This design comes from an exercise in tuning for small area on the open sky130 flow, not from production work.
RTL that was checked went through simulation tests only; none was proved equivalent to the original.
The series may have gaps, and a smaller design here may also do less where the tests do not look.
The RTL of runs 2 to 6 was laid out without a check of its function.

run_1/wire_density.png
Scale bar: 100 microns. 32 x 32 tiles, from black (low) to pale yellow (high), scaled to the fullest tile. Values are wire area over tile area, all layers added.
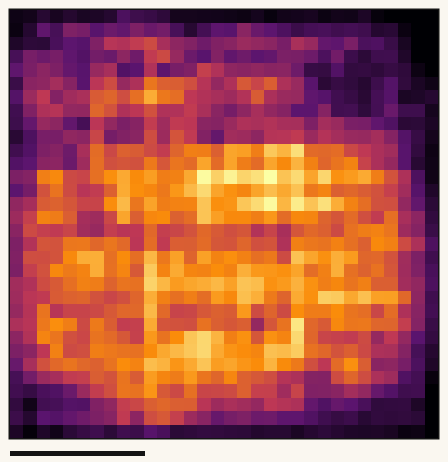
run_1/layout.png
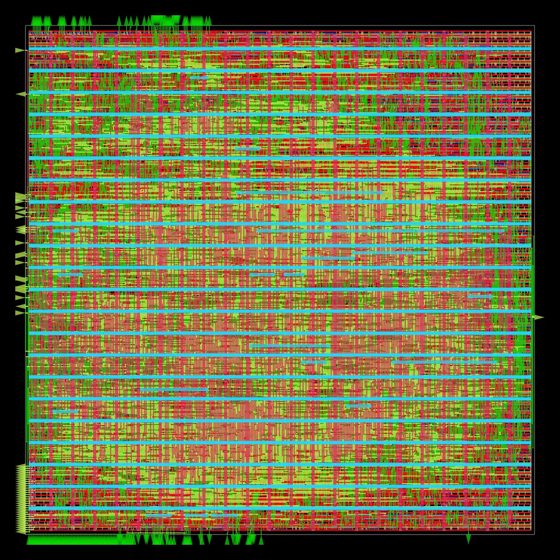
run_1/metal_stack.png
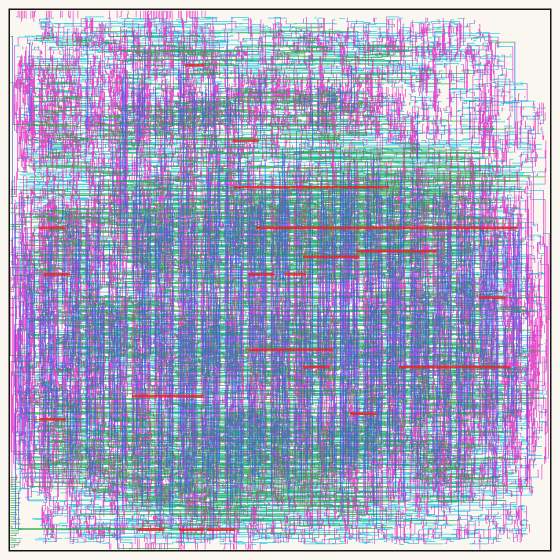
## flow/design.v in outline (module list and top-level ports)
// module GAIN_MUL: 1819 lines
// module FA: 4 lines
// module HA: 4 lines
// module IIR_SUM: 6373 lines
// module MAF_SUM: 148 lines
// module SonarOnChip: 147 lines
module SonarOnChip(
    input wire wb_clk_i,
    input wire wb_rst_i,
    input wire wbs_stb_i,
    input wire wbs_cyc_i,
    input wire wbs_we_i,
    input wire [3:0] wbs_sel_i,
    input wire [31:0] wbs_dat_i,
    input wire [31:0] wbs_adr_i,
    output wire wbs_ack_o,
    output wire [31:0] wbs_dat_o,
    input wire  [37:0] io_in,
    output wire [37:0] io_out,
    output wire [37:0] io_oeb
  );
  // ...
==> flow/run.sh <==
#!/bin/bash
# synth_recipe.tcl (not shown) runs the flow's synth.tcl, then flattens the netlist and writes it again
# the make line also repeats each setting of config.mk as NAME=value (left out here)
make -C /OpenROAD-flow-scripts/flow DESIGN_CONFIG=/design/flow/config.mk WORK_HOME=/design/flow/orfs CLKGATE_MAP_FILE= SYNTH_SCRIPT=/design/flow/synth_recipe.tcl finish
==> flow/config.mk <==
export PLATFORM = sky130hd
export DESIGN_NAME = SonarOnChip
export DESIGN_NICKNAME = SonarOnChip
export VERILOG_FILES = /design/flow/design.v
export SDC_FILE = /design/flow/constraint.sdc
export NUM_CORES = 4
export LEC_CHECK = 0
export CAP_MARGIN = 20
export CORE_MARGIN = 2
export CORE_UTILIZATION = 65
export PLACE_DENSITY = 0.75
export SLEW_MARGIN = 20
export SYNTH_HIERARCHICAL = 1
export SYNTH_MINIMUM_KEEP_SIZE = 0
==> flow/constraint.sdc <==
create_clock -name core_clock -period 12.0 [get_ports {wb_clk_i}]
set_input_delay 2.4000 -clock core_clock [delete_from_list [all_inputs] [get_ports {wb_clk_i}]]
set_output_delay 2.4000 -clock core_clock [all_outputs]
set_load 0.01 [all_outputs]
==> metrics.cfg, run 1 <==
[finish]
inverters_excl_clock = 127
largestClassByArea = multi-input gates
fillers = 7275
seq_cell_count = 552
final_cell_mix = 1855 x nand2_1, 1586 x fa_1, 550 x dfxtp_1, 275 x buf_4, 271 x and2_1
multi_input_area_share_pct = 72.8
sh_seq_area_pct = 16.3
clock_buffers = 81
final_common_cell = nand2_1
drive_gt1_share_pct = 7.29
utilization_pct = 70.0
final_nets = 7883
final-clk-cell-share_pct = 3.30

[critical_path]
crit_top_cell = fa_1
worstSetupPathType = reg2reg
crit_path_max_fanout = 8
cp_slowest_cell = or4b_2
crit_required_ns = 12.51
cp.buffers_inverters = 1
arrival_ns = 12.07
max_stage_delay_ns = 0.71
r2r_cells = 29
worstSetupStartpointType = register
end_kind = register
r2r_slack_ns = 0.43
cp.depth = 29

[detailed_routing]
wl_met1_microns = 85500
route.detailed.drc = 0
route.met2.wl_microns = 99100
wirelength_microns = 264000
wl_met3_microns = 50800
post_drt_via_cell_ratio = 7.01
dr.first_iter.drc_count = 9027
ant_nets = 0
dr.max_layer_used = met5
wire_per_inst_microns = 35.5
firstDrtPassIters = 11

[timing]
whs_ns = 0.321
tns_ns = 0
period_minus_slack_ns = 11.57
setup_ws_ns = 0.431
clock_skew_ns = 0.0290
setup_viol = 0
relSlewSlack_pct = 11.8
hold_viol_final = 0

[floorplanning]
ios = 220
rows = 114
die_area_sq_um = 100000
nWellTaps = 1276
start_util_pct = 65.6
core_area_sq_um = 96700

[clock_network]
clk_pin_slew_ns = 0.06
worstSkewPairLatency_ns = 0.66
hold_buffers = 0
root_buffer = clkbuf_16
cts.sinks = 552
numCtsBuffers = 66
cts_max_path_buffers = 3
post_cts_resized = 0
htree_levels = 3
cts_setup_buffers = 0

[grt]
grt_use_total_pct = 54.3
grt_use_met3_pct = 35.0
use_met1_pct = 64.8
antenna_found_initial = 46
met2_usage_pct = 69.5
grt_pass1_wl_microns = 375000
overflow = 0
grt_max_degree = 206
grt_busiest_layer = met2

[synthesis]
syn_area_sq_um = 63400
synth_warnings = 7
avgSynthCellArea_sq_um = 10.3
synthCells = 6170

[placed_design]
dpl.cell_count = 7251
dp_hpwl_microns = 196000
place_congestion = 1.17
place_ws_ns = 0.115

[hold_path]
hold_class = reg2reg
hold_path_depth = 0

[outcome]
outcome = finished clean

[job]
drv_cap = 0

-- wire_density.png (at the start) --
emptiest ninth of the die: upper right
mean over tiles: 0.52
tiles over half the peak: 50%
densest ninth of the die: centre
fullest tile: 1.1
nearly empty tiles: 1.7%

-- layout.png (at the start) --
Finished Layout Cells: 7434
Die X: 316 microns
Design Area, Final: 67700 sq um

-- metal_stack.png (at the start) --
[blue] met4 | wire length: 27.9 mm
[green] met3 | wire length: 50.8 mm
[cyan] met1 | wire length: 85.5 mm
[red] met5 | wire length: 641 microns
[magenta] met2 | wire length: 99.1 mm

run_1/met2.png
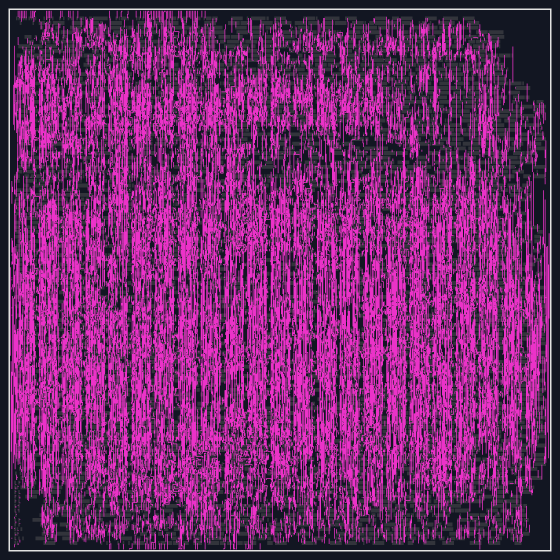

==> run 2, diff against run 1 <==
--- a/flow/design.v
+++ b/flow/design.v
@@ -1827,6 +1827,6 @@
 endmodule
 module IIR_SUM(
-  input  wire [15:0] X, X1, X2, Y1, Y2,
-  input  wire [15:0] a0, a1, a2, b1, b2,
+  input  wire [15:0] X, X1, X2, Y1n, Y2,
+  input  wire [15:0] a0, a1, a2, b1n, b2,
   output wire [31:0] Sn);
   wire i_p1;
@@ -6397,260 +6397,260 @@
   assign i_p767 = ~(X2[15] & a2[14]);
   assign i_p768 = ~(X2[15] & a2[15]);
-  assign i_p769 = (Y1[0] & b1[0]);
-  assign i_p770 = (Y1[0] & b1[1]);
-  assign i_p771 = (Y1[0] & b1[2]);
-  assign i_p772 = (Y1[0] & b1[3]);
-  assign i_p773 = (Y1[0] & b1[4]);
-  assign i_p774 = (Y1[0] & b1[5]);
-  assign i_p775 = (Y1[0] & b1[6]);
-  assign i_p776 = (Y1[0] & b1[7]);
-  assign i_p777 = (Y1[0] & b1[8]);
-  assign i_p778 = (Y1[0] & b1[9]);
-  assign i_p779 = (Y1[0] & b1[10]);
-  assign i_p780 = (Y1[0] & b1[11]);
-  assign i_p781 = (Y1[0] & b1[12]);
-  assign i_p782 = (Y1[0] & b1[13]);
-  assign i_p783 = (Y1[0] & b1[14]);
-  assign i_p784 = (Y1[0] & b1[15]);
-  assign i_p785 = (Y1[1] & b1[0]);
-  assign i_p786 = (Y1[1] & b1[1]);
-  assign i_p787 = (Y1[1] & b1[2]);
-  assign i_p788 = (Y1[1] & b1[3]);
-  assign i_p789 = (Y1[1] & b1[4]);
-  assign i_p790 = (Y1[1] & b1[5]);
-  assign i_p791 = (Y1[1] & b1[6]);
-  assign i_p792 = (Y1[1] & b1[7]);
-  assign i_p793 = (Y1[1] & b1[8]);
-  assign i_p794 = (Y1[1] & b1[9]);
-  assign i_p795 = (Y1[1] & b1[10]);
-  assign i_p796 = (Y1[1] & b1[11]);
-  assign i_p797 = (Y1[1] & b1[12]);
-  assign i_p798 = (Y1[1] & b1[13]);
-  assign i_p799 = (Y1[1] & b1[14]);
-  assign i_p800 = (Y1[1] & b1[15]);
-  assign i_p801 = (Y1[2] & b1[0]);
-  assign i_p802 = (Y1[2] & b1[1]);
-  assign i_p803 = (Y1[2] & b1[2]);
-  assign i_p804 = (Y1[2] & b1[3]);
-  assign i_p805 = (Y1[2] & b1[4]);
-  assign i_p806 = (Y1[2] & b1[5]);
-  assign i_p807 = (Y1[2] & b1[6]);
-  assign i_p808 = (Y1[2] & b1[7]);
-  assign i_p809 = (Y1[2] & b1[8]);
-  assign i_p810 = (Y1[2] & b1[9]);
-  assign i_p811 = (Y1[2] & b1[10]);
-  assign i_p812 = (Y1[2] & b1[11]);
-  assign i_p813 = (Y1[2] & b1[12]);
-  assign i_p814 = (Y1[2] & b1[13]);
-  assign i_p815 = (Y1[2] & b1[14]);
-  assign i_p816 = (Y1[2] & b1[15]);
-  assign i_p817 = (Y1[3] & b1[0]);
-  assign i_p818 = (Y1[3] & b1[1]);
-  assign i_p819 = (Y1[3] & b1[2]);
-  assign i_p820 = (Y1[3] & b1[3]);
-  assign i_p821 = (Y1[3] & b1[4]);
-  assign i_p822 = (Y1[3] & b1[5]);
-  assign i_p823 = (Y1[3] & b1[6]);
-  assign i_p824 = (Y1[3] & b1[7]);
-  assign i_p825 = (Y1[3] & b1[8]);
-  assign i_p826 = (Y1[3] & b1[9]);
-  assign i_p827 = (Y1[3] & b1[10]);
-  assign i_p828 = (Y1[3] & b1[11]);
-  assign i_p829 = (Y1[3] & b1[12]);
-  assign i_p830 = (Y1[3] & b1[13]);
-  assign i_p831 = (Y1[3] & b1[14]);
-  assign i_p832 = (Y1[3] & b1[15]);
-  assign i_p833 = (Y1[4] & b1[0]);
-  assign i_p834 = (Y1[4] & b1[1]);
-  assign i_p835 = (Y1[4] & b1[2]);
-  assign i_p836 = (Y1[4] & b1[3]);
-  assign i_p837 = (Y1[4] & b1[4]);
-  assign i_p838 = (Y1[4] & b1[5]);
-  assign i_p839 = (Y1[4] & b1[6]);
-  assign i_p840 = (Y1[4] & b1[7]);
-  assign i_p841 = (Y1[4] & b1[8]);
-  assign i_p842 = (Y1[4] & b1[9]);
-  assign i_p843 = (Y1[4] & b1[10]);
-  assign i_p844 = (Y1[4] & b1[11]);
-  assign i_p845 = (Y1[4] & b1[12]);
-  assign i_p846 = (Y1[4] & b1[13]);
-  assign i_p847 = (Y1[4] & b1[14]);
-  assign i_p848 = (Y1[4] & b1[15]);
-  assign i_p849 = (Y1[5] & b1[0]);
-  assign i_p850 = (Y1[5] & b1[1]);
-  assign i_p851 = (Y1[5] & b1[2]);
-  assign i_p852 = (Y1[5] & b1[3]);
-  assign i_p853 = (Y1[5] & b1[4]);
-  assign i_p854 = (Y1[5] & b1[5]);
-  assign i_p855 = (Y1[5] & b1[6]);
-  assign i_p856 = (Y1[5] & b1[7]);
-  assign i_p857 = (Y1[5] & b1[8]);
-  assign i_p858 = (Y1[5] & b1[9]);
-  assign i_p859 = (Y1[5] & b1[10]);
-  assign i_p860 = (Y1[5] & b1[11]);
-  assign i_p861 = (Y1[5] & b1[12]);
-  assign i_p862 = (Y1[5] & b1[13]);
-  assign i_p863 = (Y1[5] & b1[14]);
-  assign i_p864 = (Y1[5] & b1[15]);
-  assign i_p865 = (Y1[6] & b1[0]);
-  assign i_p866 = (Y1[6] & b1[1]);
-  assign i_p867 = (Y1[6] & b1[2]);
-  assign i_p868 = (Y1[6] & b1[3]);
-  assign i_p869 = (Y1[6] & b1[4]);
-  assign i_p870 = (Y1[6] & b1[5]);
-  assign i_p871 = (Y1[6] & b1[6]);
-  assign i_p872 = (Y1[6] & b1[7]);
-  assign i_p873 = (Y1[6] & b1[8]);
-  assign i_p874 = (Y1[6] & b1[9]);
-  assign i_p875 = (Y1[6] & b1[10]);
-  assign i_p876 = (Y1[6] & b1[11]);
-  assign i_p877 = (Y1[6] & b1[12]);
-  assign i_p878 = (Y1[6] & b1[13]);
-  assign i_p879 = (Y1[6] & b1[14]);
-  assign i_p880 = (Y1[6] & b1[15]);
-  assign i_p881 = (Y1[7] & b1[0]);
-  assign i_p882 = (Y1[7] & b1[1]);
-  assign i_p883 = (Y1[7] & b1[2]);
-  assign i_p884 = (Y1[7] & b1[3]);
-  assign i_p885 = (Y1[7] & b1[4]);
-  assign i_p886 = (Y1[7] & b1[5]);
-  assign i_p887 = (Y1[7] & b1[6]);
-  assign i_p888 = (Y1[7] & b1[7]);
-  assign i_p889 = (Y1[7] & b1[8]);
-  assign i_p890 = (Y1[7] & b1[9]);
-  assign i_p891 = (Y1[7] & b1[10]);
-  assign i_p892 = (Y1[7] & b1[11]);
-  assign i_p893 = (Y1[7] & b1[12]);
-  assign i_p894 = (Y1[7] & b1[13]);
-  assign i_p895 = (Y1[7] & b1[14]);
-  assign i_p896 = (Y1[7] & b1[15]);
-  assign i_p897 = (Y1[8] & b1[0]);
-  assign i_p898 = (Y1[8] & b1[1]);
-  assign i_p899 = (Y1[8] & b1[2]);
-  assign i_p900 = (Y1[8] & b1[3]);
-  assign i_p901 = (Y1[8] & b1[4]);
-  assign i_p902 = (Y1[8] & b1[5]);
-  assign i_p903 = (Y1[8] & b1[6]);
-  assign i_p904 = (Y1[8] & b1[7]);
-  assign i_p905 = (Y1[8] & b1[8]);
-  assign i_p906 = (Y1[8] & b1[9]);
-  assign i_p907 = (Y1[8] & b1[10]);
-  assign i_p908 = (Y1[8] & b1[11]);
-  assign i_p909 = (Y1[8] & b1[12]);
-  assign i_p910 = (Y1[8] & b1[13]);
-  assign i_p911 = (Y1[8] & b1[14]);
-  assign i_p912 = (Y1[8] & b1[15]);
-  assign i_p913 = (Y1[9] & b1[0]);
-  assign i_p914 = (Y1[9] & b1[1]);
-  assign i_p915 = (Y1[9] & b1[2]);
-  assign i_p916 = (Y1[9] & b1[3]);
-  assign i_p917 = (Y1[9] & b1[4]);
-  assign i_p918 = (Y1[9] & b1[5]);
-  assign i_p919 = (Y1[9] & b1[6]);
-  assign i_p920 = (Y1[9] & b1[7]);
-  assign i_p921 = (Y1[9] & b1[8]);
-  assign i_p922 = (Y1[9] & b1[9]);
-  assign i_p923 = (Y1[9] & b1[10]);
-  assign i_p924 = (Y1[9] & b1[11]);
-  assign i_p925 = (Y1[9] & b1[12]);
-  assign i_p926 = (Y1[9] & b1[13]);
-  assign i_p927 = (Y1[9] & b1[14]);
-  assign i_p928 = (Y1[9] & b1[15]);
-  assign i_p929 = (Y1[10] & b1[0]);
-  assign i_p930 = (Y1[10] & b1[1]);
-  assign i_p931 = (Y1[10] & b1[2]);
-  assign i_p932 = (Y1[10] & b1[3]);
-  assign i_p933 = (Y1[10] & b1[4]);
-  assign i_p934 = (Y1[10] & b1[5]);
-  assign i_p935 = (Y1[10] & b1[6]);
-  assign i_p936 = (Y1[10] & b1[7]);
-  assign i_p937 = (Y1[10] & b1[8]);
-  assign i_p938 = (Y1[10] & b1[9]);
-  assign i_p939 = (Y1[10] & b1[10]);
-  assign i_p940 = (Y1[10] & b1[11]);
-  assign i_p941 = (Y1[10] & b1[12]);
-  assign i_p942 = (Y1[10] & b1[13]);
-  assign i_p943 = (Y1[10] & b1[14]);
-  assign i_p944 = (Y1[10] & b1[15]);
-  assign i_p945 = (Y1[11] & b1[0]);
-  assign i_p946 = (Y1[11] & b1[1]);
-  assign i_p947 = (Y1[11] & b1[2]);
-  assign i_p948 = (Y1[11] & b1[3]);
-  assign i_p949 = (Y1[11] & b1[4]);
-  assign i_p950 = (Y1[11] & b1[5]);
-  assign i_p951 = (Y1[11] & b1[6]);
-  assign i_p952 = (Y1[11] & b1[7]);
-  assign i_p953 = (Y1[11] & b1[8]);
-  assign i_p954 = (Y1[11] & b1[9]);
-  assign i_p955 = (Y1[11] & b1[10]);
-  assign i_p956 = (Y1[11] & b1[11]);
-  assign i_p957 = (Y1[11] & b1[12]);
-  assign i_p958 = (Y1[11] & b1[13]);
-  assign i_p959 = (Y1[11] & b1[14]);
-  assign i_p960 = (Y1[11] & b1[15]);
-  assign i_p961 = (Y1[12] & b1[0]);
-  assign i_p962 = (Y1[12] & b1[1]);
-  assign i_p963 = (Y1[12] & b1[2]);
-  assign i_p964 = (Y1[12] & b1[3]);
-  assign i_p965 = (Y1[12] & b1[4]);
-  assign i_p966 = (Y1[12] & b1[5]);
-  assign i_p967 = (Y1[12] & b1[6]);
-  assign i_p968 = (Y1[12] & b1[7]);
-  assign i_p969 = (Y1[12] & b1[8]);
-  assign i_p970 = (Y1[12] & b1[9]);
-  assign i_p971 = (Y1[12] & b1[10]);
-  assign i_p972 = (Y1[12] & b1[11]);
-  assign i_p973 = (Y1[12] & b1[12]);
-  assign i_p974 = (Y1[12] & b1[13]);
-  assign i_p975 = (Y1[12] & b1[14]);
-  assign i_p976 = (Y1[12] & b1[15]);
-  assign i_p977 = (Y1[13] & b1[0]);
-  assign i_p978 = (Y1[13] & b1[1]);
-  assign i_p979 = (Y1[13] & b1[2]);
-  assign i_p980 = (Y1[13] & b1[3]);
-  assign i_p981 = (Y1[13] & b1[4]);
-  assign i_p982 = (Y1[13] & b1[5]);
-  assign i_p983 = (Y1[13] & b1[6]);
-  assign i_p984 = (Y1[13] & b1[7]);
-  assign i_p985 = (Y1[13] & b1[8]);
-  assign i_p986 = (Y1[13] & b1[9]);
-  assign i_p987 = (Y1[13] & b1[10]);
-  assign i_p988 = (Y1[13] & b1[11]);
-  assign i_p989 = (Y1[13] & b1[12]);
-  assign i_p990 = (Y1[13] & b1[13]);
-  assign i_p991 = (Y1[13] & b1[14]);
-  assign i_p992 = (Y1[13] & b1[15]);
-  assign i_p993 = (Y1[14] & b1[0]);
-  assign i_p994 = (Y1[14] & b1[1]);
-  assign i_p995 = (Y1[14] & b1[2]);
-  assign i_p996 = (Y1[14] & b1[3]);
-  assign i_p997 = (Y1[14] & b1[4]);
-  assign i_p998 = (Y1[14] & b1[5]);
-  assign i_p999 = (Y1[14] & b1[6]);
-  assign i_p1000 = (Y1[14] & b1[7]);
-  assign i_p1001 = (Y1[14] & b1[8]);
-  assign i_p1002 = (Y1[14] & b1[9]);
-  assign i_p1003 = (Y1[14] & b1[10]);
-  assign i_p1004 = (Y1[14] & b1[11]);
-  assign i_p1005 = (Y1[14] & b1[12]);
-  assign i_p1006 = (Y1[14] & b1[13]);
-  assign i_p1007 = (Y1[14] & b1[14]);
-  assign i_p1008 = (Y1[14] & b1[15]);
-  assign i_p1009 = (Y1[15] & b1[0]);
-  assign i_p1010 = (Y1[15] & b1[1]);
-  assign i_p1011 = (Y1[15] & b1[2]);
-  assign i_p1012 = (Y1[15] & b1[3]);
-  assign i_p1013 = (Y1[15] & b1[4]);
-  assign i_p1014 = (Y1[15] & b1[5]);
-  assign i_p1015 = (Y1[15] & b1[6]);
-  assign i_p1016 = (Y1[15] & b1[7]);
-  assign i_p1017 = (Y1[15] & b1[8]);
-  assign i_p1018 = (Y1[15] & b1[9]);
-  assign i_p1019 = (Y1[15] & b1[10]);
-  assign i_p1020 = (Y1[15] & b1[11]);
-  assign i_p1021 = (Y1[15] & b1[12]);
-  assign i_p1022 = (Y1[15] & b1[13]);
-  assign i_p1023 = (Y1[15] & b1[14]);
-  assign i_p1024 = (Y1[15] & b1[15]);
+  assign i_p769 = ~(Y1n[0] | b1n[0]);
+  assign i_p770 = ~(Y1n[0] | b1n[1]);
+  assign i_p771 = ~(Y1n[0] | b1n[2]);
+  assign i_p772 = ~(Y1n[0] | b1n[3]);
+  assign i_p773 = ~(Y1n[0] | b1n[4]);
+  assign i_p774 = ~(Y1n[0] | b1n[5]);
+  assign i_p775 = ~(Y1n[0] | b1n[6]);
+  assign i_p776 = ~(Y1n[0] | b1n[7]);
+  assign i_p777 = ~(Y1n[0] | b1n[8]);
+  assign i_p778 = ~(Y1n[0] | b1n[9]);
+  assign i_p779 = ~(Y1n[0] | b1n[10]);
+  assign i_p780 = ~(Y1n[0] | b1n[11]);
+  assign i_p781 = ~(Y1n[0] | b1n[12]);
+  assign i_p782 = ~(Y1n[0] | b1n[13]);
+  assign i_p783 = ~(Y1n[0] | b1n[14]);
+  assign i_p784 = ~(Y1n[0] | b1n[15]);
+  assign i_p785 = ~(Y1n[1] | b1n[0]);
+  assign i_p786 = ~(Y1n[1] | b1n[1]);
+  assign i_p787 = ~(Y1n[1] | b1n[2]);
+  assign i_p788 = ~(Y1n[1] | b1n[3]);
+  assign i_p789 = ~(Y1n[1] | b1n[4]);
+  assign i_p790 = ~(Y1n[1] | b1n[5]);
+  assign i_p791 = ~(Y1n[1] | b1n[6]);
+  assign i_p792 = ~(Y1n[1] | b1n[7]);
+  assign i_p793 = ~(Y1n[1] | b1n[8]);
+  assign i_p794 = ~(Y1n[1] | b1n[9]);
+  assign i_p795 = ~(Y1n[1] | b1n[10]);
+  assign i_p796 = ~(Y1n[1] | b1n[11]);
+  assign i_p797 = ~(Y1n[1] | b1n[12]);
+  assign i_p798 = ~(Y1n[1] | b1n[13]);
+  assign i_p799 = ~(Y1n[1] | b1n[14]);
+  assign i_p800 = ~(Y1n[1] | b1n[15]);
+  assign i_p801 = ~(Y1n[2] | b1n[0]);
+  assign i_p802 = ~(Y1n[2] | b1n[1]);
+  assign i_p803 = ~(Y1n[2] | b1n[2]);
+  assign i_p804 = ~(Y1n[2] | b1n[3]);
+  assign i_p805 = ~(Y1n[2] | b1n[4]);
+  assign i_p806 = ~(Y1n[2] | b1n[5]);
+  assign i_p807 = ~(Y1n[2] | b1n[6]);
+  assign i_p808 = ~(Y1n[2] | b1n[7]);
+  assign i_p809 = ~(Y1n[2] | b1n[8]);
+  assign i_p810 = ~(Y1n[2] | b1n[9]);
+  assign i_p811 = ~(Y1n[2] | b1n[10]);
+  assign i_p812 = ~(Y1n[2] | b1n[11]);
+  assign i_p813 = ~(Y1n[2] | b1n[12]);
+  assign i_p814 = ~(Y1n[2] | b1n[13]);
+  assign i_p815 = ~(Y1n[2] | b1n[14]);
+  assign i_p816 = ~(Y1n[2] | b1n[15]);
+  assign i_p817 = ~(Y1n[3] | b1n[0]);
+  assign i_p818 = ~(Y1n[3] | b1n[1]);
+  assign i_p819 = ~(Y1n[3] | b1n[2]);
+  assign i_p820 = ~(Y1n[3] | b1n[3]);
+  assign i_p821 = ~(Y1n[3] | b1n[4]);
+  assign i_p822 = ~(Y1n[3] | b1n[5]);
+  assign i_p823 = ~(Y1n[3] | b1n[6]);
+  assign i_p824 = ~(Y1n[3] | b1n[7]);
+  assign i_p825 = ~(Y1n[3] | b1n[8]);
+  assign i_p826 = ~(Y1n[3] | b1n[9]);
+  assign i_p827 = ~(Y1n[3] | b1n[10]);
+  assign i_p828 = ~(Y1n[3] | b1n[11]);
+  assign i_p829 = ~(Y1n[3] | b1n[12]);
+  assign i_p830 = ~(Y1n[3] | b1n[13]);
+  assign i_p831 = ~(Y1n[3] | b1n[14]);
+  assign i_p832 = ~(Y1n[3] | b1n[15]);
+  assign i_p833 = ~(Y1n[4] | b1n[0]);
+  assign i_p834 = ~(Y1n[4] | b1n[1]);
+  assign i_p835 = ~(Y1n[4] | b1n[2]);
+  assign i_p836 = ~(Y1n[4] | b1n[3]);
+  assign i_p837 = ~(Y1n[4] | b1n[4]);
+  assign i_p838 = ~(Y1n[4] | b1n[5]);
+  assign i_p839 = ~(Y1n[4] | b1n[6]);
+  assign i_p840 = ~(Y1n[4] | b1n[7]);
+  assign i_p841 = ~(Y1n[4] | b1n[8]);
+  assign i_p842 = ~(Y1n[4] | b1n[9]);
+  assign i_p843 = ~(Y1n[4] | b1n[10]);
+  assign i_p844 = ~(Y1n[4] | b1n[11]);
+  assign i_p845 = ~(Y1n[4] | b1n[12]);
+  assign i_p846 = ~(Y1n[4] | b1n[13]);
+  assign i_p847 = ~(Y1n[4] | b1n[14]);
+  assign i_p848 = ~(Y1n[4] | b1n[15]);
+  assign i_p849 = ~(Y1n[5] | b1n[0]);
+  assign i_p850 = ~(Y1n[5] | b1n[1]);
+  assign i_p851 = ~(Y1n[5] | b1n[2]);
+  assign i_p852 = ~(Y1n[5] | b1n[3]);
+  assign i_p853 = ~(Y1n[5] | b1n[4]);
+  assign i_p854 = ~(Y1n[5] | b1n[5]);
+  assign i_p855 = ~(Y1n[5] | b1n[6]);
+  assign i_p856 = ~(Y1n[5] | b1n[7]);
+  assign i_p857 = ~(Y1n[5] | b1n[8]);
+  assign i_p858 = ~(Y1n[5] | b1n[9]);
+  assign i_p859 = ~(Y1n[5] | b1n[10]);
+  assign i_p860 = ~(Y1n[5] | b1n[11]);
+  assign i_p861 = ~(Y1n[5] | b1n[12]);
+  assign i_p862 = ~(Y1n[5] | b1n[13]);
+  assign i_p863 = ~(Y1n[5] | b1n[14]);
+  assign i_p864 = ~(Y1n[5] | b1n[15]);
+  assign i_p865 = ~(Y1n[6] | b1n[0]);
+  assign i_p866 = ~(Y1n[6] | b1n[1]);
+  assign i_p867 = ~(Y1n[6] | b1n[2]);
+  assign i_p868 = ~(Y1n[6] | b1n[3]);
+  assign i_p869 = ~(Y1n[6] | b1n[4]);
+  assign i_p870 = ~(Y1n[6] | b1n[5]);
+  assign i_p871 = ~(Y1n[6] | b1n[6]);
+  assign i_p872 = ~(Y1n[6] | b1n[7]);
+  assign i_p873 = ~(Y1n[6] | b1n[8]);
+  assign i_p874 = ~(Y1n[6] | b1n[9]);
+  assign i_p875 = ~(Y1n[6] | b1n[10]);
+  assign i_p876 = ~(Y1n[6] | b1n[11]);
+  assign i_p877 = ~(Y1n[6] | b1n[12]);
+  assign i_p878 = ~(Y1n[6] | b1n[13]);
+  assign i_p879 = ~(Y1n[6] | b1n[14]);
+  assign i_p880 = ~(Y1n[6] | b1n[15]);
+  assign i_p881 = ~(Y1n[7] | b1n[0]);
+  assign i_p882 = ~(Y1n[7] | b1n[1]);
+  assign i_p883 = ~(Y1n[7] | b1n[2]);
+  assign i_p884 = ~(Y1n[7] | b1n[3]);
+  assign i_p885 = ~(Y1n[7] | b1n[4]);
+  assign i_p886 = ~(Y1n[7] | b1n[5]);
+  assign i_p887 = ~(Y1n[7] | b1n[6]);
+  assign i_p888 = ~(Y1n[7] | b1n[7]);
+  assign i_p889 = ~(Y1n[7] | b1n[8]);
+  assign i_p890 = ~(Y1n[7] | b1n[9]);
+  assign i_p891 = ~(Y1n[7] | b1n[10]);
+  assign i_p892 = ~(Y1n[7] | b1n[11]);
+  assign i_p893 = ~(Y1n[7] | b1n[12]);
+  assign i_p894 = ~(Y1n[7] | b1n[13]);
+  assign i_p895 = ~(Y1n[7] | b1n[14]);
+  assign i_p896 = ~(Y1n[7] | b1n[15]);
+  assign i_p897 = ~(Y1n[8] | b1n[0]);
+  assign i_p898 = ~(Y1n[8] | b1n[1]);
+  assign i_p899 = ~(Y1n[8] | b1n[2]);
+  assign i_p900 = ~(Y1n[8] | b1n[3]);
+  assign i_p901 = ~(Y1n[8] | b1n[4]);
+  assign i_p902 = ~(Y1n[8] | b1n[5]);
+  assign i_p903 = ~(Y1n[8] | b1n[6]);
+  assign i_p904 = ~(Y1n[8] | b1n[7]);
+  assign i_p905 = ~(Y1n[8] | b1n[8]);
+  assign i_p906 = ~(Y1n[8] | b1n[9]);
+  assign i_p907 = ~(Y1n[8] | b1n[10]);
+  assign i_p908 = ~(Y1n[8] | b1n[11]);
+  assign i_p909 = ~(Y1n[8] | b1n[12]);
+  assign i_p910 = ~(Y1n[8] | b1n[13]);
+  assign i_p911 = ~(Y1n[8] | b1n[14]);
+  assign i_p912 = ~(Y1n[8] | b1n[15]);
+  assign i_p913 = ~(Y1n[9] | b1n[0]);
+  assign i_p914 = ~(Y1n[9] | b1n[1]);
+  assign i_p915 = ~(Y1n[9] | b1n[2]);
+  assign i_p916 = ~(Y1n[9] | b1n[3]);
+  assign i_p917 = ~(Y1n[9] | b1n[4]);
+  assign i_p918 = ~(Y1n[9] | b1n[5]);
+  assign i_p919 = ~(Y1n[9] | b1n[6]);
+  assign i_p920 = ~(Y1n[9] | b1n[7]);
+  assign i_p921 = ~(Y1n[9] | b1n[8]);
+  assign i_p922 = ~(Y1n[9] | b1n[9]);
+  assign i_p923 = ~(Y1n[9] | b1n[10]);
+  assign i_p924 = ~(Y1n[9] | b1n[11]);
+  assign i_p925 = ~(Y1n[9] | b1n[12]);
+  assign i_p926 = ~(Y1n[9] | b1n[13]);
+  assign i_p927 = ~(Y1n[9] | b1n[14]);
+  assign i_p928 = ~(Y1n[9] | b1n[15]);
+  assign i_p929 = ~(Y1n[10] | b1n[0]);
+  assign i_p930 = ~(Y1n[10] | b1n[1]);
+  assign i_p931 = ~(Y1n[10] | b1n[2]);
+  assign i_p932 = ~(Y1n[10] | b1n[3]);
+  assign i_p933 = ~(Y1n[10] | b1n[4]);
+  assign i_p934 = ~(Y1n[10] | b1n[5]);
+  assign i_p935 = ~(Y1n[10] | b1n[6]);
+  assign i_p936 = ~(Y1n[10] | b1n[7]);
+  assign i_p937 = ~(Y1n[10] | b1n[8]);
+  assign i_p938 = ~(Y1n[10] | b1n[9]);
+  assign i_p939 = ~(Y1n[10] | b1n[10]);
+  assign i_p940 = ~(Y1n[10] | b1n[11]);
+  assign i_p941 = ~(Y1n[10] | b1n[12]);
+  assign i_p942 = ~(Y1n[10] | b1n[13]);
+  assign i_p943 = ~(Y1n[10] | b1n[14]);
+  assign i_p944 = ~(Y1n[10] | b1n[15]);
+  assign i_p945 = ~(Y1n[11] | b1n[0]);
+  assign i_p946 = ~(Y1n[11] | b1n[1]);
+  assign i_p947 = ~(Y1n[11] | b1n[2]);
+  assign i_p948 = ~(Y1n[11] | b1n[3]);
+  assign i_p949 = ~(Y1n[11] | b1n[4]);
+  assign i_p950 = ~(Y1n[11] | b1n[5]);
+  assign i_p951 = ~(Y1n[11] | b1n[6]);
+  assign i_p952 = ~(Y1n[11] | b1n[7]);
+  assign i_p953 = ~(Y1n[11] | b1n[8]);
+  assign i_p954 = ~(Y1n[11] | b1n[9]);
+  assign i_p955 = ~(Y1n[11] | b1n[10]);
+  assign i_p956 = ~(Y1n[11] | b1n[11]);
+  assign i_p957 = ~(Y1n[11] | b1n[12]);
+  assign i_p958 = ~(Y1n[11] | b1n[13]);
+  assign i_p959 = ~(Y1n[11] | b1n[14]);
+  assign i_p960 = ~(Y1n[11] | b1n[15]);
+  assign i_p961 = ~(Y1n[12] | b1n[0]);
+  assign i_p962 = ~(Y1n[12] | b1n[1]);
+  assign i_p963 = ~(Y1n[12] | b1n[2]);
+  assign i_p964 = ~(Y1n[12] | b1n[3]);
+  assign i_p965 = ~(Y1n[12] | b1n[4]);
+  assign i_p966 = ~(Y1n[12] | b1n[5]);
+  assign i_p967 = ~(Y1n[12] | b1n[6]);
+  assign i_p968 = ~(Y1n[12] | b1n[7]);
+  assign i_p969 = ~(Y1n[12] | b1n[8]);
+  assign i_p970 = ~(Y1n[12] | b1n[9]);
+  assign i_p971 = ~(Y1n[12] | b1n[10]);
+  assign i_p972 = ~(Y1n[12] | b1n[11]);
+  assign i_p973 = ~(Y1n[12] | b1n[12]);
+  assign i_p974 = ~(Y1n[12] | b1n[13]);
+  assign i_p975 = ~(Y1n[12] | b1n[14]);
+  assign i_p976 = ~(Y1n[12] | b1n[15]);
+  assign i_p977 = ~(Y1n[13] | b1n[0]);
+  assign i_p978 = ~(Y1n[13] | b1n[1]);
+  assign i_p979 = ~(Y1n[13] | b1n[2]);
+  assign i_p980 = ~(Y1n[13] | b1n[3]);
+  assign i_p981 = ~(Y1n[13] | b1n[4]);
+  assign i_p982 = ~(Y1n[13] | b1n[5]);
+  assign i_p983 = ~(Y1n[13] | b1n[6]);
+  assign i_p984 = ~(Y1n[13] | b1n[7]);
+  assign i_p985 = ~(Y1n[13] | b1n[8]);
+  assign i_p986 = ~(Y1n[13] | b1n[9]);
+  assign i_p987 = ~(Y1n[13] | b1n[10]);
+  assign i_p988 = ~(Y1n[13] | b1n[11]);
+  assign i_p989 = ~(Y1n[13] | b1n[12]);
+  assign i_p990 = ~(Y1n[13] | b1n[13]);
+  assign i_p991 = ~(Y1n[13] | b1n[14]);
+  assign i_p992 = ~(Y1n[13] | b1n[15]);
+  assign i_p993 = ~(Y1n[14] | b1n[0]);
+  assign i_p994 = ~(Y1n[14] | b1n[1]);
+  assign i_p995 = ~(Y1n[14] | b1n[2]);
+  assign i_p996 = ~(Y1n[14] | b1n[3]);
+  assign i_p997 = ~(Y1n[14] | b1n[4]);
+  assign i_p998 = ~(Y1n[14] | b1n[5]);
+  assign i_p999 = ~(Y1n[14] | b1n[6]);
+  assign i_p1000 = ~(Y1n[14] | b1n[7]);
+  assign i_p1001 = ~(Y1n[14] | b1n[8]);
+  assign i_p1002 = ~(Y1n[14] | b1n[9]);
+  assign i_p1003 = ~(Y1n[14] | b1n[10]);
+  assign i_p1004 = ~(Y1n[14] | b1n[11]);
+  assign i_p1005 = ~(Y1n[14] | b1n[12]);
+  assign i_p1006 = ~(Y1n[14] | b1n[13]);
+  assign i_p1007 = ~(Y1n[14] | b1n[14]);
+  assign i_p1008 = ~(Y1n[14] | b1n[15]);
+  assign i_p1009 = ~(Y1n[15] | b1n[0]);
+  assign i_p1010 = ~(Y1n[15] | b1n[1]);
+  assign i_p1011 = ~(Y1n[15] | b1n[2]);
+  assign i_p1012 = ~(Y1n[15] | b1n[3]);
+  assign i_p1013 = ~(Y1n[15] | b1n[4]);
+  assign i_p1014 = ~(Y1n[15] | b1n[5]);
+  assign i_p1015 = ~(Y1n[15] | b1n[6]);
+  assign i_p1016 = ~(Y1n[15] | b1n[7]);
+  assign i_p1017 = ~(Y1n[15] | b1n[8]);
+  assign i_p1018 = ~(Y1n[15] | b1n[9]);
+  assign i_p1019 = ~(Y1n[15] | b1n[10]);
+  assign i_p1020 = ~(Y1n[15] | b1n[11]);
+  assign i_p1021 = ~(Y1n[15] | b1n[12]);
+  assign i_p1022 = ~(Y1n[15] | b1n[13]);
+  assign i_p1023 = ~(Y1n[15] | b1n[14]);
+  assign i_p1024 = ~(Y1n[15] | b1n[15]);
   assign i_p1025 = ~(Y2[0] & b2[0]);
   assign i_p1026 = ~(Y2[0] & b2[1]);
@@ -8366,5 +8366,5 @@
   assign io_oeb = 38'h00FFFF0000;
   reg        wbs_done;
-  reg [15:0] control, a0, a1, a2, b1, b2, amp;
+  reg [15:0] control, a0, a1, a2, b2, amp;
   reg [31:0] threshold;
   reg [31:0] rdata;
@@ -8373,24 +8373,18 @@
   assign wbs_ack_o = wbs_done;
   assign wbs_dat_o = rdata;
+  wire        wr = wb_valid & wbs_we_i;
+  wire [31:0] wdat = wbs_dat_i & {32{~rst}};
+  reg  [15:0] b1n;
+  wire [15:0] b1 = ~b1n;
   always @(posedge clk) begin
-    if (rst) begin
-      wbs_done <= 1'b0;
-      control <= 16'd0; a0 <= 16'd0; a1 <= 16'd0; a2 <= 16'd0;
-      b1 <= 16'd0; b2 <= 16'd0; amp <= 16'd0; threshold <= 32'd0;
-    end else begin
-      wbs_done <= wb_valid;
-      if (wb_valid && wbs_we_i)
-        case (adr)
-          4'd0: control   <= wbs_dat_i[15:0];
-          4'd1: a0        <= wbs_dat_i[15:0];
-          4'd2: a1        <= wbs_dat_i[15:0];
-          4'd3: a2        <= wbs_dat_i[15:0];
-          4'd4: b1        <= wbs_dat_i[15:0];
-          4'd5: b2        <= wbs_dat_i[15:0];
-          4'd6: amp       <= wbs_dat_i[15:0];
-          4'd7: threshold <= wbs_dat_i;
-          default: ;
-        endcase
-    end
+    wbs_done <= wb_valid & ~rst;
+    if (rst | (wr & (adr == 4'd0))) control   <= wdat[15:0];
+    if (rst | (wr & (adr == 4'd1))) a0        <= wdat[15:0];
+    if (rst | (wr & (adr == 4'd2))) a1        <= wdat[15:0];
+    if (rst | (wr & (adr == 4'd3))) a2        <= wdat[15:0];
+    if (rst | (wr & (adr == 4'd4))) b1n       <= ~wdat[15:0];
+    if (rst | (wr & (adr == 4'd5))) b2        <= wdat[15:0];
+    if (rst | (wr & (adr == 4'd6))) amp       <= wdat[15:0];
+    if (rst | (wr & (adr == 4'd7))) threshold <= wdat;
   end
   reg [3:0] div_cnt;
@@ -8413,5 +8407,17 @@
   wire up = mclk & mic & ~sr[31];
   wire dn = mclk & ~mic & sr[31];
-  wire [15:0] acc_next = acc + {{15{dn}}, up | dn};
+  wire [15:0] acc_next;
+  wire [15:0] acc_c;
+  HA u_acc0(.a(acc[0]), .b(up | dn), .s(acc_next[0]), .co(acc_c[1]));
+  genvar j;
+  generate
+    for (j = 1; j < 16; j = j + 1) begin : g_acc
+      if (j < 15) begin : g_fa
+        FA u_fa(.a(acc[j]), .b(dn), .ci(acc_c[j]), .s(acc_next[j]), .co(acc_c[j+1]));
+      end else begin : g_top
+        assign acc_next[j] = acc[j] ^ dn ^ acc_c[j];
+      end
+    end
+  endgenerate
   always @(posedge clk) begin
     if (rst) begin
@@ -8438,14 +8444,14 @@
     if (rst) pcm <= 16'd0;
     else if (control[0]) pcm <= cic_out;
-  reg [15:0] X1, X2, Y1, Y2;
+  reg [15:0] X1, X2, Y1n, Y2;
   reg [31:0] Y;
   wire [31:0] iir_sn;
-  IIR_SUM u_iir(.X(pcm), .X1(X1), .X2(X2), .Y1(Y1), .Y2(Y2),
-                .a0(a0), .a1(a1), .a2(a2), .b1(b1), .b2(b2), .Sn(iir_sn));
+  IIR_SUM u_iir(.X(pcm), .X1(X1), .X2(X2), .Y1n(Y1n), .Y2(Y2),
+                .a0(a0), .a1(a1), .a2(a2), .b1n(b1n), .b2(b2), .Sn(iir_sn));
   always @(posedge clk) begin
     if (rst) begin
-      X1 <= 16'd0; X2 <= 16'd0; Y1 <= 16'd0; Y2 <= 16'd0; Y <= 32'd0;
+      X1 <= 16'd0; X2 <= 16'd0; Y1n <= 16'hffff; Y2 <= 16'd0; Y <= 32'd0;
     end else begin
-      X1 <= pcm; X2 <= X1; Y1 <= Y[15:0]; Y2 <= Y1; Y <= ~iir_sn;
+      X1 <= pcm; X2 <= X1; Y1n <= ~Y[15:0]; Y2 <= ~Y1n; Y <= ~iir_sn;
     end
   end
@@ -8471,5 +8477,13 @@
     end
   end
-  wire detect = {2'b00, maf} >= threshold;
+  wire [30:0] cmp_c;
+  assign cmp_c[0] = 1'b1;
+  genvar k;
+  generate
+    for (k = 0; k < 30; k = k + 1) begin : g_cmp
+      assign cmp_c[k+1] = (maf[k] & ~threshold[k]) | (maf[k] & cmp_c[k]) | (~threshold[k] & cmp_c[k]);
+    end
+  endgenerate
+  wire detect = cmp_c[30] & ~threshold[30] & ~threshold[31];
   assign io_out = {21'd0, detect, 14'd0, mclk, 1'b0};
   always @(posedge clk) begin
--- a/flow/config.mk
+++ b/flow/config.mk
@@ -8,6 +8,7 @@
 export CAP_MARGIN = 20
 export CORE_MARGIN = 2
-export CORE_UTILIZATION = 65
-export PLACE_DENSITY = 0.75
+export CORE_UTILIZATION = 70
+export CTS_BUF_LIST = sky130_fd_sc_hd__clkbuf_4 sky130_fd_sc_hd__clkbuf_8
+export PLACE_DENSITY = 0.8
 export SLEW_MARGIN = 20
 export SYNTH_HIERARCHICAL = 1
run_2/met2.png
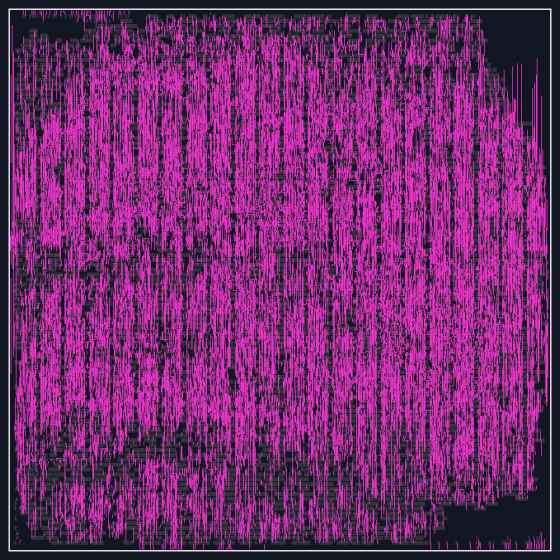
nets with wire on the layer: 6591
wire length on this layer: 91.5 mm
longest straight run: 170 microns

run_2/wire_density.png
Scale bar: 100 microns. 30 x 30 tiles, from black (low) to pale yellow (high), scaled to the fullest tile. Values are wire area over tile area, all layers added.
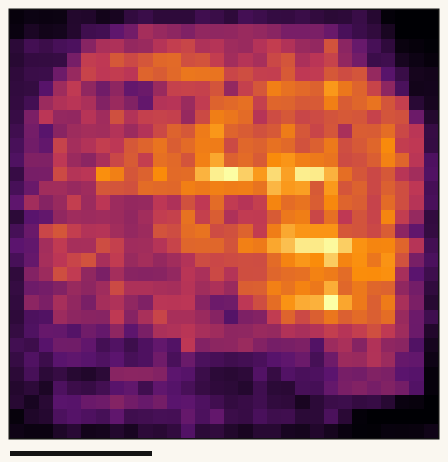
nearly empty tiles: 2.6%
tiles over half the peak: 37%
emptiest ninth of the die: lower left
fullest tile: 1.2

==> run 2 against run 1 <==
Highest routed layer unchanged. Via count down 8.1%. Hold slack worse by 0.0033 ns. Maximum frequency shrank 0.49%. Cell area shrank 3.1%. Synthesized cell count shrank 7.6%. Die area down 9.3%. Critical path depth shrank 1. Sequential share of layout area is 2.7 points higher. Critical path type unchanged. Utilization rose by 4.6 points.
==> metrics.cfg, run 2 <==
[timing]
period_minus_slack_ns = 11.63  ; +0.0574 ns
setup_ws_ns = 0.374  ; -0.0574 ns
relSlewSlack_pct = 20.1  ; +8.4 points
setup_viol = 0  ; unchanged
clock_skew_ns = 0.0913  ; +0.0623 ns

[grt]
met2_usage_pct = 70.2  ; +0.71 points
grt_pass1_wl_microns = 334000  ; -11%
grt_use_total_pct = 52.3  ; -2.0 points
overflow = 0  ; unchanged
use_met1_pct = 61.2  ; -3.6 points
grt_busiest_layer = met2
grt_max_degree = 103  ; -50%
grt_use_met3_pct = 31.0  ; -4.0 points
antenna_found_initial = 15  ; -67%

[floorplanning]
start_util_pct = 70.3  ; +4.8 points
die_w_microns = 301  ; -4.8%
nWellTaps = 1165  ; -8.7%
ios = 220  ; unchanged

[finish]
drive_gt1_share_pct = 8.01  ; +0.72 points
multi_input_area_share_pct = 70.8  ; -2.0 points
final_area_sq_um = 65600  ; -3.1%
final_cell_mix = 1605 x nand2_1, 1599 x fa_1, 422 x nor2_1, 406 x dfxtp_1, 226 x buf_4
fillers = 5997  ; -18%
final-clk-cell-share_pct = 3.29  ; -0.0033 points
utilization_pct = 74.6  ; +4.6 points
seq_cell_count = 552  ; unchanged
clock_buffers = 138  ; +70%
largestClassByArea = multi-input gates
final_nets = 7378  ; -6.4%
stdcell_count = 6821  ; -8.2%

[clock_network]
cts_max_path_buffers = 3  ; unchanged
numCtsBuffers = 91  ; +38%
cts_setup_buffers = 0  ; unchanged
htree_levels = 3  ; unchanged
post_cts_resized = 0  ; unchanged
clk_pin_slew_ns = 0.06  ; about the same
hold_buffers = 0  ; unchanged
cts.sinks = 552  ; unchanged

[detailed_routing]
wirelength_microns = 229000  ; -13%
wl_met1_microns = 69800  ; -18%
post_drt_via_cell_ratio = 7.02  ; +0.17%
firstDrtPassIters = 13  ; +2
wire_per_inst_microns = 33.6  ; -5.3%
ant_nets = 0  ; unchanged
dr.max_layer_used = met5
route.met2.wl_microns = 91500  ; -7.7%

[placed_design]
place_congestion = 1.13  ; -3.8%
place_ws_ns = 0.284  ; +0.169 ns
dpl.cell_count = 6642  ; -8.4%

[synthesis]
avgSynthCellArea_sq_um = 10.9  ; +5.6%
synth_warnings = 7  ; unchanged
synthCells = 5701  ; -7.6%
syn_area_sq_um = 61900  ; -2.4%

[critical_path]
worstSetupPathType = reg2reg
crit_required_ns = 12.64  ; +0.13 ns
max_stage_delay_ns = 0.80  ; +0.09 ns
end_kind = register
crit_top_cell = fa_1
cp.depth = 28  ; -3.4%
r2r_cells = 28  ; -3.4%
cp_slowest_cell = dfxtp_1
worstSetupStartpointType = register
arrival_ns = 12.27  ; +0.20 ns

[hold_path]
hold_class = reg2reg
hold_path_depth = 0  ; unchanged

[outcome]
outcome = finished clean

--- run 3: outline of the changes from run 2 ---
flow/design.v: 8509 -> 8522 lines; modules unchanged: 2
  GAIN_MUL: edited, 1819 -> 1823 lines
  IIR_SUM: edited, 6373 -> 6360 lines
  MAF_SUM: edited, 148 -> 168 lines
  SonarOnChip: edited, 161 -> 163 lines
==> module SonarOnChip as of run 3 <==
module SonarOnChip(
    input wire wb_clk_i,
    input wire wb_rst_i,
    input wire wbs_stb_i,
    input wire wbs_cyc_i,
    input wire wbs_we_i,
    input wire [3:0] wbs_sel_i,
    input wire [31:0] wbs_dat_i,
    input wire [31:0] wbs_adr_i,
    output wire wbs_ack_o,
    output wire [31:0] wbs_dat_o,
    input wire  [37:0] io_in,
    output wire [37:0] io_out,
    output wire [37:0] io_oeb
  );
  wire clk = wb_clk_i;
  wire rst = wb_rst_i;
  assign io_oeb = 38'h00FFFF0000;
  reg        wbs_done;
  reg [15:0] control, a0, a1, a2, b2, amp;
  reg [31:0] threshold;
  reg [31:0] rdata;
  wire       wb_valid = wbs_cyc_i & wbs_stb_i;
  wire [3:0] adr = wbs_adr_i[5:2];
  assign wbs_ack_o = wbs_done;
  assign wbs_dat_o = rdata;
  wire        wr = wb_valid & wbs_we_i;
  wire [31:0] wdat = wbs_dat_i & {32{~rst}};
  reg  [15:0] b1n;
  wire [15:0] b1 = ~b1n;
  always @(posedge clk) begin
    wbs_done <= wb_valid & ~rst;
    if (rst | (wr & (adr == 4'd0))) control   <= wdat[15:0];
    if (rst | (wr & (adr == 4'd1))) a0        <= wdat[15:0];
    if (rst | (wr & (adr == 4'd2))) a1        <= wdat[15:0];
    if (rst | (wr & (adr == 4'd3))) a2        <= wdat[15:0];
    if (rst | (wr & (adr == 4'd4))) b1n       <= ~wdat[15:0];
    if (rst | (wr & (adr == 4'd5))) b2        <= wdat[15:0];
    if (rst | (wr & (adr == 4'd6))) amp       <= wdat[15:0];
    if (rst | (wr & (adr == 4'd7))) threshold <= wdat;
  end
  reg [3:0] div_cnt;
  reg       mclk;
  always @(posedge clk) begin
    if (rst) begin
      div_cnt <= 4'd0;
      mclk <= 1'b0;
    end else if (div_cnt == 4'd8) begin
      div_cnt <= 4'd0;
      mclk <= ~mclk;
    end else
      div_cnt <= div_cnt + 4'd1;
  end
  reg [31:0] sr;
  reg [15:0] acc;
  reg [3:0]  dec_cnt;
  reg [15:0] cic_out;
  wire mic = io_in[0];
  wire up = mclk & mic & ~sr[31];
  wire dn = mclk & ~mic & sr[31];
  wire [15:0] acc_next;
  wire [15:0] acc_c;
  HA u_acc0(.a(acc[0]), .b(up | dn), .s(acc_next[0]), .co(acc_c[1]));
  genvar j;
  generate
    for (j = 1; j < 16; j = j + 1) begin : g_acc
      if (j < 15) begin : g_fa
        FA u_fa(.a(acc[j]), .b(dn), .ci(acc_c[j]), .s(acc_next[j]), .co(acc_c[j+1]));
      end else begin : g_top
        assign acc_next[j] = acc[j] ^ dn ^ acc_c[j];
      end
    end
  endgenerate
  always @(posedge clk) begin
    if (rst) begin
      sr <= 32'd0;
      acc <= 16'd0;
      dec_cnt <= 4'd0;
      cic_out <= 16'd0;
    end else begin
      acc <= acc_next;
      if (mclk) begin
        sr <= {sr[30:0], mic};
        if (dec_cnt == 4'd10)
          dec_cnt <= 4'd11;
        else if (dec_cnt == 4'd11) begin
          dec_cnt <= 4'd2;
          cic_out <= acc;
        end else
          dec_cnt <= dec_cnt + 4'd1;
      end
    end
  end
  reg [15:0] pcm;
  always @(posedge clk)
    if (rst) pcm <= 16'd0;
    else if (control[0]) pcm <= cic_out;
  reg [15:0] X1, X2, Y1n, Y2;
  reg [31:0] Y;
  wire [31:0] iir_sn;
  IIR_SUM u_iir(.X(pcm), .X1(X1), .X2(X2), .Y1n(Y1n), .Y2(Y2),
                .a0(a0), .a1(a1), .a2(a2), .b1n(b1n), .b2(b2), .Sn(iir_sn));
  always @(posedge clk) begin
    if (rst) begin
      X1 <= 16'd0; X2 <= 16'd0; Y1n <= 16'hffff; Y2 <= 16'd0; Y <= 32'd0;
    end else begin
      X1 <= pcm; X2 <= X1; Y1n <= ~Y[15:0]; Y2 <= ~Y1n; Y <= ~iir_sn;
    end
  end
  wire [31:0] mul_i = io_in[4] ? {{16{pcm[15]}}, pcm} : Y;
  wire [31:0] mn;
  GAIN_MUL u_gain(.mi(mul_i), .amp(amp), .mn(mn));
  reg [31:0] d1n;
  reg [30:0] d2, d3, d4, d5;
  reg [5:1]  v;
  reg [29:0] maf;
  wire [31:0] maf_sn;
  MAF_SUM u_maf(.d4(d4), .d5(d5), .v4(v[4]), .v5(v[5]), .sn(maf_sn));
  always @(posedge clk) begin
    d1n <= mn;
    d2 <= d1n[30:0] ^ {31{d1n[31]}};
    d3 <= d2; d4 <= d3; d5 <= d4;
  end
  always @(posedge clk) begin
    if (rst) begin
      v <= 5'd0;
      maf <= 30'd0;
    end else begin
      v <= {v[4:1], 1'b1};
      maf <= ~maf_sn[31:2];
    end
  end
  wire [30:0] cmp_c;
  assign cmp_c[0] = 1'b1;
  genvar k;
  generate
    for (k = 0; k < 30; k = k + 1) begin : g_cmp
      assign cmp_c[k+1] = (maf[k] & ~threshold[k]) | (maf[k] & cmp_c[k]) | (~threshold[k] & cmp_c[k]);
    end
  endgenerate
  wire detect = cmp_c[30] & ~threshold[30] & ~threshold[31];
  assign io_out = {21'd0, detect, 14'd0, mclk, 1'b0};
  always @(posedge clk) begin
    if (rst)
      rdata <= 32'd0;
    else
      case (adr)
        4'd0:  rdata <= {16'd0, control};
        4'd1:  rdata <= {16'd0, a0};
        4'd2:  rdata <= {16'd0, a1};
        4'd3:  rdata <= {16'd0, a2};
        4'd4:  rdata <= {16'd0, b1};
        4'd5:  rdata <= {16'd0, b2};
        4'd6:  rdata <= {16'd0, amp};
        4'd7:  rdata <= threshold;
        4'd8:  rdata <= {16'd0, pcm};
        4'd9:  rdata <= Y;
        4'd10: rdata <= {2'b00, maf};
        4'd11: rdata <= {30'd0, mclk, detect};
        default: rdata <= 32'd0;
      endcase
  end
endmodule
==> module MAF_SUM as of run 3 <==
module MAF_SUM(
  input  wire [30:0] d4, d5,
  input  wire        v4, v5,
  output wire [31:0] sn);
  wire [30:0] pn = ~(d4 & {31{v4}});
  wire [30:0] qn = ~(d5 & {31{v5}});
  wire m_s1;
  wire m_c2;
  wire m_s3;
  wire m_c4;
  wire m_s5;
  wire m_c6;
  wire m_s7;
  wire m_c8;
  wire m_s9;
  wire m_c10;
  wire m_s11;
  wire m_c12;
  wire m_s13;
  wire m_c14;
  wire m_s15;
  wire m_c16;
  wire m_s17;
  wire m_c18;
  wire m_s19;
  wire m_c20;
  wire m_s21;
  wire m_c22;
  wire m_s23;
  wire m_c24;
  wire m_s25;
  wire m_c26;
  wire m_s27;
  wire m_c28;
  wire m_s29;
  wire m_c30;
  wire m_s31;
  wire m_c32;
  wire m_s33;
  wire m_c34;
  wire m_s35;
  wire m_c36;
  wire m_s37;
  wire m_c38;
  wire m_s39;
  wire m_c40;
  wire m_s41;
  wire m_c42;
  wire m_s43;
  wire m_c44;
  wire m_s45;
  wire m_c46;
  wire m_s47;
  wire m_c48;
  wire m_s49;
  wire m_c50;
  wire m_s51;
  wire m_c52;
  wire m_s53;
  wire m_c54;
  wire m_s55;
  wire m_c56;
  wire m_s57;
  wire m_c58;
  wire m_s59;
  wire m_c60;
  wire m_s61;
  wire m_c62;
  wire m_s63;
  wire m_c64;
  wire m_s65;
  wire m_c66;
  wire m_s67;
  wire m_c68;
  wire m_s69;
  wire m_c70;
  wire m_s71;
  wire m_c72;
  wire m_s73;
  wire m_c74;
  wire m_s75;
  wire m_c76;
  wire m_s77;
  wire m_c78;
  wire m_s79;
  wire m_c80;
  wire m_s81;
  wire m_c82;
  wire m_s83;
  wire m_c84;
  wire m_s85;
  wire m_c86;
  wire m_s87;
  wire m_c88;
  wire m_s89;
  wire m_c90;
  wire m_s91;
  wire m_c92;
  wire m_s93;
  wire m_c94;
  FA mf2 (.a(pn[1]), .b(qn[0]), .ci(qn[1]), .s(m_s1), .co(m_c2));
  FA mf4 (.a(pn[2]), .b(qn[1]), .ci(qn[2]), .s(m_s3), .co(m_c4));
  FA mf6 (.a(pn[3]), .b(qn[2]), .ci(qn[3]), .s(m_s5), .co(m_c6));
  FA mf8 (.a(pn[4]), .b(qn[3]), .ci(qn[4]), .s(m_s7), .co(m_c8));
  FA mf10 (.a(pn[5]), .b(qn[4]), .ci(qn[5]), .s(m_s9), .co(m_c10));
  FA mf12 (.a(pn[6]), .b(qn[5]), .ci(qn[6]), .s(m_s11), .co(m_c12));
  FA mf14 (.a(pn[7]), .b(qn[6]), .ci(qn[7]), .s(m_s13), .co(m_c14));
  FA mf16 (.a(pn[8]), .b(qn[7]), .ci(qn[8]), .s(m_s15), .co(m_c16));
  FA mf18 (.a(pn[9]), .b(qn[8]), .ci(qn[9]), .s(m_s17), .co(m_c18));
  FA mf20 (.a(pn[10]), .b(qn[10]), .ci(qn[9]), .s(m_s19), .co(m_c20));
  FA mf22 (.a(pn[11]), .b(qn[10]), .ci(qn[11]), .s(m_s21), .co(m_c22));
  FA mf24 (.a(pn[12]), .b(qn[11]), .ci(qn[12]), .s(m_s23), .co(m_c24));
  FA mf26 (.a(pn[13]), .b(qn[12]), .ci(qn[13]), .s(m_s25), .co(m_c26));
  FA mf28 (.a(pn[14]), .b(qn[13]), .ci(qn[14]), .s(m_s27), .co(m_c28));
  FA mf30 (.a(pn[15]), .b(qn[14]), .ci(qn[15]), .s(m_s29), .co(m_c30));
  FA mf32 (.a(pn[16]), .b(qn[15]), .ci(qn[16]), .s(m_s31), .co(m_c32));
  FA mf34 (.a(pn[17]), .b(qn[16]), .ci(qn[17]), .s(m_s33), .co(m_c34));
  FA mf36 (.a(pn[18]), .b(qn[17]), .ci(qn[18]), .s(m_s35), .co(m_c36));
  FA mf38 (.a(pn[19]), .b(qn[18]), .ci(qn[19]), .s(m_s37), .co(m_c38));
  FA mf40 (.a(pn[20]), .b(qn[19]), .ci(qn[20]), .s(m_s39), .co(m_c40));
  FA mf42 (.a(pn[21]), .b(qn[20]), .ci(qn[21]), .s(m_s41), .co(m_c42));
  FA mf44 (.a(pn[22]), .b(qn[21]), .ci(qn[22]), .s(m_s43), .co(m_c44));
  FA mf46 (.a(pn[23]), .b(qn[22]), .ci(qn[23]), .s(m_s45), .co(m_c46));
  FA mf48 (.a(pn[24]), .b(qn[23]), .ci(qn[24]), .s(m_s47), .co(m_c48));
  FA mf50 (.a(pn[25]), .b(qn[24]), .ci(qn[25]), .s(m_s49), .co(m_c50));
  FA mf52 (.a(pn[26]), .b(qn[25]), .ci(qn[26]), .s(m_s51), .co(m_c52));
  FA mf54 (.a(pn[27]), .b(qn[26]), .ci(qn[27]), .s(m_s53), .co(m_c54));
  FA mf56 (.a(pn[28]), .b(qn[27]), .ci(qn[28]), .s(m_s55), .co(m_c56));
  FA mf58 (.a(pn[29]), .b(qn[28]), .ci(qn[29]), .s(m_s57), .co(m_c58));
  FA mf60 (.a(pn[30]), .b(qn[29]), .ci(qn[30]), .s(m_s59), .co(m_c60));
  assign m_s61 = ~(pn[0] ^ qn[0]);
  assign m_c62 = pn[0] | qn[0];
  assign sn[0] = m_s61;
  assign m_s63 = ~(m_s1 ^ m_c62);
  assign m_c64 = m_s1 | m_c62;
  assign sn[1] = m_s63;
  FA mf66 (.a(m_c2), .b(m_s3), .ci(m_c64), .s(m_s65), .co(m_c66));
  assign sn[2] = m_s65;
  FA mf68 (.a(m_c4), .b(m_s5), .ci(m_c66), .s(m_s67), .co(m_c68));
  assign sn[3] = m_s67;
  FA mf70 (.a(m_c6), .b(m_s7), .ci(m_c68), .s(m_s69), .co(m_c70));
  assign sn[4] = m_s69;
  FA mf72 (.a(m_c8), .b(m_s9), .ci(m_c70), .s(m_s71), .co(m_c72));
  assign sn[5] = m_s71;
  FA mf74 (.a(m_c10), .b(m_s11), .ci(m_c72), .s(m_s73), .co(m_c74));
  assign sn[6] = m_s73;
  FA mf76 (.a(m_c12), .b(m_s13), .ci(m_c74), .s(m_s75), .co(m_c76));
  assign sn[7] = m_s75;
  FA mf78 (.a(m_c14), .b(m_s15), .ci(m_c76), .s(m_s77), .co(m_c78));
  assign sn[8] = m_s77;
  FA mf80 (.a(m_c16), .b(m_s17), .ci(m_c78), .s(m_s79), .co(m_c80));
  assign sn[9] = m_s79;
  FA mf82 (.a(m_c18), .b(m_s19), .ci(m_c80), .s(m_s81), .co(m_c82));
  assign sn[10] = m_s81;
  FA mf84 (.a(m_c20), .b(m_s21), .ci(m_c82), .s(m_s83), .co(m_c84));
  assign sn[11] = m_s83;
  FA mf86 (.a(m_c22), .b(m_s23), .ci(m_c84), .s(m_s85), .co(m_c86));
  assign sn[12] = m_s85;
  FA mf88 (.a(m_c24), .b(m_s25), .ci(m_c86), .s(m_s87), .co(m_c88));
  assign sn[13] = m_s87;
  FA mf90 (.a(m_c26), .b(m_s27), .ci(m_c88), .s(m_s89), .co(m_c90));
  assign sn[14] = m_s89;
  FA mf92 (.a(m_c28), .b(m_s29), .ci(m_c90), .s(m_s91), .co(m_c92));
  assign sn[15] = m_s91;
  FA mf94 (.a(m_c30), .b(m_s31), .ci(m_c92), .s(m_s93), .co(m_c94));
  assign sn[16] = m_s93;
  assign sn[31:17] = {qn[30], m_c58, m_c56, m_c54, m_c52, m_c50, m_c48, m_c46, m_c44, m_c42, m_c40, m_c38, m_c36, m_c34, m_c32} + {m_c60, m_s59, m_s57, m_s55, m_s53, m_s51, m_s49, m_s47, m_s45, m_s43, m_s41, m_s39, m_s37, m_s35, m_s33} + m_c94;
endmodule
--- a/flow/config.mk
+++ b/flow/config.mk
@@ -8,7 +8,6 @@
 export CAP_MARGIN = 20
 export CORE_MARGIN = 2
-export CORE_UTILIZATION = 70
-export CTS_BUF_LIST = sky130_fd_sc_hd__clkbuf_4 sky130_fd_sc_hd__clkbuf_8
-export PLACE_DENSITY = 0.8
+export CORE_UTILIZATION = 45
+export PLACE_DENSITY = 0.6
 export SLEW_MARGIN = 20
 export SYNTH_HIERARCHICAL = 1
run_3/met2.png
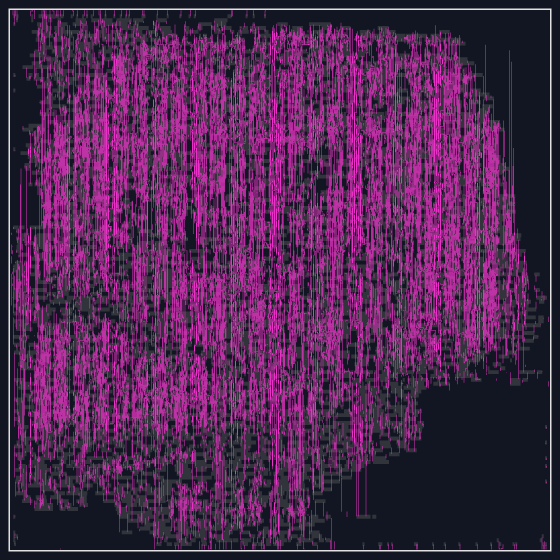
longest straight run: 141 microns
wire length on this layer: 102 mm
main direction: vertical
nets with wire on the layer: 6425
share of all routed wire: 42%
Routed WL: 246000 microns
vias: 46000
GR Layer Usage met2: 49.5%

run_3/wire_density.png
Scale bar: 100 microns. 38 x 38 tiles, from black (low) to pale yellow (high), scaled to the fullest tile. Values are wire area over tile area, all layers added.
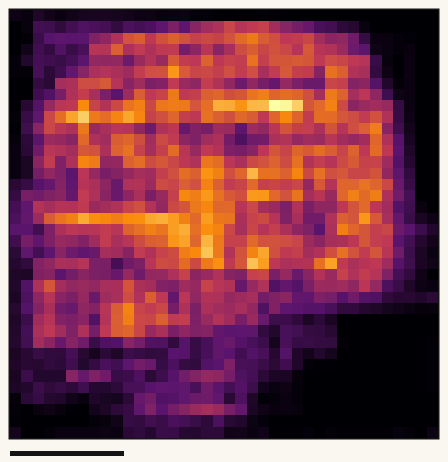
fullest tile: 0.99
nearly empty tiles: 16%
mean over tiles: 0.32
tiles over half the peak: 27%
emptiest ninth of the die: lower right
densest ninth of the die: centre
GRT Util Overall: 35.1%
DR WL/cell: 33.0 microns

==> run 3 against run 2 <==
Highest routed layer unchanged. Register-to-register slack better by 2.3 ns. Hold slack got worse by 0.0052 ns. First-iteration DRC count decreased by 26%.
==> metrics.cfg, run 3 <==
[detailed_routing]
route.met2.wl_microns = 102000  ; +12%
ant_nets = 0  ; unchanged
dr.max_layer_used = met5
post_drt_via_cell_ratio = 6.19  ; -12%
dr.first_iter.drc_count = 6473
firstDrtPassIters = 10  ; -3
wl_met1_microns = 87200  ; +25%
wl_met3_microns = 37100

[floorplanning]
ios = 220  ; unchanged
die_w_microns = 376  ; +25%
nWellTaps = 1794  ; +54%
start_util_pct = 45.3  ; -25 points

[placed_design]
dpl.cell_count = 7304  ; +10%
place_ws_ns = 1.74  ; +1.46 ns
place_congestion = 1.04  ; -8.0%

[grt]
use_met1_pct = 44.5  ; -17 points
grt_busiest_layer = met2
grt_max_degree = 87  ; -16%
overflow = 0  ; unchanged
antenna_found_initial = 16  ; +1
grt_pass1_wl_microns = 347000  ; +4.0%
grt_use_met3_pct = 15.0  ; -16 points

[timing]
setup_viol = 0  ; unchanged
setup_ws_ns = 2.28  ; +1.91 ns
period_minus_slack_ns = 9.72  ; -1.91 ns
relSlewSlack_pct = 16.7  ; -3.5 points
clock_skew_ns = 0.0643  ; -0.0270 ns

[synthesis]
avgSynthCellArea_sq_um = 10.8  ; -0.35%
syn_area_sq_um = 62200  ; +0.46%
synth_warnings = 7  ; unchanged
synthCells = 5747  ; +0.81%

[finish]
final-clk-cell-share_pct = 3.40  ; +0.11 points
final_cell_mix = 1598 x nand2_1, 1597 x fa_1, 416 x nor2_1, 393 x dfxtp_1, 208 x buf_4
seq_cell_count = 553  ; +0.18%
fillers = 12400  ; +110%
drive_gt1_share_pct = 7.26  ; -0.75 points
stdcell_count = 7433  ; +9.0%
clock_buffers = 85  ; -38%
multi_input_area_share_pct = 69.8  ; -1.0 points
largestClassByArea = multi-input gates
inverters_excl_clock = 188
final_nets = 7391  ; +0.18%
final_area_sq_um = 66700  ; +1.6%

[clock_network]
cts.sinks = 553  ; +0.18%
clk_pin_slew_ns = 0.06  ; about the same
cts_max_path_buffers = 3  ; unchanged
post_cts_resized = 0  ; unchanged
numCtsBuffers = 66  ; -27%
cts_setup_buffers = 0  ; unchanged
htree_levels = 3  ; unchanged
hold_buffers = 0  ; unchanged

[outcome]
outcome = finished clean

[critical_path]
cp.depth = 26  ; -7.1%
r2r_cells = 29  ; +3.6%
worstSetupPathType = in2reg
worstSetupStartpointType = input port
max_stage_delay_ns = 0.76  ; -0.04 ns
crit_required_ns = 12.54  ; -0.10 ns
end_kind = register
cp_slowest_cell = clkdlybuf4s50_1
crit_top_cell = fa_1
arrival_ns = 10.26  ; -2.01 ns

[hold_path]
hold_class = reg2reg
hold_path_depth = 0  ; unchanged

==> run 4, diff against run 3 <==
==> flow/flow/run.sh (new file) <==
#!/bin/bash
# Standard layout, with clock tree synthesis told not to add dummy loads.
set -euo pipefail
export CTS_ARGS="-sink_clustering_enable -repair_clock_nets -dont_use_dummy_load"
bash standard.sh > standard_make.log 2>&1
==> flow/standard.sh (new file) <==
#!/bin/bash
# synth_recipe.tcl (not shown) runs the flow's synth.tcl, then flattens the netlist and writes it again
# the make line also repeats each setting of config.mk as NAME=value (left out here)
make -C /OpenROAD-flow-scripts/flow DESIGN_CONFIG=/design/flow/config.mk WORK_HOME=/design/flow/orfs CLKGATE_MAP_FILE= SYNTH_SCRIPT=/design/flow/synth_recipe.tcl "${@:-finish}"
removed: flow/run.sh
==> run 4 against run 3 <==
Still clean on timing, DRC and antenna. Final cell count fell by 0.79%. First-iteration DRC count down 2.5%. Die area stayed put. Critical path type unchanged. Critical endpoint unchanged. Largest cell class unchanged.
==> metrics.cfg, run 4 <==
[timing]
period_minus_slack_ns = 9.73  ; +0.00973 ns
setup_ws_ns = 2.27  ; -0.00973 ns
setup_viol = 0  ; unchanged

[detailed_routing]
wl_met3_microns = 37200  ; +0.26%
dr.max_layer_used = met5
wl_met1_microns = 87600  ; +0.50%
wire_per_inst_microns = 33.3  ; +0.84%
dr.first_iter.drc_count = 6310  ; -2.5%
firstDrtPassIters = 10  ; unchanged
post_drt_via_cell_ratio = 6.21  ; +0.28%

[finish]
final_nets = 7391  ; unchanged
largestClassByArea = multi-input gates
final_area_sq_um = 66100  ; -0.94%
stdcell_count = 7374  ; -0.79%
multi_input_area_share_pct = 70.5  ; +0.66 points
drive_gt1_share_pct = 6.62  ; -0.65 points
clock_buffers = 66  ; -22%
inverters_excl_clock = 188  ; unchanged
final-clk-cell-share_pct = 2.50  ; -0.90 points
fillers = 12400  ; +0.41%
final_cell_mix = 1598 x nand2_1, 1597 x fa_1, 416 x nor2_1, 393 x dfxtp_1, 208 x buf_4

[floorplanning]
die_w_microns = 376  ; unchanged
ios = 220  ; unchanged
nWellTaps = 1794  ; unchanged
start_util_pct = 45.3  ; unchanged

[clock_network]
cts_max_path_buffers = 3  ; unchanged
hold_buffers = 0  ; unchanged
cts_tree = built
htree_levels = 3  ; unchanged
clk_pin_slew_ns = 0.05  ; about the same
cts.sinks = 553  ; unchanged
numCtsBuffers = 66  ; unchanged
post_cts_resized = 0  ; unchanged

[grt]
grt_use_met3_pct = 15.2  ; +0.21 points
grt_max_degree = 87  ; unchanged
antenna_found_initial = 12  ; -4
grt_pass1_wl_microns = 346000  ; -0.24%
overflow = 0  ; unchanged
use_met1_pct = 44.3  ; -0.22 points
grt_use_total_pct = 35.1  ; -0.074 points
grt_busiest_layer = met2

[critical_path]
cp.depth = 26  ; unchanged
end_kind = register
crit_required_ns = 12.52  ; -0.02 ns
crit_top_cell = fa_1
worstSetupStartpointType = input port
max_stage_delay_ns = 0.77  ; about the same
arrival_ns = 10.24  ; -0.02 ns
r2r_cells = 29  ; unchanged
worstSetupPathType = in2reg
cp_slowest_cell = clkdlybuf4s50_1

[job]
drv_cap = 0

[placed_design]
place_congestion = 1.04  ; unchanged
dpl.cell_count = 7304  ; unchanged
place_ws_ns = 1.74  ; unchanged

[outcome]
outcome = finished clean

[synthesis]
syn_area_sq_um = 62200  ; unchanged
synthCells = 5747  ; unchanged
synth_warnings = 7  ; unchanged
avgSynthCellArea_sq_um = 10.8  ; unchanged

run_4/met2.png
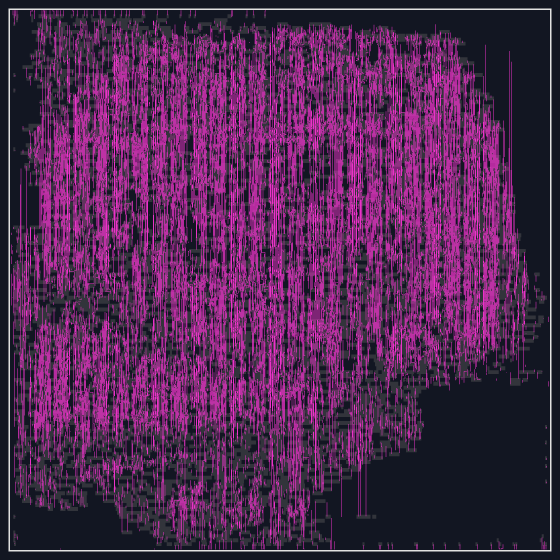
wire length on this layer: 102 mm
nets with wire on the layer: 6429
longest straight run: 143 microns
GR Layer Usage met2: 49.6%
vias: 45800
Routed WL: 246000 microns

run_4/clock_map.png
Scale bar: 100 microns.
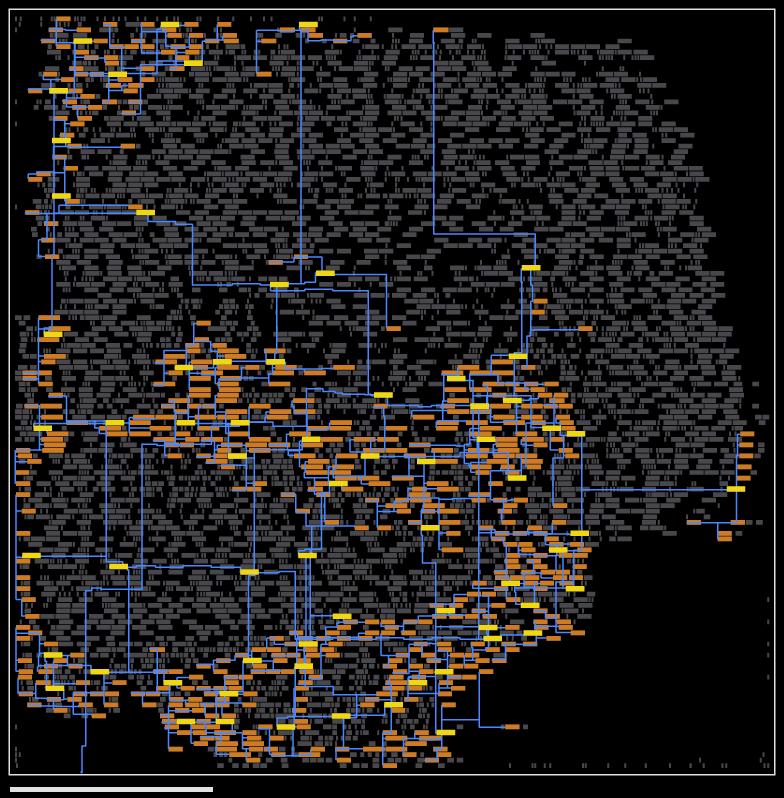
[orange] flip-flops | count: 553
[blue] clock wires | length: 8090 microns
[yellow] cells driving clock nets | count: 66
flops lie: spread over the die
Clock Skews: 0.0701 ns
worst-skew pair later-pin latency: 0.67 ns

==> run 5, diff against run 4 <==
--- a/flow/config.mk
+++ b/flow/config.mk
@@ -9,4 +9,5 @@
 export CORE_MARGIN = 2
 export CORE_UTILIZATION = 45
+export GPL_TIMING_DRIVEN = 0
 export PLACE_DENSITY = 0.6
 export SLEW_MARGIN = 20
==> run 5 against run 4 <==
Hold slack better by 0.0022 ns. Routed wire length is 6.2% higher. Die area stayed put. Cell area is 1.6% higher. Critical endpoint is now Y[31]$_SDFF_PP0_.
==> metrics.cfg, run 5 <==
[outcome]
outcome = finished clean

[synthesis]
syn_area_sq_um = 62200  ; unchanged
synth_warnings = 7  ; unchanged
avgSynthCellArea_sq_um = 10.8  ; unchanged
synthCells = 5747  ; unchanged

[grt]
grt_max_degree = 17  ; -80%
overflow = 0  ; unchanged
grt_pass1_wl_microns = 367000  ; +5.8%
grt_use_met3_pct = 10.0  ; -5.1 points

[floorplanning]
start_util_pct = 45.3  ; unchanged
die_w_microns = 376  ; unchanged

[critical_path]
max_stage_delay_ns = 0.94  ; +0.17 ns
arrival_ns = 11.13  ; +0.89 ns
cp_slowest_cell = clkbuf_1
r2r_cells = 25  ; -14%
worstSetupPathType = reg2reg
cp.depth = 25  ; -3.8%

[detailed_routing]
dr.max_layer_used = met5
dr.first_iter.drc_count = 6087  ; -3.5%
wl_met3_microns = 30300  ; -19%
wl_met1_microns = 99600  ; +14%
post_drt_via_cell_ratio = 5.92  ; -4.6%

[clock_network]
htree_levels = 2  ; -1
clk_pin_slew_ns = 0.06  ; about the same
post_cts_resized = 0  ; unchanged
cts_max_path_buffers = 3  ; unchanged
numCtsBuffers = 56  ; -15%

[timing]
period_minus_slack_ns = 10.68  ; +0.948 ns
setup_ws_ns = 1.32  ; -0.948 ns
setup_viol = 0  ; unchanged
clock_skew_ns = 0.141  ; +0.0705 ns

[finish]
fillers = 12700  ; +2.3%
final_area_sq_um = 67100  ; +1.6%
multi_input_area_share_pct = 69.4  ; -1.1 points
stdcell_count = 7769  ; +5.4%

[placed_design]
place_ws_ns = 1.22  ; -0.527 ns
place_congestion = 1.02  ; -1.7%

[job]
drv_cap = 0  ; unchanged

run_5/wire_density.png
Scale bar: 100 microns. 38 x 38 tiles, from black (low) to pale yellow (high), scaled to the fullest tile. Values are wire area over tile area, all layers added.
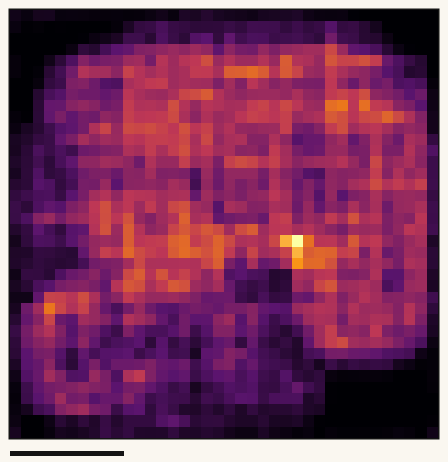
mean over tiles: 0.32
tiles over half the peak: 11%
emptiest ninth of the die: lower right
fullest tile: 1.1
DR WL/cell: 33.6 microns
GRT Util Overall: 37.6%
vias: 46000

run_5/metal_stack.png
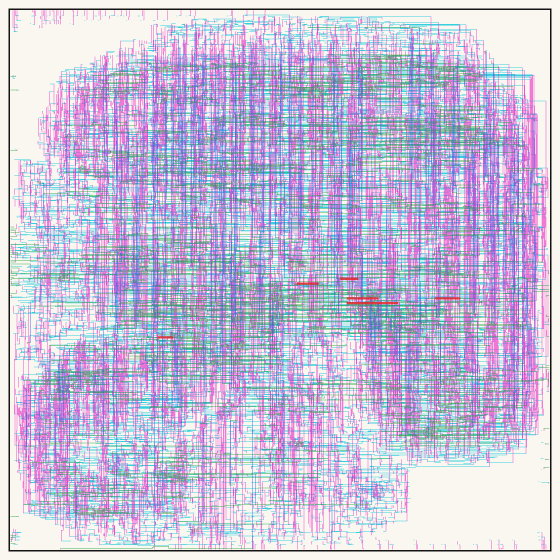
[blue] met4 | wire length: 17000 microns
[cyan] met1 | wire length: 99.6 mm
[red] met5 | wire length: 104 microns
[magenta] met2 | wire length: 114 mm
[green] met3 | wire length: 30.3 mm
Routed WL: 261000 microns

run_5/clock_map.png
Scale bar: 100 microns.
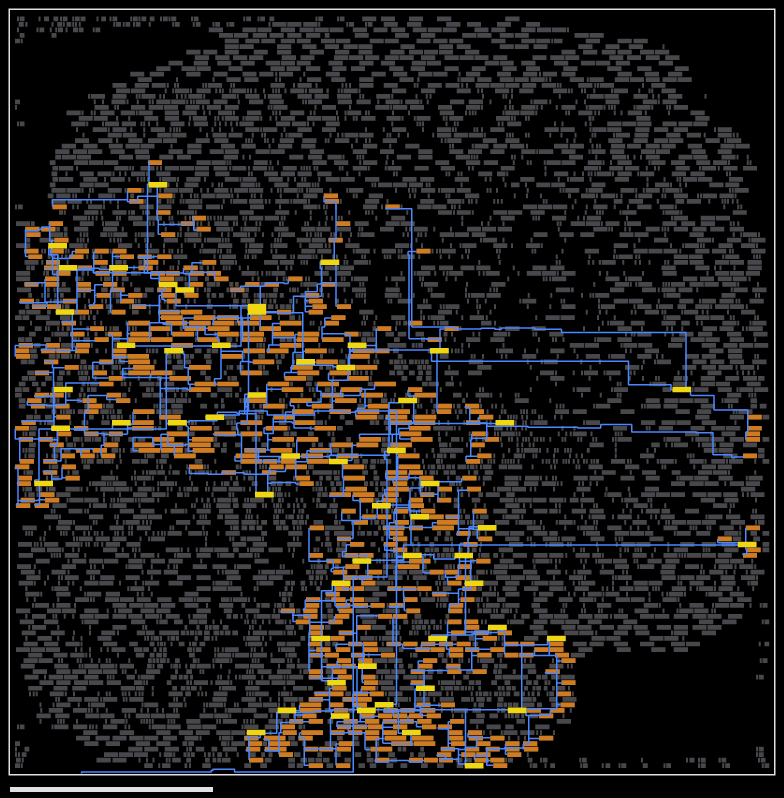

==> run 6, diff against run 5 <==
==> flow/flow/run.sh (replaced) <==
#!/bin/bash
# Standard layout; clock tree synthesis adds no dummy loads and builds the
# tree from small clock buffers.
set -euo pipefail
export CTS_ARGS="-sink_clustering_enable -repair_clock_nets -dont_use_dummy_load -buf_list sky130_fd_sc_hd__clkbuf_4"
bash standard.sh > standard_make.log 2>&1
--- a/flow/config.mk
+++ b/flow/config.mk
@@ -9,5 +9,4 @@
 export CORE_MARGIN = 2
 export CORE_UTILIZATION = 45
-export GPL_TIMING_DRIVEN = 0
 export PLACE_DENSITY = 0.6
 export SLEW_MARGIN = 20
run_6/clock_map.png
Scale bar: 100 microns.
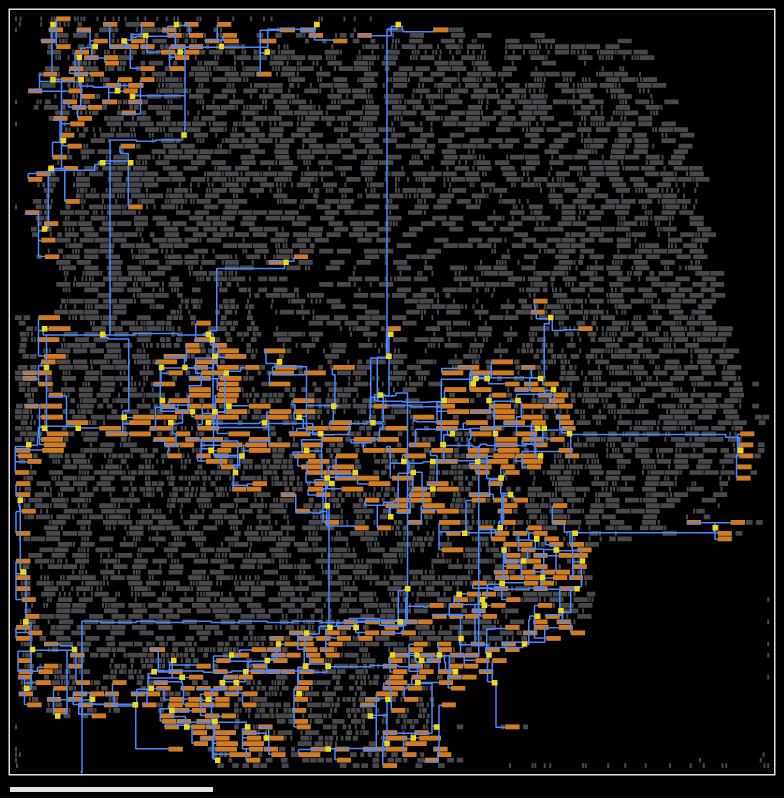
[yellow] cells driving clock nets | count: 150
[orange] flip-flops | count: 553
[blue] clock wires | length: 8340 microns
routed clock nets: 151
flops lie: spread over the die

run_6/met2.png
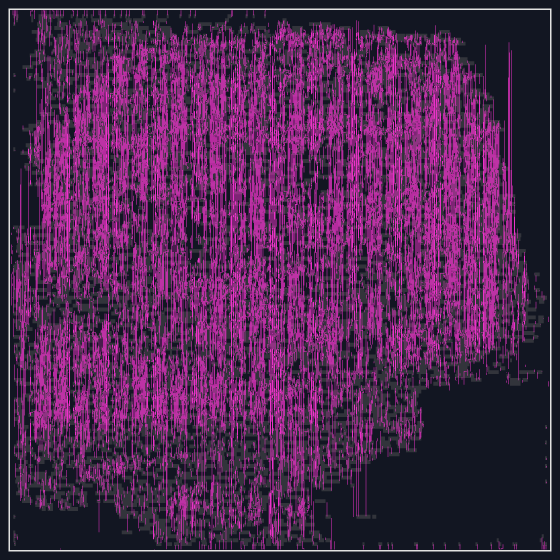
nets with wire on the layer: 6511
longest straight run: 132 microns
share of all routed wire: 42%
wire length on this layer: 103 mm
main direction: vertical

==> run 6 against run 5 <==
Still clean on timing, DRC and antenna. Maximum frequency rose by 14%. Routed wire length fell by 5.7%. Count of clock-buffer cells in the layout rose by 94. Synthesized cell count did not move. Sequential cell count did not move. Register-to-register slack improved by 1.3 ns. Die area did not move. Largest cell class unchanged.
==> metrics.cfg, run 6 <==
[finish]
multi_input_area_sq_um = 46600
final_cell_mix = 1598 x nand2_1, 1597 x fa_1, 416 x nor2_1, 393 x dfxtp_1, 208 x buf_4
final_area_sq_um = 65500  ; -2.4%
stdcell_count = 7461  ; -4.0%
fillers = 12500  ; -1.5%
syn_to_final_growth_pct = 5.44
clock_buffers = 150
multi_input_area_share_pct = 71.0  ; +1.7 points
largestClassByArea = multi-input gates
final_common_cell = nand2_1

[critical_path]
max_stage_delay_ns = 1.18  ; +0.24 ns
cp_top_family = adder cells
end_kind = register
worstSetupPathType = reg2reg
r2r_slack_ns = 2.63
r2r_cells = 29  ; +16%
cp_slowest_cell = edfxtp_1
arrival_ns = 10.17  ; -0.96 ns
cp.depth = 29  ; +16%
crit_required_ns = 12.79

[clock_network]
clk_pin_slew_ns = 0.06  ; about the same
post_cts_resized = 0  ; unchanged
numCtsBuffers = 150  ; +170%
cts_max_path_buffers = 3  ; unchanged
htree_levels = 4  ; +2

[grt]
grt_use_total_pct = 35.2  ; -2.3 points
grt_use_met3_pct = 15.4  ; +5.4 points
grt_pass1_wl_microns = 348000  ; -5.2%
grt_pass1_vias = 48800
grt_max_degree = 87  ; +70
overflow = 0  ; unchanged

[synthesis]
synth_warnings = 7  ; unchanged
syn_area_sq_um = 62200  ; unchanged
avgSynthCellArea_sq_um = 10.8  ; unchanged
synthCells = 5747  ; unchanged

[outcome]
outcome = finished clean

[timing]
period_minus_slack_ns = 9.37  ; -1.30 ns
setup_viol = 0  ; unchanged
rsz0062_at_grt = false
clock_skew_ns = 0.129  ; -0.0114 ns
fmax_mhz = 107
slew_violations = 0
setup_ws_ns = 2.63  ; +1.30 ns
whs_ns = 0.282

[detailed_routing]
vias = 46300  ; +0.62%
wire_per_inst_microns = 33.0  ; -1.8%
wl_met1_microns = 88000  ; -12%
wirelength_microns = 246000  ; -5.7%
ant_nets = 0
dr.first_iter.drc_count = 6223  ; +2.2%
wl_met3_microns = 37600  ; +24%
post_drt_via_cell_ratio = 6.20  ; +4.8%
route.met2.wl_microns = 103000
dr.max_layer_used = met5

[placed_design]
place_congestion = 1.04  ; +1.7%
place_ws_ns = 1.74  ; +0.527 ns

[job]
drv_cap = 0  ; unchanged

[floorplanning]
start_util_pct = 45.3  ; unchanged
fp.dieH_microns = 376
nWellTaps = 1794
die_w_microns = 376  ; unchanged
rows = 136

==> run 7, diff against run 6 <==
--- a/flow/design.v
+++ b/flow/design.v
@@ -1061,4 +1061,8 @@
   wire g_s1057;
   wire g_c1058;
+  wire g_s1059;
+  wire g_c1060;
+  wire g_s1061;
+  wire g_c1062;
   assign g_p1 = ~(mi[0] & amp[0]);
   assign g_p2 = ~(mi[1] & amp[0]);
@@ -1820,5 +1824,9 @@
   assign g_c1058 = g_s501 | g_c1056;
   assign mn[11] = g_s1057;
-  assign mn[31:12] = {g_c1022, g_c994, g_c966, g_c938, g_c910, g_c882, g_c854, g_c826, g_c798, g_c770, g_c742, g_c714, g_c686, g_c658, g_c630, g_c602, g_c574, g_c548, g_c524, g_s523} + {g_x1036, g_s1021, g_s993, g_s965, g_s937, g_s909, g_s881, g_s853, g_s825, g_s797, g_s769, g_s741, g_s713, g_s685, g_s657, g_s629, g_s601, g_s573, g_s547, g_c502} + g_c1058;
+  FA gf1060 (.a(g_s523), .b(g_c502), .ci(g_c1058), .s(g_s1059), .co(g_c1060));
+  assign mn[12] = g_s1059;
+  FA gf1062 (.a(g_c524), .b(g_s547), .ci(g_c1060), .s(g_s1061), .co(g_c1062));
+  assign mn[13] = g_s1061;
+  assign mn[31:14] = {g_c1022, g_c994, g_c966, g_c938, g_c910, g_c882, g_c854, g_c826, g_c798, g_c770, g_c742, g_c714, g_c686, g_c658, g_c630, g_c602, g_c574, g_c548} + {g_x1036, g_s1021, g_s993, g_s965, g_s937, g_s909, g_s881, g_s853, g_s825, g_s797, g_s769, g_s741, g_s713, g_s685, g_s657, g_s629, g_s601, g_s573} + g_c1062;
 endmodule
 module FA(input wire a, input wire b, input wire ci, output wire s, output wire co);
@@ -5625,4 +5633,10 @@
   wire i_s3790;
   wire i_c3791;
+  wire i_s3792;
+  wire i_c3793;
+  wire i_s3794;
+  wire i_c3795;
+  wire i_s3796;
+  wire i_c3797;
   assign i_p1 = ~(X[0] & a0[0]);
   assign i_p2 = ~(X[0] & a0[1]);
@@ -8188,5 +8202,12 @@
   FA if3791 (.a(i_c1646), .b(i_s1735), .ci(i_c3789), .s(i_s3790), .co(i_c3791));
   assign Sn[9] = i_s3790;
-  assign Sn[31:10] = {i_x3771, i_s3767, i_s3751, i_s3725, i_c3644, i_c3588, i_s3587, i_c3446, i_s3445, i_c3264, i_c3158, i_s3157, i_c2916, i_s2915, i_s2779, i_c2486, i_c2336, i_c2196, i_s2195, i_s2065, i_c1836, i_c1736} + {i_c3768, i_c3752, i_c3726, i_c3690, i_s3689, i_s3643, i_c3522, i_s3521, i_c3360, i_s3359, i_s3263, i_c3042, i_s3041, i_c2780, 1'b1, i_s2635, i_s2485, i_s2335, i_c2066, 1'b1, i_s1945, i_s1835} + i_c3791;
+  FA if3793 (.a(i_c1736), .b(i_s1835), .ci(i_c3791), .s(i_s3792), .co(i_c3793));
+  assign Sn[10] = i_s3792;
+  FA if3795 (.a(i_c1836), .b(i_s1945), .ci(i_c3793), .s(i_s3794), .co(i_c3795));
+  assign Sn[11] = i_s3794;
+  assign i_s3796 = ~(i_s2065 ^ i_c3795);
+  assign i_c3797 = i_s2065 | i_c3795;
+  assign Sn[12] = i_s3796;
+  assign Sn[31:13] = {i_x3771, i_s3767, i_s3751, i_s3725, i_c3644, i_c3588, i_s3587, i_c3446, i_s3445, i_c3264, i_c3158, i_s3157, i_c2916, i_s2915, i_s2779, i_c2486, i_c2336, i_c2196, i_s2195} + {i_c3768, i_c3752, i_c3726, i_c3690, i_s3689, i_s3643, i_c3522, i_s3521, i_c3360, i_s3359, i_s3263, i_c3042, i_s3041, i_c2780, 1'b1, i_s2635, i_s2485, i_s2335, i_c2066} + i_c3797;
 endmodule
 module MAF_SUM(
@@ -8290,4 +8311,12 @@
   wire m_s93;
   wire m_c94;
+  wire m_s95;
+  wire m_c96;
+  wire m_s97;
+  wire m_c98;
+  wire m_s99;
+  wire m_c100;
+  wire m_s101;
+  wire m_c102;
   FA mf2 (.a(pn[1]), .b(qn[0]), .ci(qn[1]), .s(m_s1), .co(m_c2));
   FA mf4 (.a(pn[2]), .b(qn[1]), .ci(qn[2]), .s(m_s3), .co(m_c4));
@@ -8356,5 +8385,13 @@
   FA mf94 (.a(m_c30), .b(m_s31), .ci(m_c92), .s(m_s93), .co(m_c94));
   assign sn[16] = m_s93;
-  assign sn[31:17] = {qn[30], m_c58, m_c56, m_c54, m_c52, m_c50, m_c48, m_c46, m_c44, m_c42, m_c40, m_c38, m_c36, m_c34, m_c32} + {m_c60, m_s59, m_s57, m_s55, m_s53, m_s51, m_s49, m_s47, m_s45, m_s43, m_s41, m_s39, m_s37, m_s35, m_s33} + m_c94;
+  FA mf96 (.a(m_c32), .b(m_s33), .ci(m_c94), .s(m_s95), .co(m_c96));
+  assign sn[17] = m_s95;
+  FA mf98 (.a(m_c34), .b(m_s35), .ci(m_c96), .s(m_s97), .co(m_c98));
+  assign sn[18] = m_s97;
+  FA mf100 (.a(m_c36), .b(m_s37), .ci(m_c98), .s(m_s99), .co(m_c100));
+  assign sn[19] = m_s99;
+  FA mf102 (.a(m_c38), .b(m_s39), .ci(m_c100), .s(m_s101), .co(m_c102));
+  assign sn[20] = m_s101;
+  assign sn[31:21] = {qn[30], m_c58, m_c56, m_c54, m_c52, m_c50, m_c48, m_c46, m_c44, m_c42, m_c40} + {m_c60, m_s59, m_s57, m_s55, m_s53, m_s51, m_s49, m_s47, m_s45, m_s43, m_s41} + m_c102;
 endmodule
 module SonarOnChip(
==> flow/flow/run.sh (replaced) <==
#!/bin/bash
# Standard layout, with clock tree synthesis told not to add dummy loads.
set -euo pipefail
export CTS_ARGS="-sink_clustering_enable -repair_clock_nets -dont_use_dummy_load"
bash standard.sh > standard_make.log 2>&1
run_7/clock_map.png
Scale bar: 100 microns.
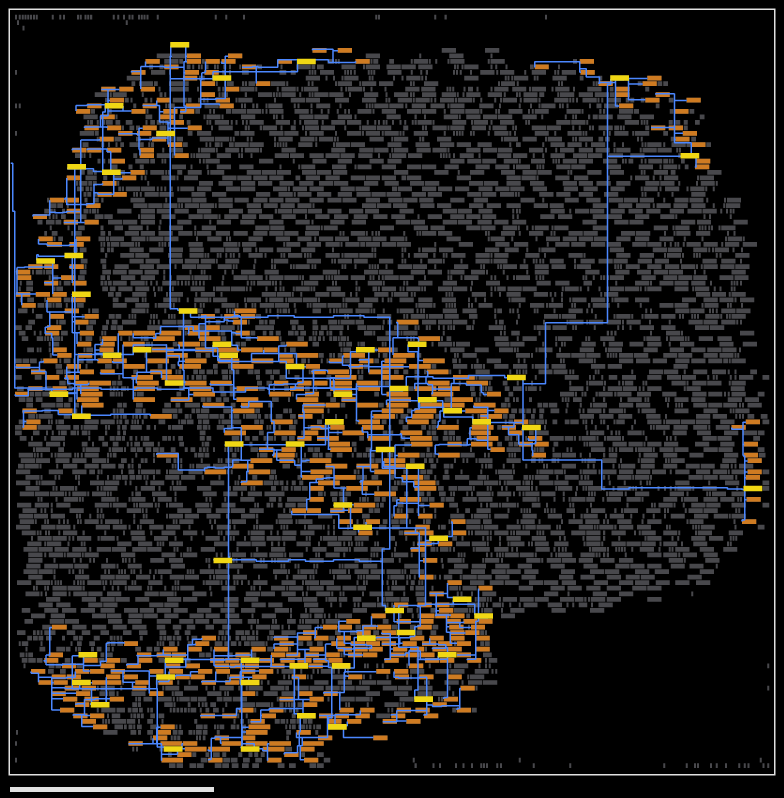
[yellow] cells driving clock nets | count: 60
[blue] clock wires | length: 7210 microns
[orange] flip-flops | count: 553
routed clock nets: 61

==> run 7 against run 6 <==
Hold slack better by 0.037 ns. First-iteration DRC count is 2.7% lower. Clock skew is 0.00088 ns higher. Sequential share of layout area hardly changed. Global-route usage is 2.2 points lower. Maximum frequency is 11% lower. Critical endpoint is now maf[27]$_SDFF_PP0_. Highest routed layer unchanged.
==> metrics.cfg, run 7 <==
[timing]
whs_ns = 0.319  ; +0.0369 ns
setup_viol = 0  ; unchanged
rsz0062_at_grt = false
tns_ns = 0
fmax_mhz = 94.5  ; -11%
period_minus_slack_ns = 10.58  ; +1.21 ns
slew_violations = 0  ; unchanged
clock_skew_ns = 0.130  ; +0.000885 ns
setup_ws_ns = 1.42  ; -1.21 ns

[finish]
stdcell_count = 7311  ; -2.0%
inverters_excl_clock = 188
multi_input_area_share_pct = 70.6  ; -0.43 points
clock_buffers = 60  ; -60%
final_cell_mix = 1607 x nand2_1, 1605 x fa_1, 411 x nor2_1, 407 x dfxtp_1, 195 x buf_4
sh_seq_area_pct = 19.1
final_area_sq_um = 65500  ; -0.11%
largestClassByArea = multi-input gates
final-clk-cell-share_pct = 2.29
syn_to_final_growth_pct = 5.84
multi_input_area_sq_um = 46200  ; -0.71%
fillers = 12400  ; -0.98%

[critical_path]
arrival_ns = 11.07  ; +0.90 ns
cp_top_family = adder cells
r2r_slack_ns = 1.42  ; -1.21 ns
r2r_cells = 34  ; +17%
cp.depth = 34  ; +17%
end_kind = register
worstSetupPathType = reg2reg
cp_slowest_cell = fa_1
max_stage_delay_ns = 0.45  ; -0.73 ns
crit_required_ns = 12.49  ; -0.30 ns
worstSetupStartpointType = register

[floorplanning]
start_util_pct = 45.2  ; -0.11 points
rows = 136  ; unchanged
nWellTaps = 1794  ; unchanged

[detailed_routing]
wire_per_inst_microns = 31.1  ; -5.7%
wl_met3_microns = 30500  ; -19%
route.met2.wl_microns = 96200  ; -6.4%
vias = 44100  ; -4.6%
ant_nets = 0  ; unchanged
wl_met1_microns = 80900  ; -8.1%
dr.max_layer_used = met5
wirelength_microns = 227000  ; -7.6%

[grt]
grt_use_met3_pct = 10.9  ; -4.6 points
grt_pass1_vias = 47700  ; -2.2%
use_met1_pct = 42.4
grt_max_degree = 102  ; +17%
grt_pass1_wl_microns = 330000  ; -5.1%
grt_use_total_pct = 33.0  ; -2.2 points

[clock_network]
post_cts_resized = 0  ; unchanged
clk_pin_slew_ns = 0.06  ; about the same
cts_max_path_buffers = 3  ; unchanged
worstSkewPairLatency_ns = 0.73
numCtsBuffers = 60  ; -60%

[synthesis]
synth_warnings = 7  ; unchanged
syn_area_sq_um = 61800  ; -0.49%
avgSynthCellArea_sq_um = 10.8  ; +0.19%

[placed_design]
place_ws_ns = 0.892  ; -0.852 ns
place_congestion = 1.01  ; -2.3%

[job]
drv_cap = 0  ; unchanged

[outcome]
outcome = finished clean

run_7/layout.png
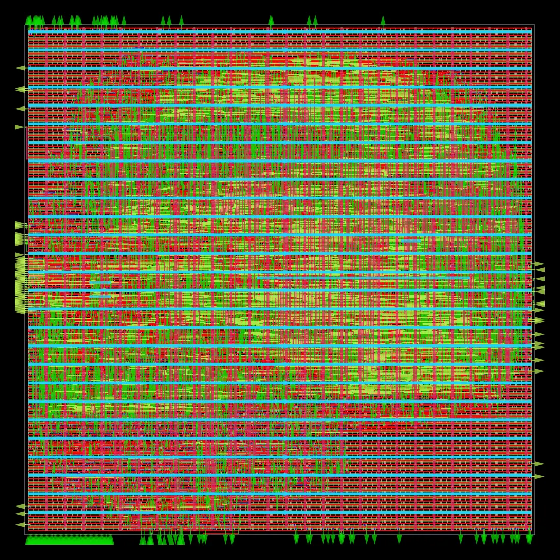
Boundary Pins: 220
Die X: 375 microns
die area: 140000 sq um

run_7/wire_density.png
Scale bar: 100 microns. 37 x 37 tiles, from black (low) to pale yellow (high), scaled to the fullest tile. Values are wire area over tile area, all layers added.
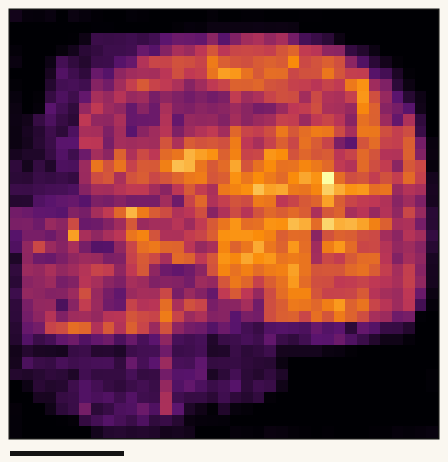

==> run 8, diff against run 7 <==
==> flow/flow/run.sh (replaced) <==
#!/bin/bash
# Standard layout; clock tree synthesis adds no dummy loads and builds the
# tree from small clock buffers.
set -euo pipefail
export CTS_ARGS="-sink_clustering_enable -repair_clock_nets -dont_use_dummy_load -buf_list sky130_fd_sc_hd__clkbuf_4"
bash standard.sh > standard_make.log 2>&1
run_8/wire_density.png
Scale bar: 100 microns. 37 x 37 tiles, from black (low) to pale yellow (high), scaled to the fullest tile. Values are wire area over tile area, all layers added.
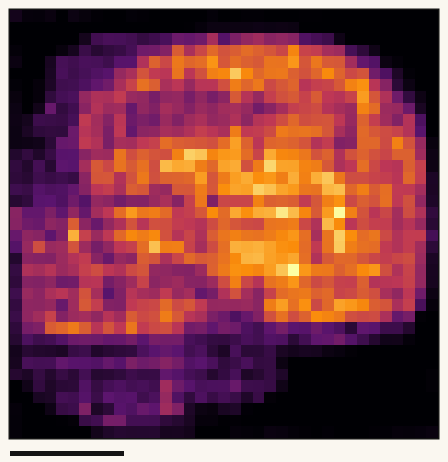
mean over tiles: 0.30
tiles over half the peak: 33%
nearly empty tiles: 19%

run_8/layout.png
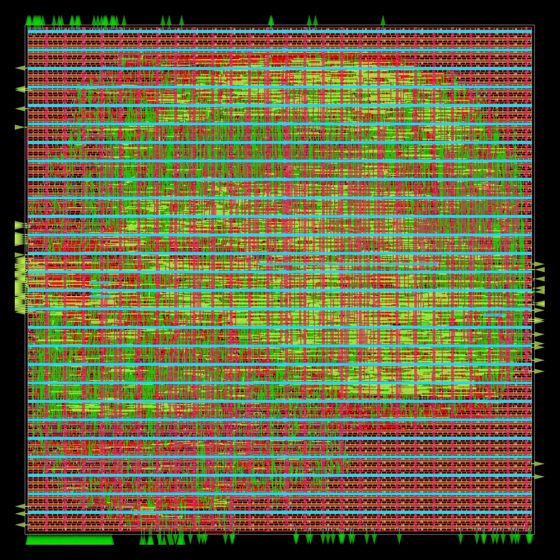
number of placement rows: 136
Final Util: 47.5%

==> run 8 against run 7 <==
Sequential share of layout area rose by 0.11 points. Via count increased by 1.3%. Still clean. First-iteration DRC count is 0.12% higher. Maximum frequency is 0.32% lower. Highest routed layer unchanged. Clock skew rose by 0.034 ns. Final cell count rose by 1.3%.
==> metrics.cfg, run 8 <==
[timing]
setup_ws_ns = 1.38  ; -0.0338 ns
whs_ns = 0.273  ; -0.0455 ns
clock_skew_ns = 0.164  ; +0.0339 ns
setup_viol = 0  ; unchanged
rsz0062_at_grt = false
period_minus_slack_ns = 10.62  ; +0.0338 ns
slew_violations = 0  ; unchanged
fmax_mhz = 94.2  ; -0.32%
tns_ns = 0  ; unchanged

[grt]
grt_max_degree = 102  ; unchanged
grt_use_total_pct = 33.2  ; +0.25 points
grt_busiest_layer = met2
grt_pass1_vias = 48300  ; +1.4%
grt_use_met3_pct = 11.7  ; +0.86 points
use_met1_pct = 42.0  ; -0.42 points

[finish]
num_antenna_cells = 10
multi_input_area_sq_um = 46200  ; unchanged
clock_buffers = 149  ; +150%
inverters_excl_clock = 188  ; unchanged
final-clk-cell-share_pct = 1.72  ; -0.58 points
final_area_sq_um = 65100  ; -0.57%
multi_input_area_share_pct = 71.0  ; +0.40 points
fillers = 12500  ; +0.99%
final_nets = 7416
syn_to_final_growth_pct = 5.24
sh_seq_area_pct = 19.2  ; +0.11 points
final_cell_mix = 1607 x nand2_1, 1605 x fa_1, 411 x nor2_1, 407 x dfxtp_1, 195 x buf_4
num-nonclk-buffers = 273
stdcell_count = 7405  ; +1.3%
final_common_cell = nand2_1

[critical_path]
r2r_slack_ns = 1.38  ; -0.03 ns
cp_slowest_cell = fa_1
crit_required_ns = 12.79  ; +0.30 ns
r2r_cells = 34  ; unchanged
cp.depth = 34  ; unchanged
cp_top_family = adder cells
end_kind = register
worstSetupPathType = reg2reg
arrival_ns = 11.41  ; +0.34 ns

[detailed_routing]
wl_met1_microns = 80600  ; -0.30%
wire_per_inst_microns = 30.9  ; -0.72%
dr.max_layer_used = met5
wl_met3_microns = 30800  ; +1.0%
ant_nets = 0  ; unchanged
wirelength_microns = 229000  ; +0.56%
route.met2.wl_microns = 98300  ; +2.2%
vias = 44700  ; +1.3%

[synthesis]
avgSynthCellArea_sq_um = 10.8  ; unchanged
syn_area_sq_um = 61800  ; unchanged
synth_warnings = 7  ; unchanged

[job]
drv_cap = 0  ; unchanged

[floorplanning]
start_util_pct = 45.2  ; unchanged
ios = 220  ; unchanged
die_area_sq_um = 140000  ; unchanged
die_w_microns = 375  ; unchanged
nWellTaps = 1794  ; unchanged

[placed_design]
place_congestion = 1.01  ; unchanged
place_ws_ns = 0.892  ; unchanged
dp_hpwl_microns = 172000

[clock_network]
cts_setup_buffers = 0
cts.sinks = 553
clk_pin_slew_ns = 0.06  ; about the same
post_cts_resized = 0  ; unchanged
worstSkewPairLatency_ns = 1.06  ; +0.33 ns
root_buffer = clkbuf_4

[outcome]
outcome = finished clean

==> run 9, diff against run 8 <==
--- a/flow/config.mk
+++ b/flow/config.mk
@@ -6,9 +6,9 @@
 export NUM_CORES = 4
 export LEC_CHECK = 0
-export CAP_MARGIN = 20
+export CAP_MARGIN = 5
 export CORE_MARGIN = 2
 export CORE_UTILIZATION = 45
 export PLACE_DENSITY = 0.6
-export SLEW_MARGIN = 20
+export SLEW_MARGIN = 5
 export SYNTH_HIERARCHICAL = 1
 export SYNTH_MINIMUM_KEEP_SIZE = 0
run_9/clock_map.png
Scale bar: 100 microns.
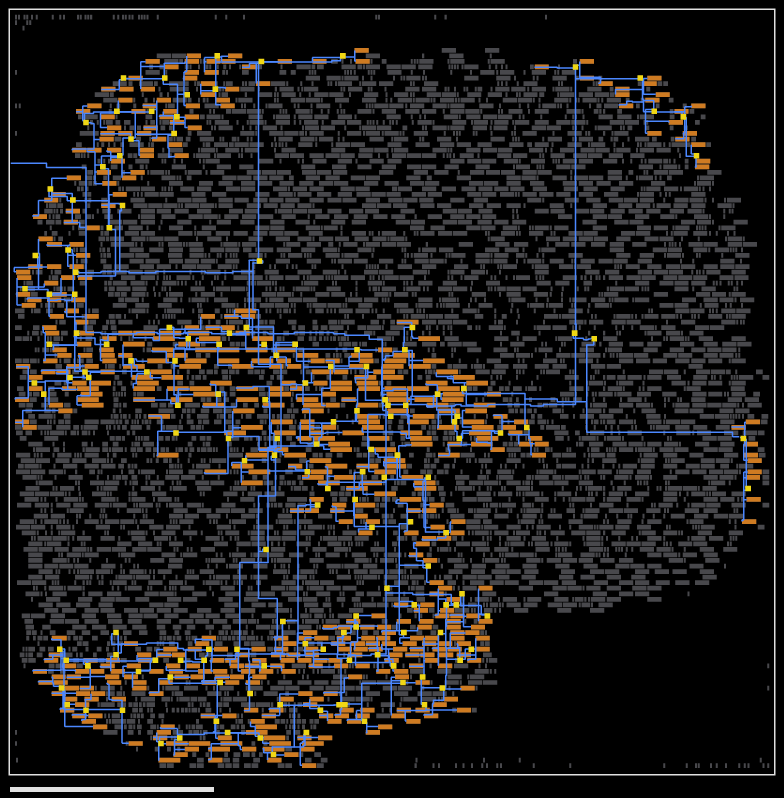
[yellow] cells driving clock nets | count: 150
[orange] flip-flops | count: 553
[blue] clock wires | length: 8310 microns
routed clock nets: 151
Clock Skews: 0.117 ns

==> run 9 against run 8 <==
Routed wire length is essentially flat. Highest routed layer unchanged. Critical endpoint unchanged. Setup slack gained 0.029 ns. Hold slack gained 0.036 ns. Utilization is essentially flat. Non-clock buffer count shrank 1.
==> metrics.cfg, run 9 <==
[clock_network]
clk_pin_slew_ns = 0.05  ; about the same
cts.sinks = 553  ; unchanged
worstSkewPairLatency_ns = 1.07  ; about the same
root_buffer = clkbuf_4
post_cts_resized = 0  ; unchanged
cts_setup_buffers = 0  ; unchanged

[critical_path]
arrival_ns = 11.43  ; +0.02 ns
crit_required_ns = 12.84  ; +0.05 ns
worstSetupPathType = reg2reg
r2r_slack_ns = 1.41  ; +0.03 ns
end_kind = register
cp_slowest_cell = fa_1

[grt]
grt_max_degree = 102  ; unchanged
grt_use_total_pct = 33.2  ; about the same
use_met1_pct = 41.7  ; -0.25 points
grt_busiest_layer = met2

[finish]
final_cell_mix = 1607 x nand2_1, 1605 x fa_1, 411 x nor2_1, 407 x dfxtp_1, 195 x buf_4
final_common_cell = nand2_1
multi_input_area_share_pct = 71.0  ; about the same
syn_to_final_growth_pct = 5.22  ; about the same
final-clk-cell-share_pct = 1.73  ; +0.012 points
num_antenna_cells = 14  ; +4
sh_seq_area_pct = 19.2  ; about the same
final_nets = 7416  ; unchanged
num-nonclk-buffers = 272  ; -0.37%

[outcome]
outcome = finished clean

[floorplanning]
die_area_sq_um = 140000  ; unchanged
ios = 220  ; unchanged
die_w_microns = 375  ; unchanged
rows = 136  ; unchanged
nWellTaps = 1794  ; unchanged

[timing]
slew_violations = 0  ; unchanged
setup_viol = 0  ; unchanged
setup_ws_ns = 1.41  ; +0.0287 ns
rsz0062_at_grt = false
fmax_mhz = 94.5  ; +0.27%
whs_ns = 0.310  ; +0.0362 ns

[job]
drv_cap = 0  ; unchanged

[detailed_routing]
wire_per_inst_microns = 30.9  ; about the same
vias = 44700  ; -0.038%
ant_nets = 0  ; unchanged
dr.max_layer_used = met5

[synthesis]
synth_warnings = 7  ; unchanged
avgSynthCellArea_sq_um = 10.8  ; unchanged

[placed_design]
place_ws_ns = 0.880  ; -0.0114 ns
place_congestion = 1.01  ; unchanged
dp_hpwl_microns = 172000  ; -0.25%

run_9/layout.png
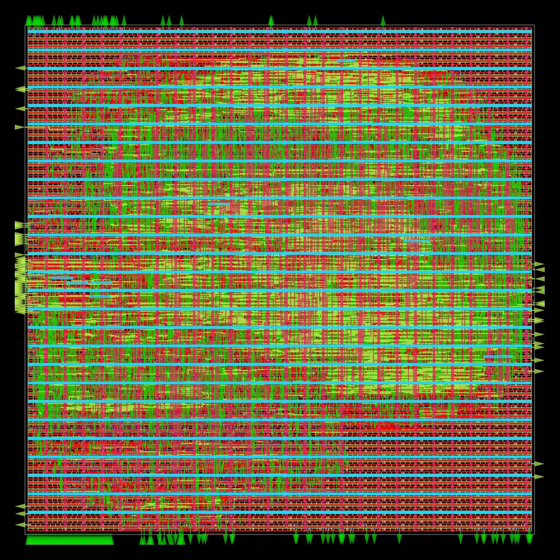
Final Util: 47.5%
Design Area, Final: 65100 sq um
Finished Layout Cells: 7409
Die Ht: 375 microns
Routed WL: 229000 microns

==> run 10, diff against run 9 <==
==> flow/flow/run.sh (replaced) <==
#!/bin/bash
# Standard layout; clock tree synthesis adds no dummy loads and builds the
# tree from clkbuf_8 cells driving clusters of up to 16 flip-flops.
set -euo pipefail
export CTS_ARGS="-sink_clustering_enable -repair_clock_nets -dont_use_dummy_load -buf_list sky130_fd_sc_hd__clkbuf_8 -sink_clustering_size 16 -sink_clustering_max_diameter 60"
bash standard.sh > standard_make.log 2>&1
--- a/flow/config.mk
+++ b/flow/config.mk
@@ -6,9 +6,9 @@
 export NUM_CORES = 4
 export LEC_CHECK = 0
-export CAP_MARGIN = 5
+export CAP_MARGIN = 20
 export CORE_MARGIN = 2
 export CORE_UTILIZATION = 45
 export PLACE_DENSITY = 0.6
-export SLEW_MARGIN = 5
+export SLEW_MARGIN = 20
 export SYNTH_HIERARCHICAL = 1
 export SYNTH_MINIMUM_KEEP_SIZE = 0
run_10/layout.png
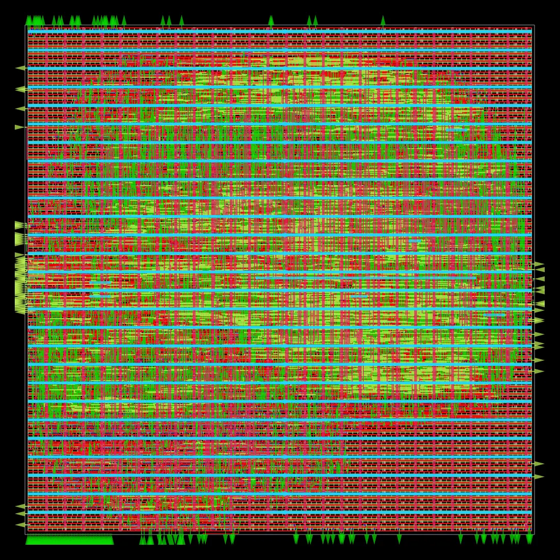
Routed WL: 228000 microns
Finished Layout Cells: 7304

run_10/met2.png
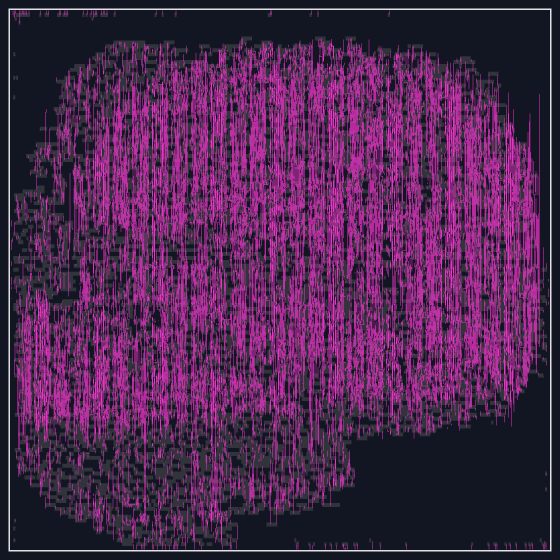
nets with wire on the layer: 6390
share of all routed wire: 43%
longest straight run: 175 microns

==> run 10 against run 9 <==
Sequential cell count unchanged. Critical path type unchanged.
==> metrics.cfg, run 10 <==
[critical_path]
worstSetupPathType = reg2reg
arrival_ns = 11.17  ; -0.26 ns
cp_slowest_cell = fa_1
r2r_slack_ns = 1.39  ; -0.02 ns
end_kind = register
crit_required_ns = 12.56  ; -0.28 ns

[timing]
tns_ns = 0
whs_ns = 0.295  ; -0.0145 ns
rsz0062_at_grt = false
worstMarginPinSlew_ns = 1.25
slew_violations = 0  ; unchanged
fmax_mhz = 94.3  ; -0.20%
setup_ws_ns = 1.39  ; -0.0214 ns
setup_viol = 0  ; unchanged
clock_skew_ns = 0.165  ; +0.0482 ns

[detailed_routing]
wire_per_inst_microns = 31.2  ; +0.93%
route.met2.wl_microns = 97100
dr.max_layer_used = met5
ant_nets = 0  ; unchanged
wl_met3_microns = 31200
vias = 44100  ; -1.4%

[grt]
grt_use_total_pct = 33.0  ; -0.24 points
grt_max_degree = 102  ; unchanged
use_met1_pct = 42.1  ; +0.36 points
grt_busiest_layer = met2
grt_pass1_wl_microns = 330000

[clock_network]
cts.sinks = 553  ; unchanged
worstSkewPairLatency_ns = 0.81  ; -0.26 ns
clk_pin_slew_ns = 0.09  ; +0.04 ns
cts_setup_buffers = 0  ; unchanged
post_cts_resized = 0  ; unchanged
root_buffer = clkbuf_8

[finish]
largestClassByArea = multi-input gates
final-clk-cell-share_pct = 1.06  ; -0.67 points
final_common_cell = nand2_1
syn_to_final_growth_pct = 4.54
multi_input_area_share_pct = 71.5  ; +0.49 points
num_antenna_cells = 8  ; -6
sh_seq_area_pct = 19.4  ; +0.13 points
final_cell_mix = 1607 x nand2_1, 1605 x fa_1, 411 x nor2_1, 407 x dfxtp_1, 195 x buf_4
final_nets = 7317  ; -1.3%
utilization_pct = 47.2  ; -0.31 points
num-nonclk-buffers = 273  ; +0.37%
fillers = 12500
drive_gt1_share_pct = 5.67
final_area_sq_um = 64700  ; -0.65%
regArea_sq_um = 12500

[placed_design]
place_ws_ns = 0.892  ; +0.0114 ns
dp_hpwl_microns = 172000  ; +0.25%
place_congestion = 1.01  ; unchanged

[synthesis]
avgSynthCellArea_sq_um = 10.8  ; unchanged
synth_warnings = 7  ; unchanged

[floorplanning]
die_w_microns = 375  ; unchanged
rows = 136  ; unchanged
fp.dieH_microns = 375  ; unchanged
die_area_sq_um = 140000  ; unchanged
ios = 220  ; unchanged
nWellTaps = 1794  ; unchanged

[hold_path]
hold_path_depth = 0

[job]
drv_cap = 0  ; unchanged

[outcome]
outcome = finished clean


## Gallery

Routed clock nets over the placement.
Scale bar: 100 microns.
shot_01.png
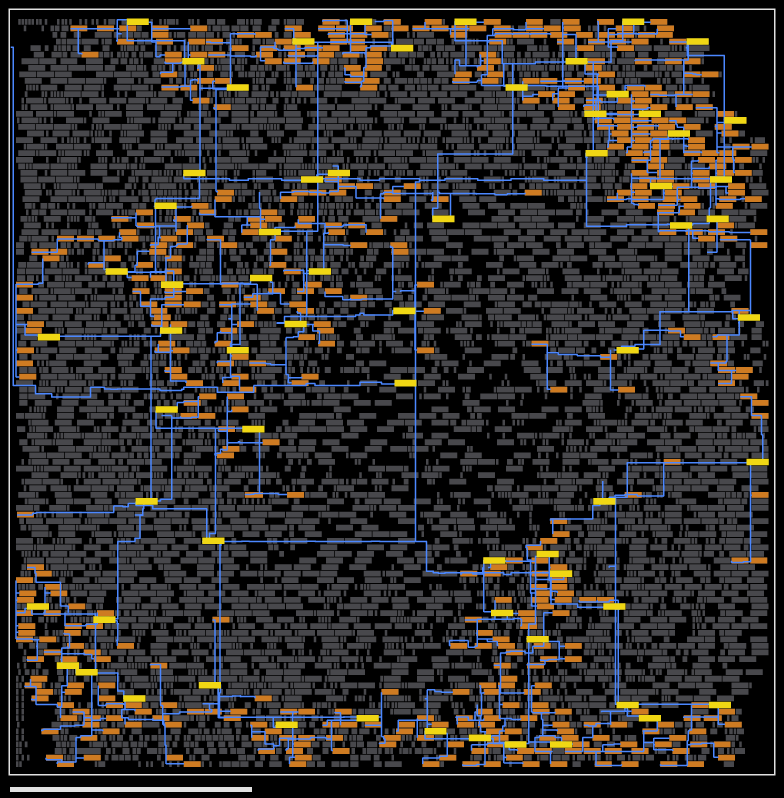
shot_02.png
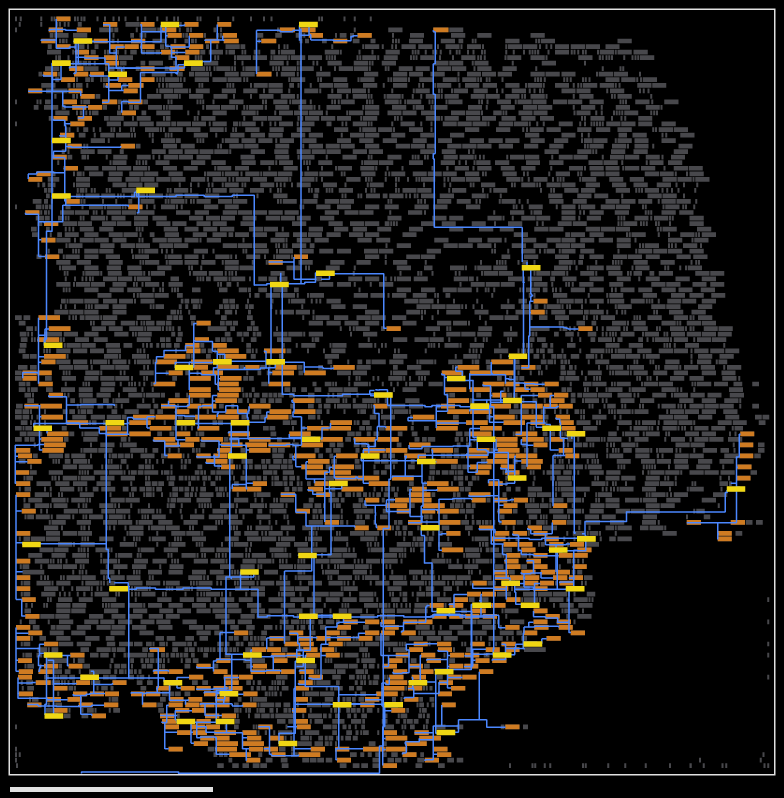
shot_03.png
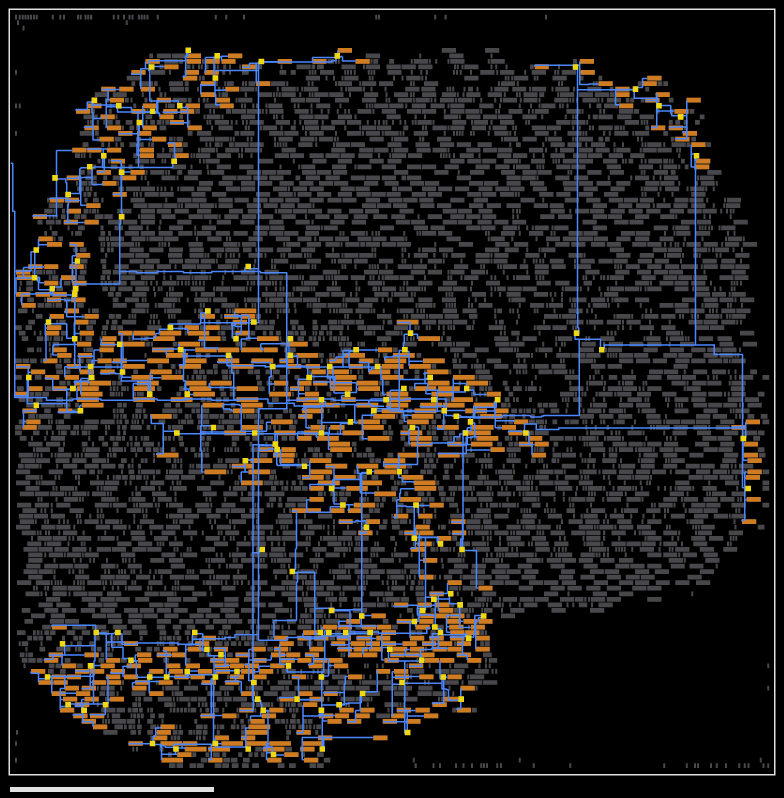
shot_04.png
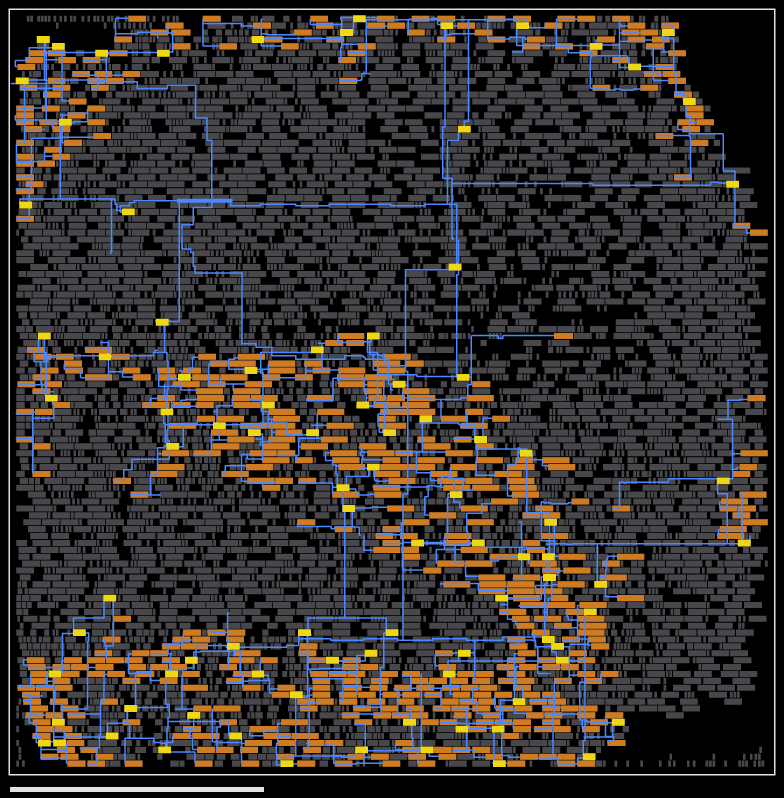
| picture | from |
|---|---|
| shot_04.png | run 2 |
| shot_01.png | run 1 |
| shot_02.png | run 3 |
| shot_03.png | run 8 |

afterwards: timing with drivers on the ports:
Ports are ideal in the flow. The routed layouts listed here were re-timed in OpenROAD.
Step 1 sets driving cells, clkbuf_16 on the clock port and buf_2 on the other inputs (assumed; they add their load-dependent delay and slew).
Step 2 moves the port delays by t, midway between the first and last clock arrival at a register: inputs arrive t later, outputs are due t later. That takes back most of the time a late clock gives input paths.
Three values: ideal, step 1, step 2; two values: the first two.
| run | t (ns) | setup slack, ns | hold slack, ns | worst setup path after step 2 | slew at the worst register clock pin (ns) |
|---|---|---|---|---|---|
| run 1 | 0.724 | 0.431 / 0.431 / -0.276 | 0.321 / 0.321 / 0.321 | input to register | 0.07 / 0.07 |
| run 2 | 0.867 | 0.374 / 0.374 / 0.016 | 0.318 / 0.318 / 0.318 | input to register | 0.08 / 0.08 |
| run 3 | 0.730 | 2.282 / 2.247 / 1.517 | 0.313 / 0.313 / 0.313 | input to register | 0.09 / 0.09 |
| run 4 | 0.715 | 2.272 / 2.232 / 1.518 | 0.311 / 0.311 / 0.311 | input to register | 0.07 / 0.07 |
| run 5 | 0.704 | 1.324 / 1.324 / 0.972 | 0.314 / 0.314 / 0.314 | input to register | 0.09 / 0.09 |
| run 6 | 1.042 | 2.626 / 2.625 / 1.611 | 0.282 / 0.282 / 0.282 | input to register | 0.07 / 0.07 |
| run 7 | 0.736 | 1.418 / 1.418 / 0.819 | 0.319 / 0.319 / 0.319 | input to register | 0.06 / 0.06 |
| run 8 | 1.052 | 1.384 / 1.384 / 0.857 | 0.273 / 0.273 / 0.273 | input to register | 0.07 / 0.07 |
| run 9 | 1.090 | 1.413 / 1.413 / 0.830 | 0.310 / 0.310 / 0.310 | input to register | 0.08 / 0.08 |
| run 10 | 0.800 | 1.391 / 1.391 / 0.864 | 0.295 / 0.295 / 0.295 | input to register | 0.11 / 0.11 |
Met with ideal ports but missed after step 2: setup timing in run 1. The setup slack of run 6, which loses most, moves by -0.001 ns with the drivers and by -1.015 ns with both steps.
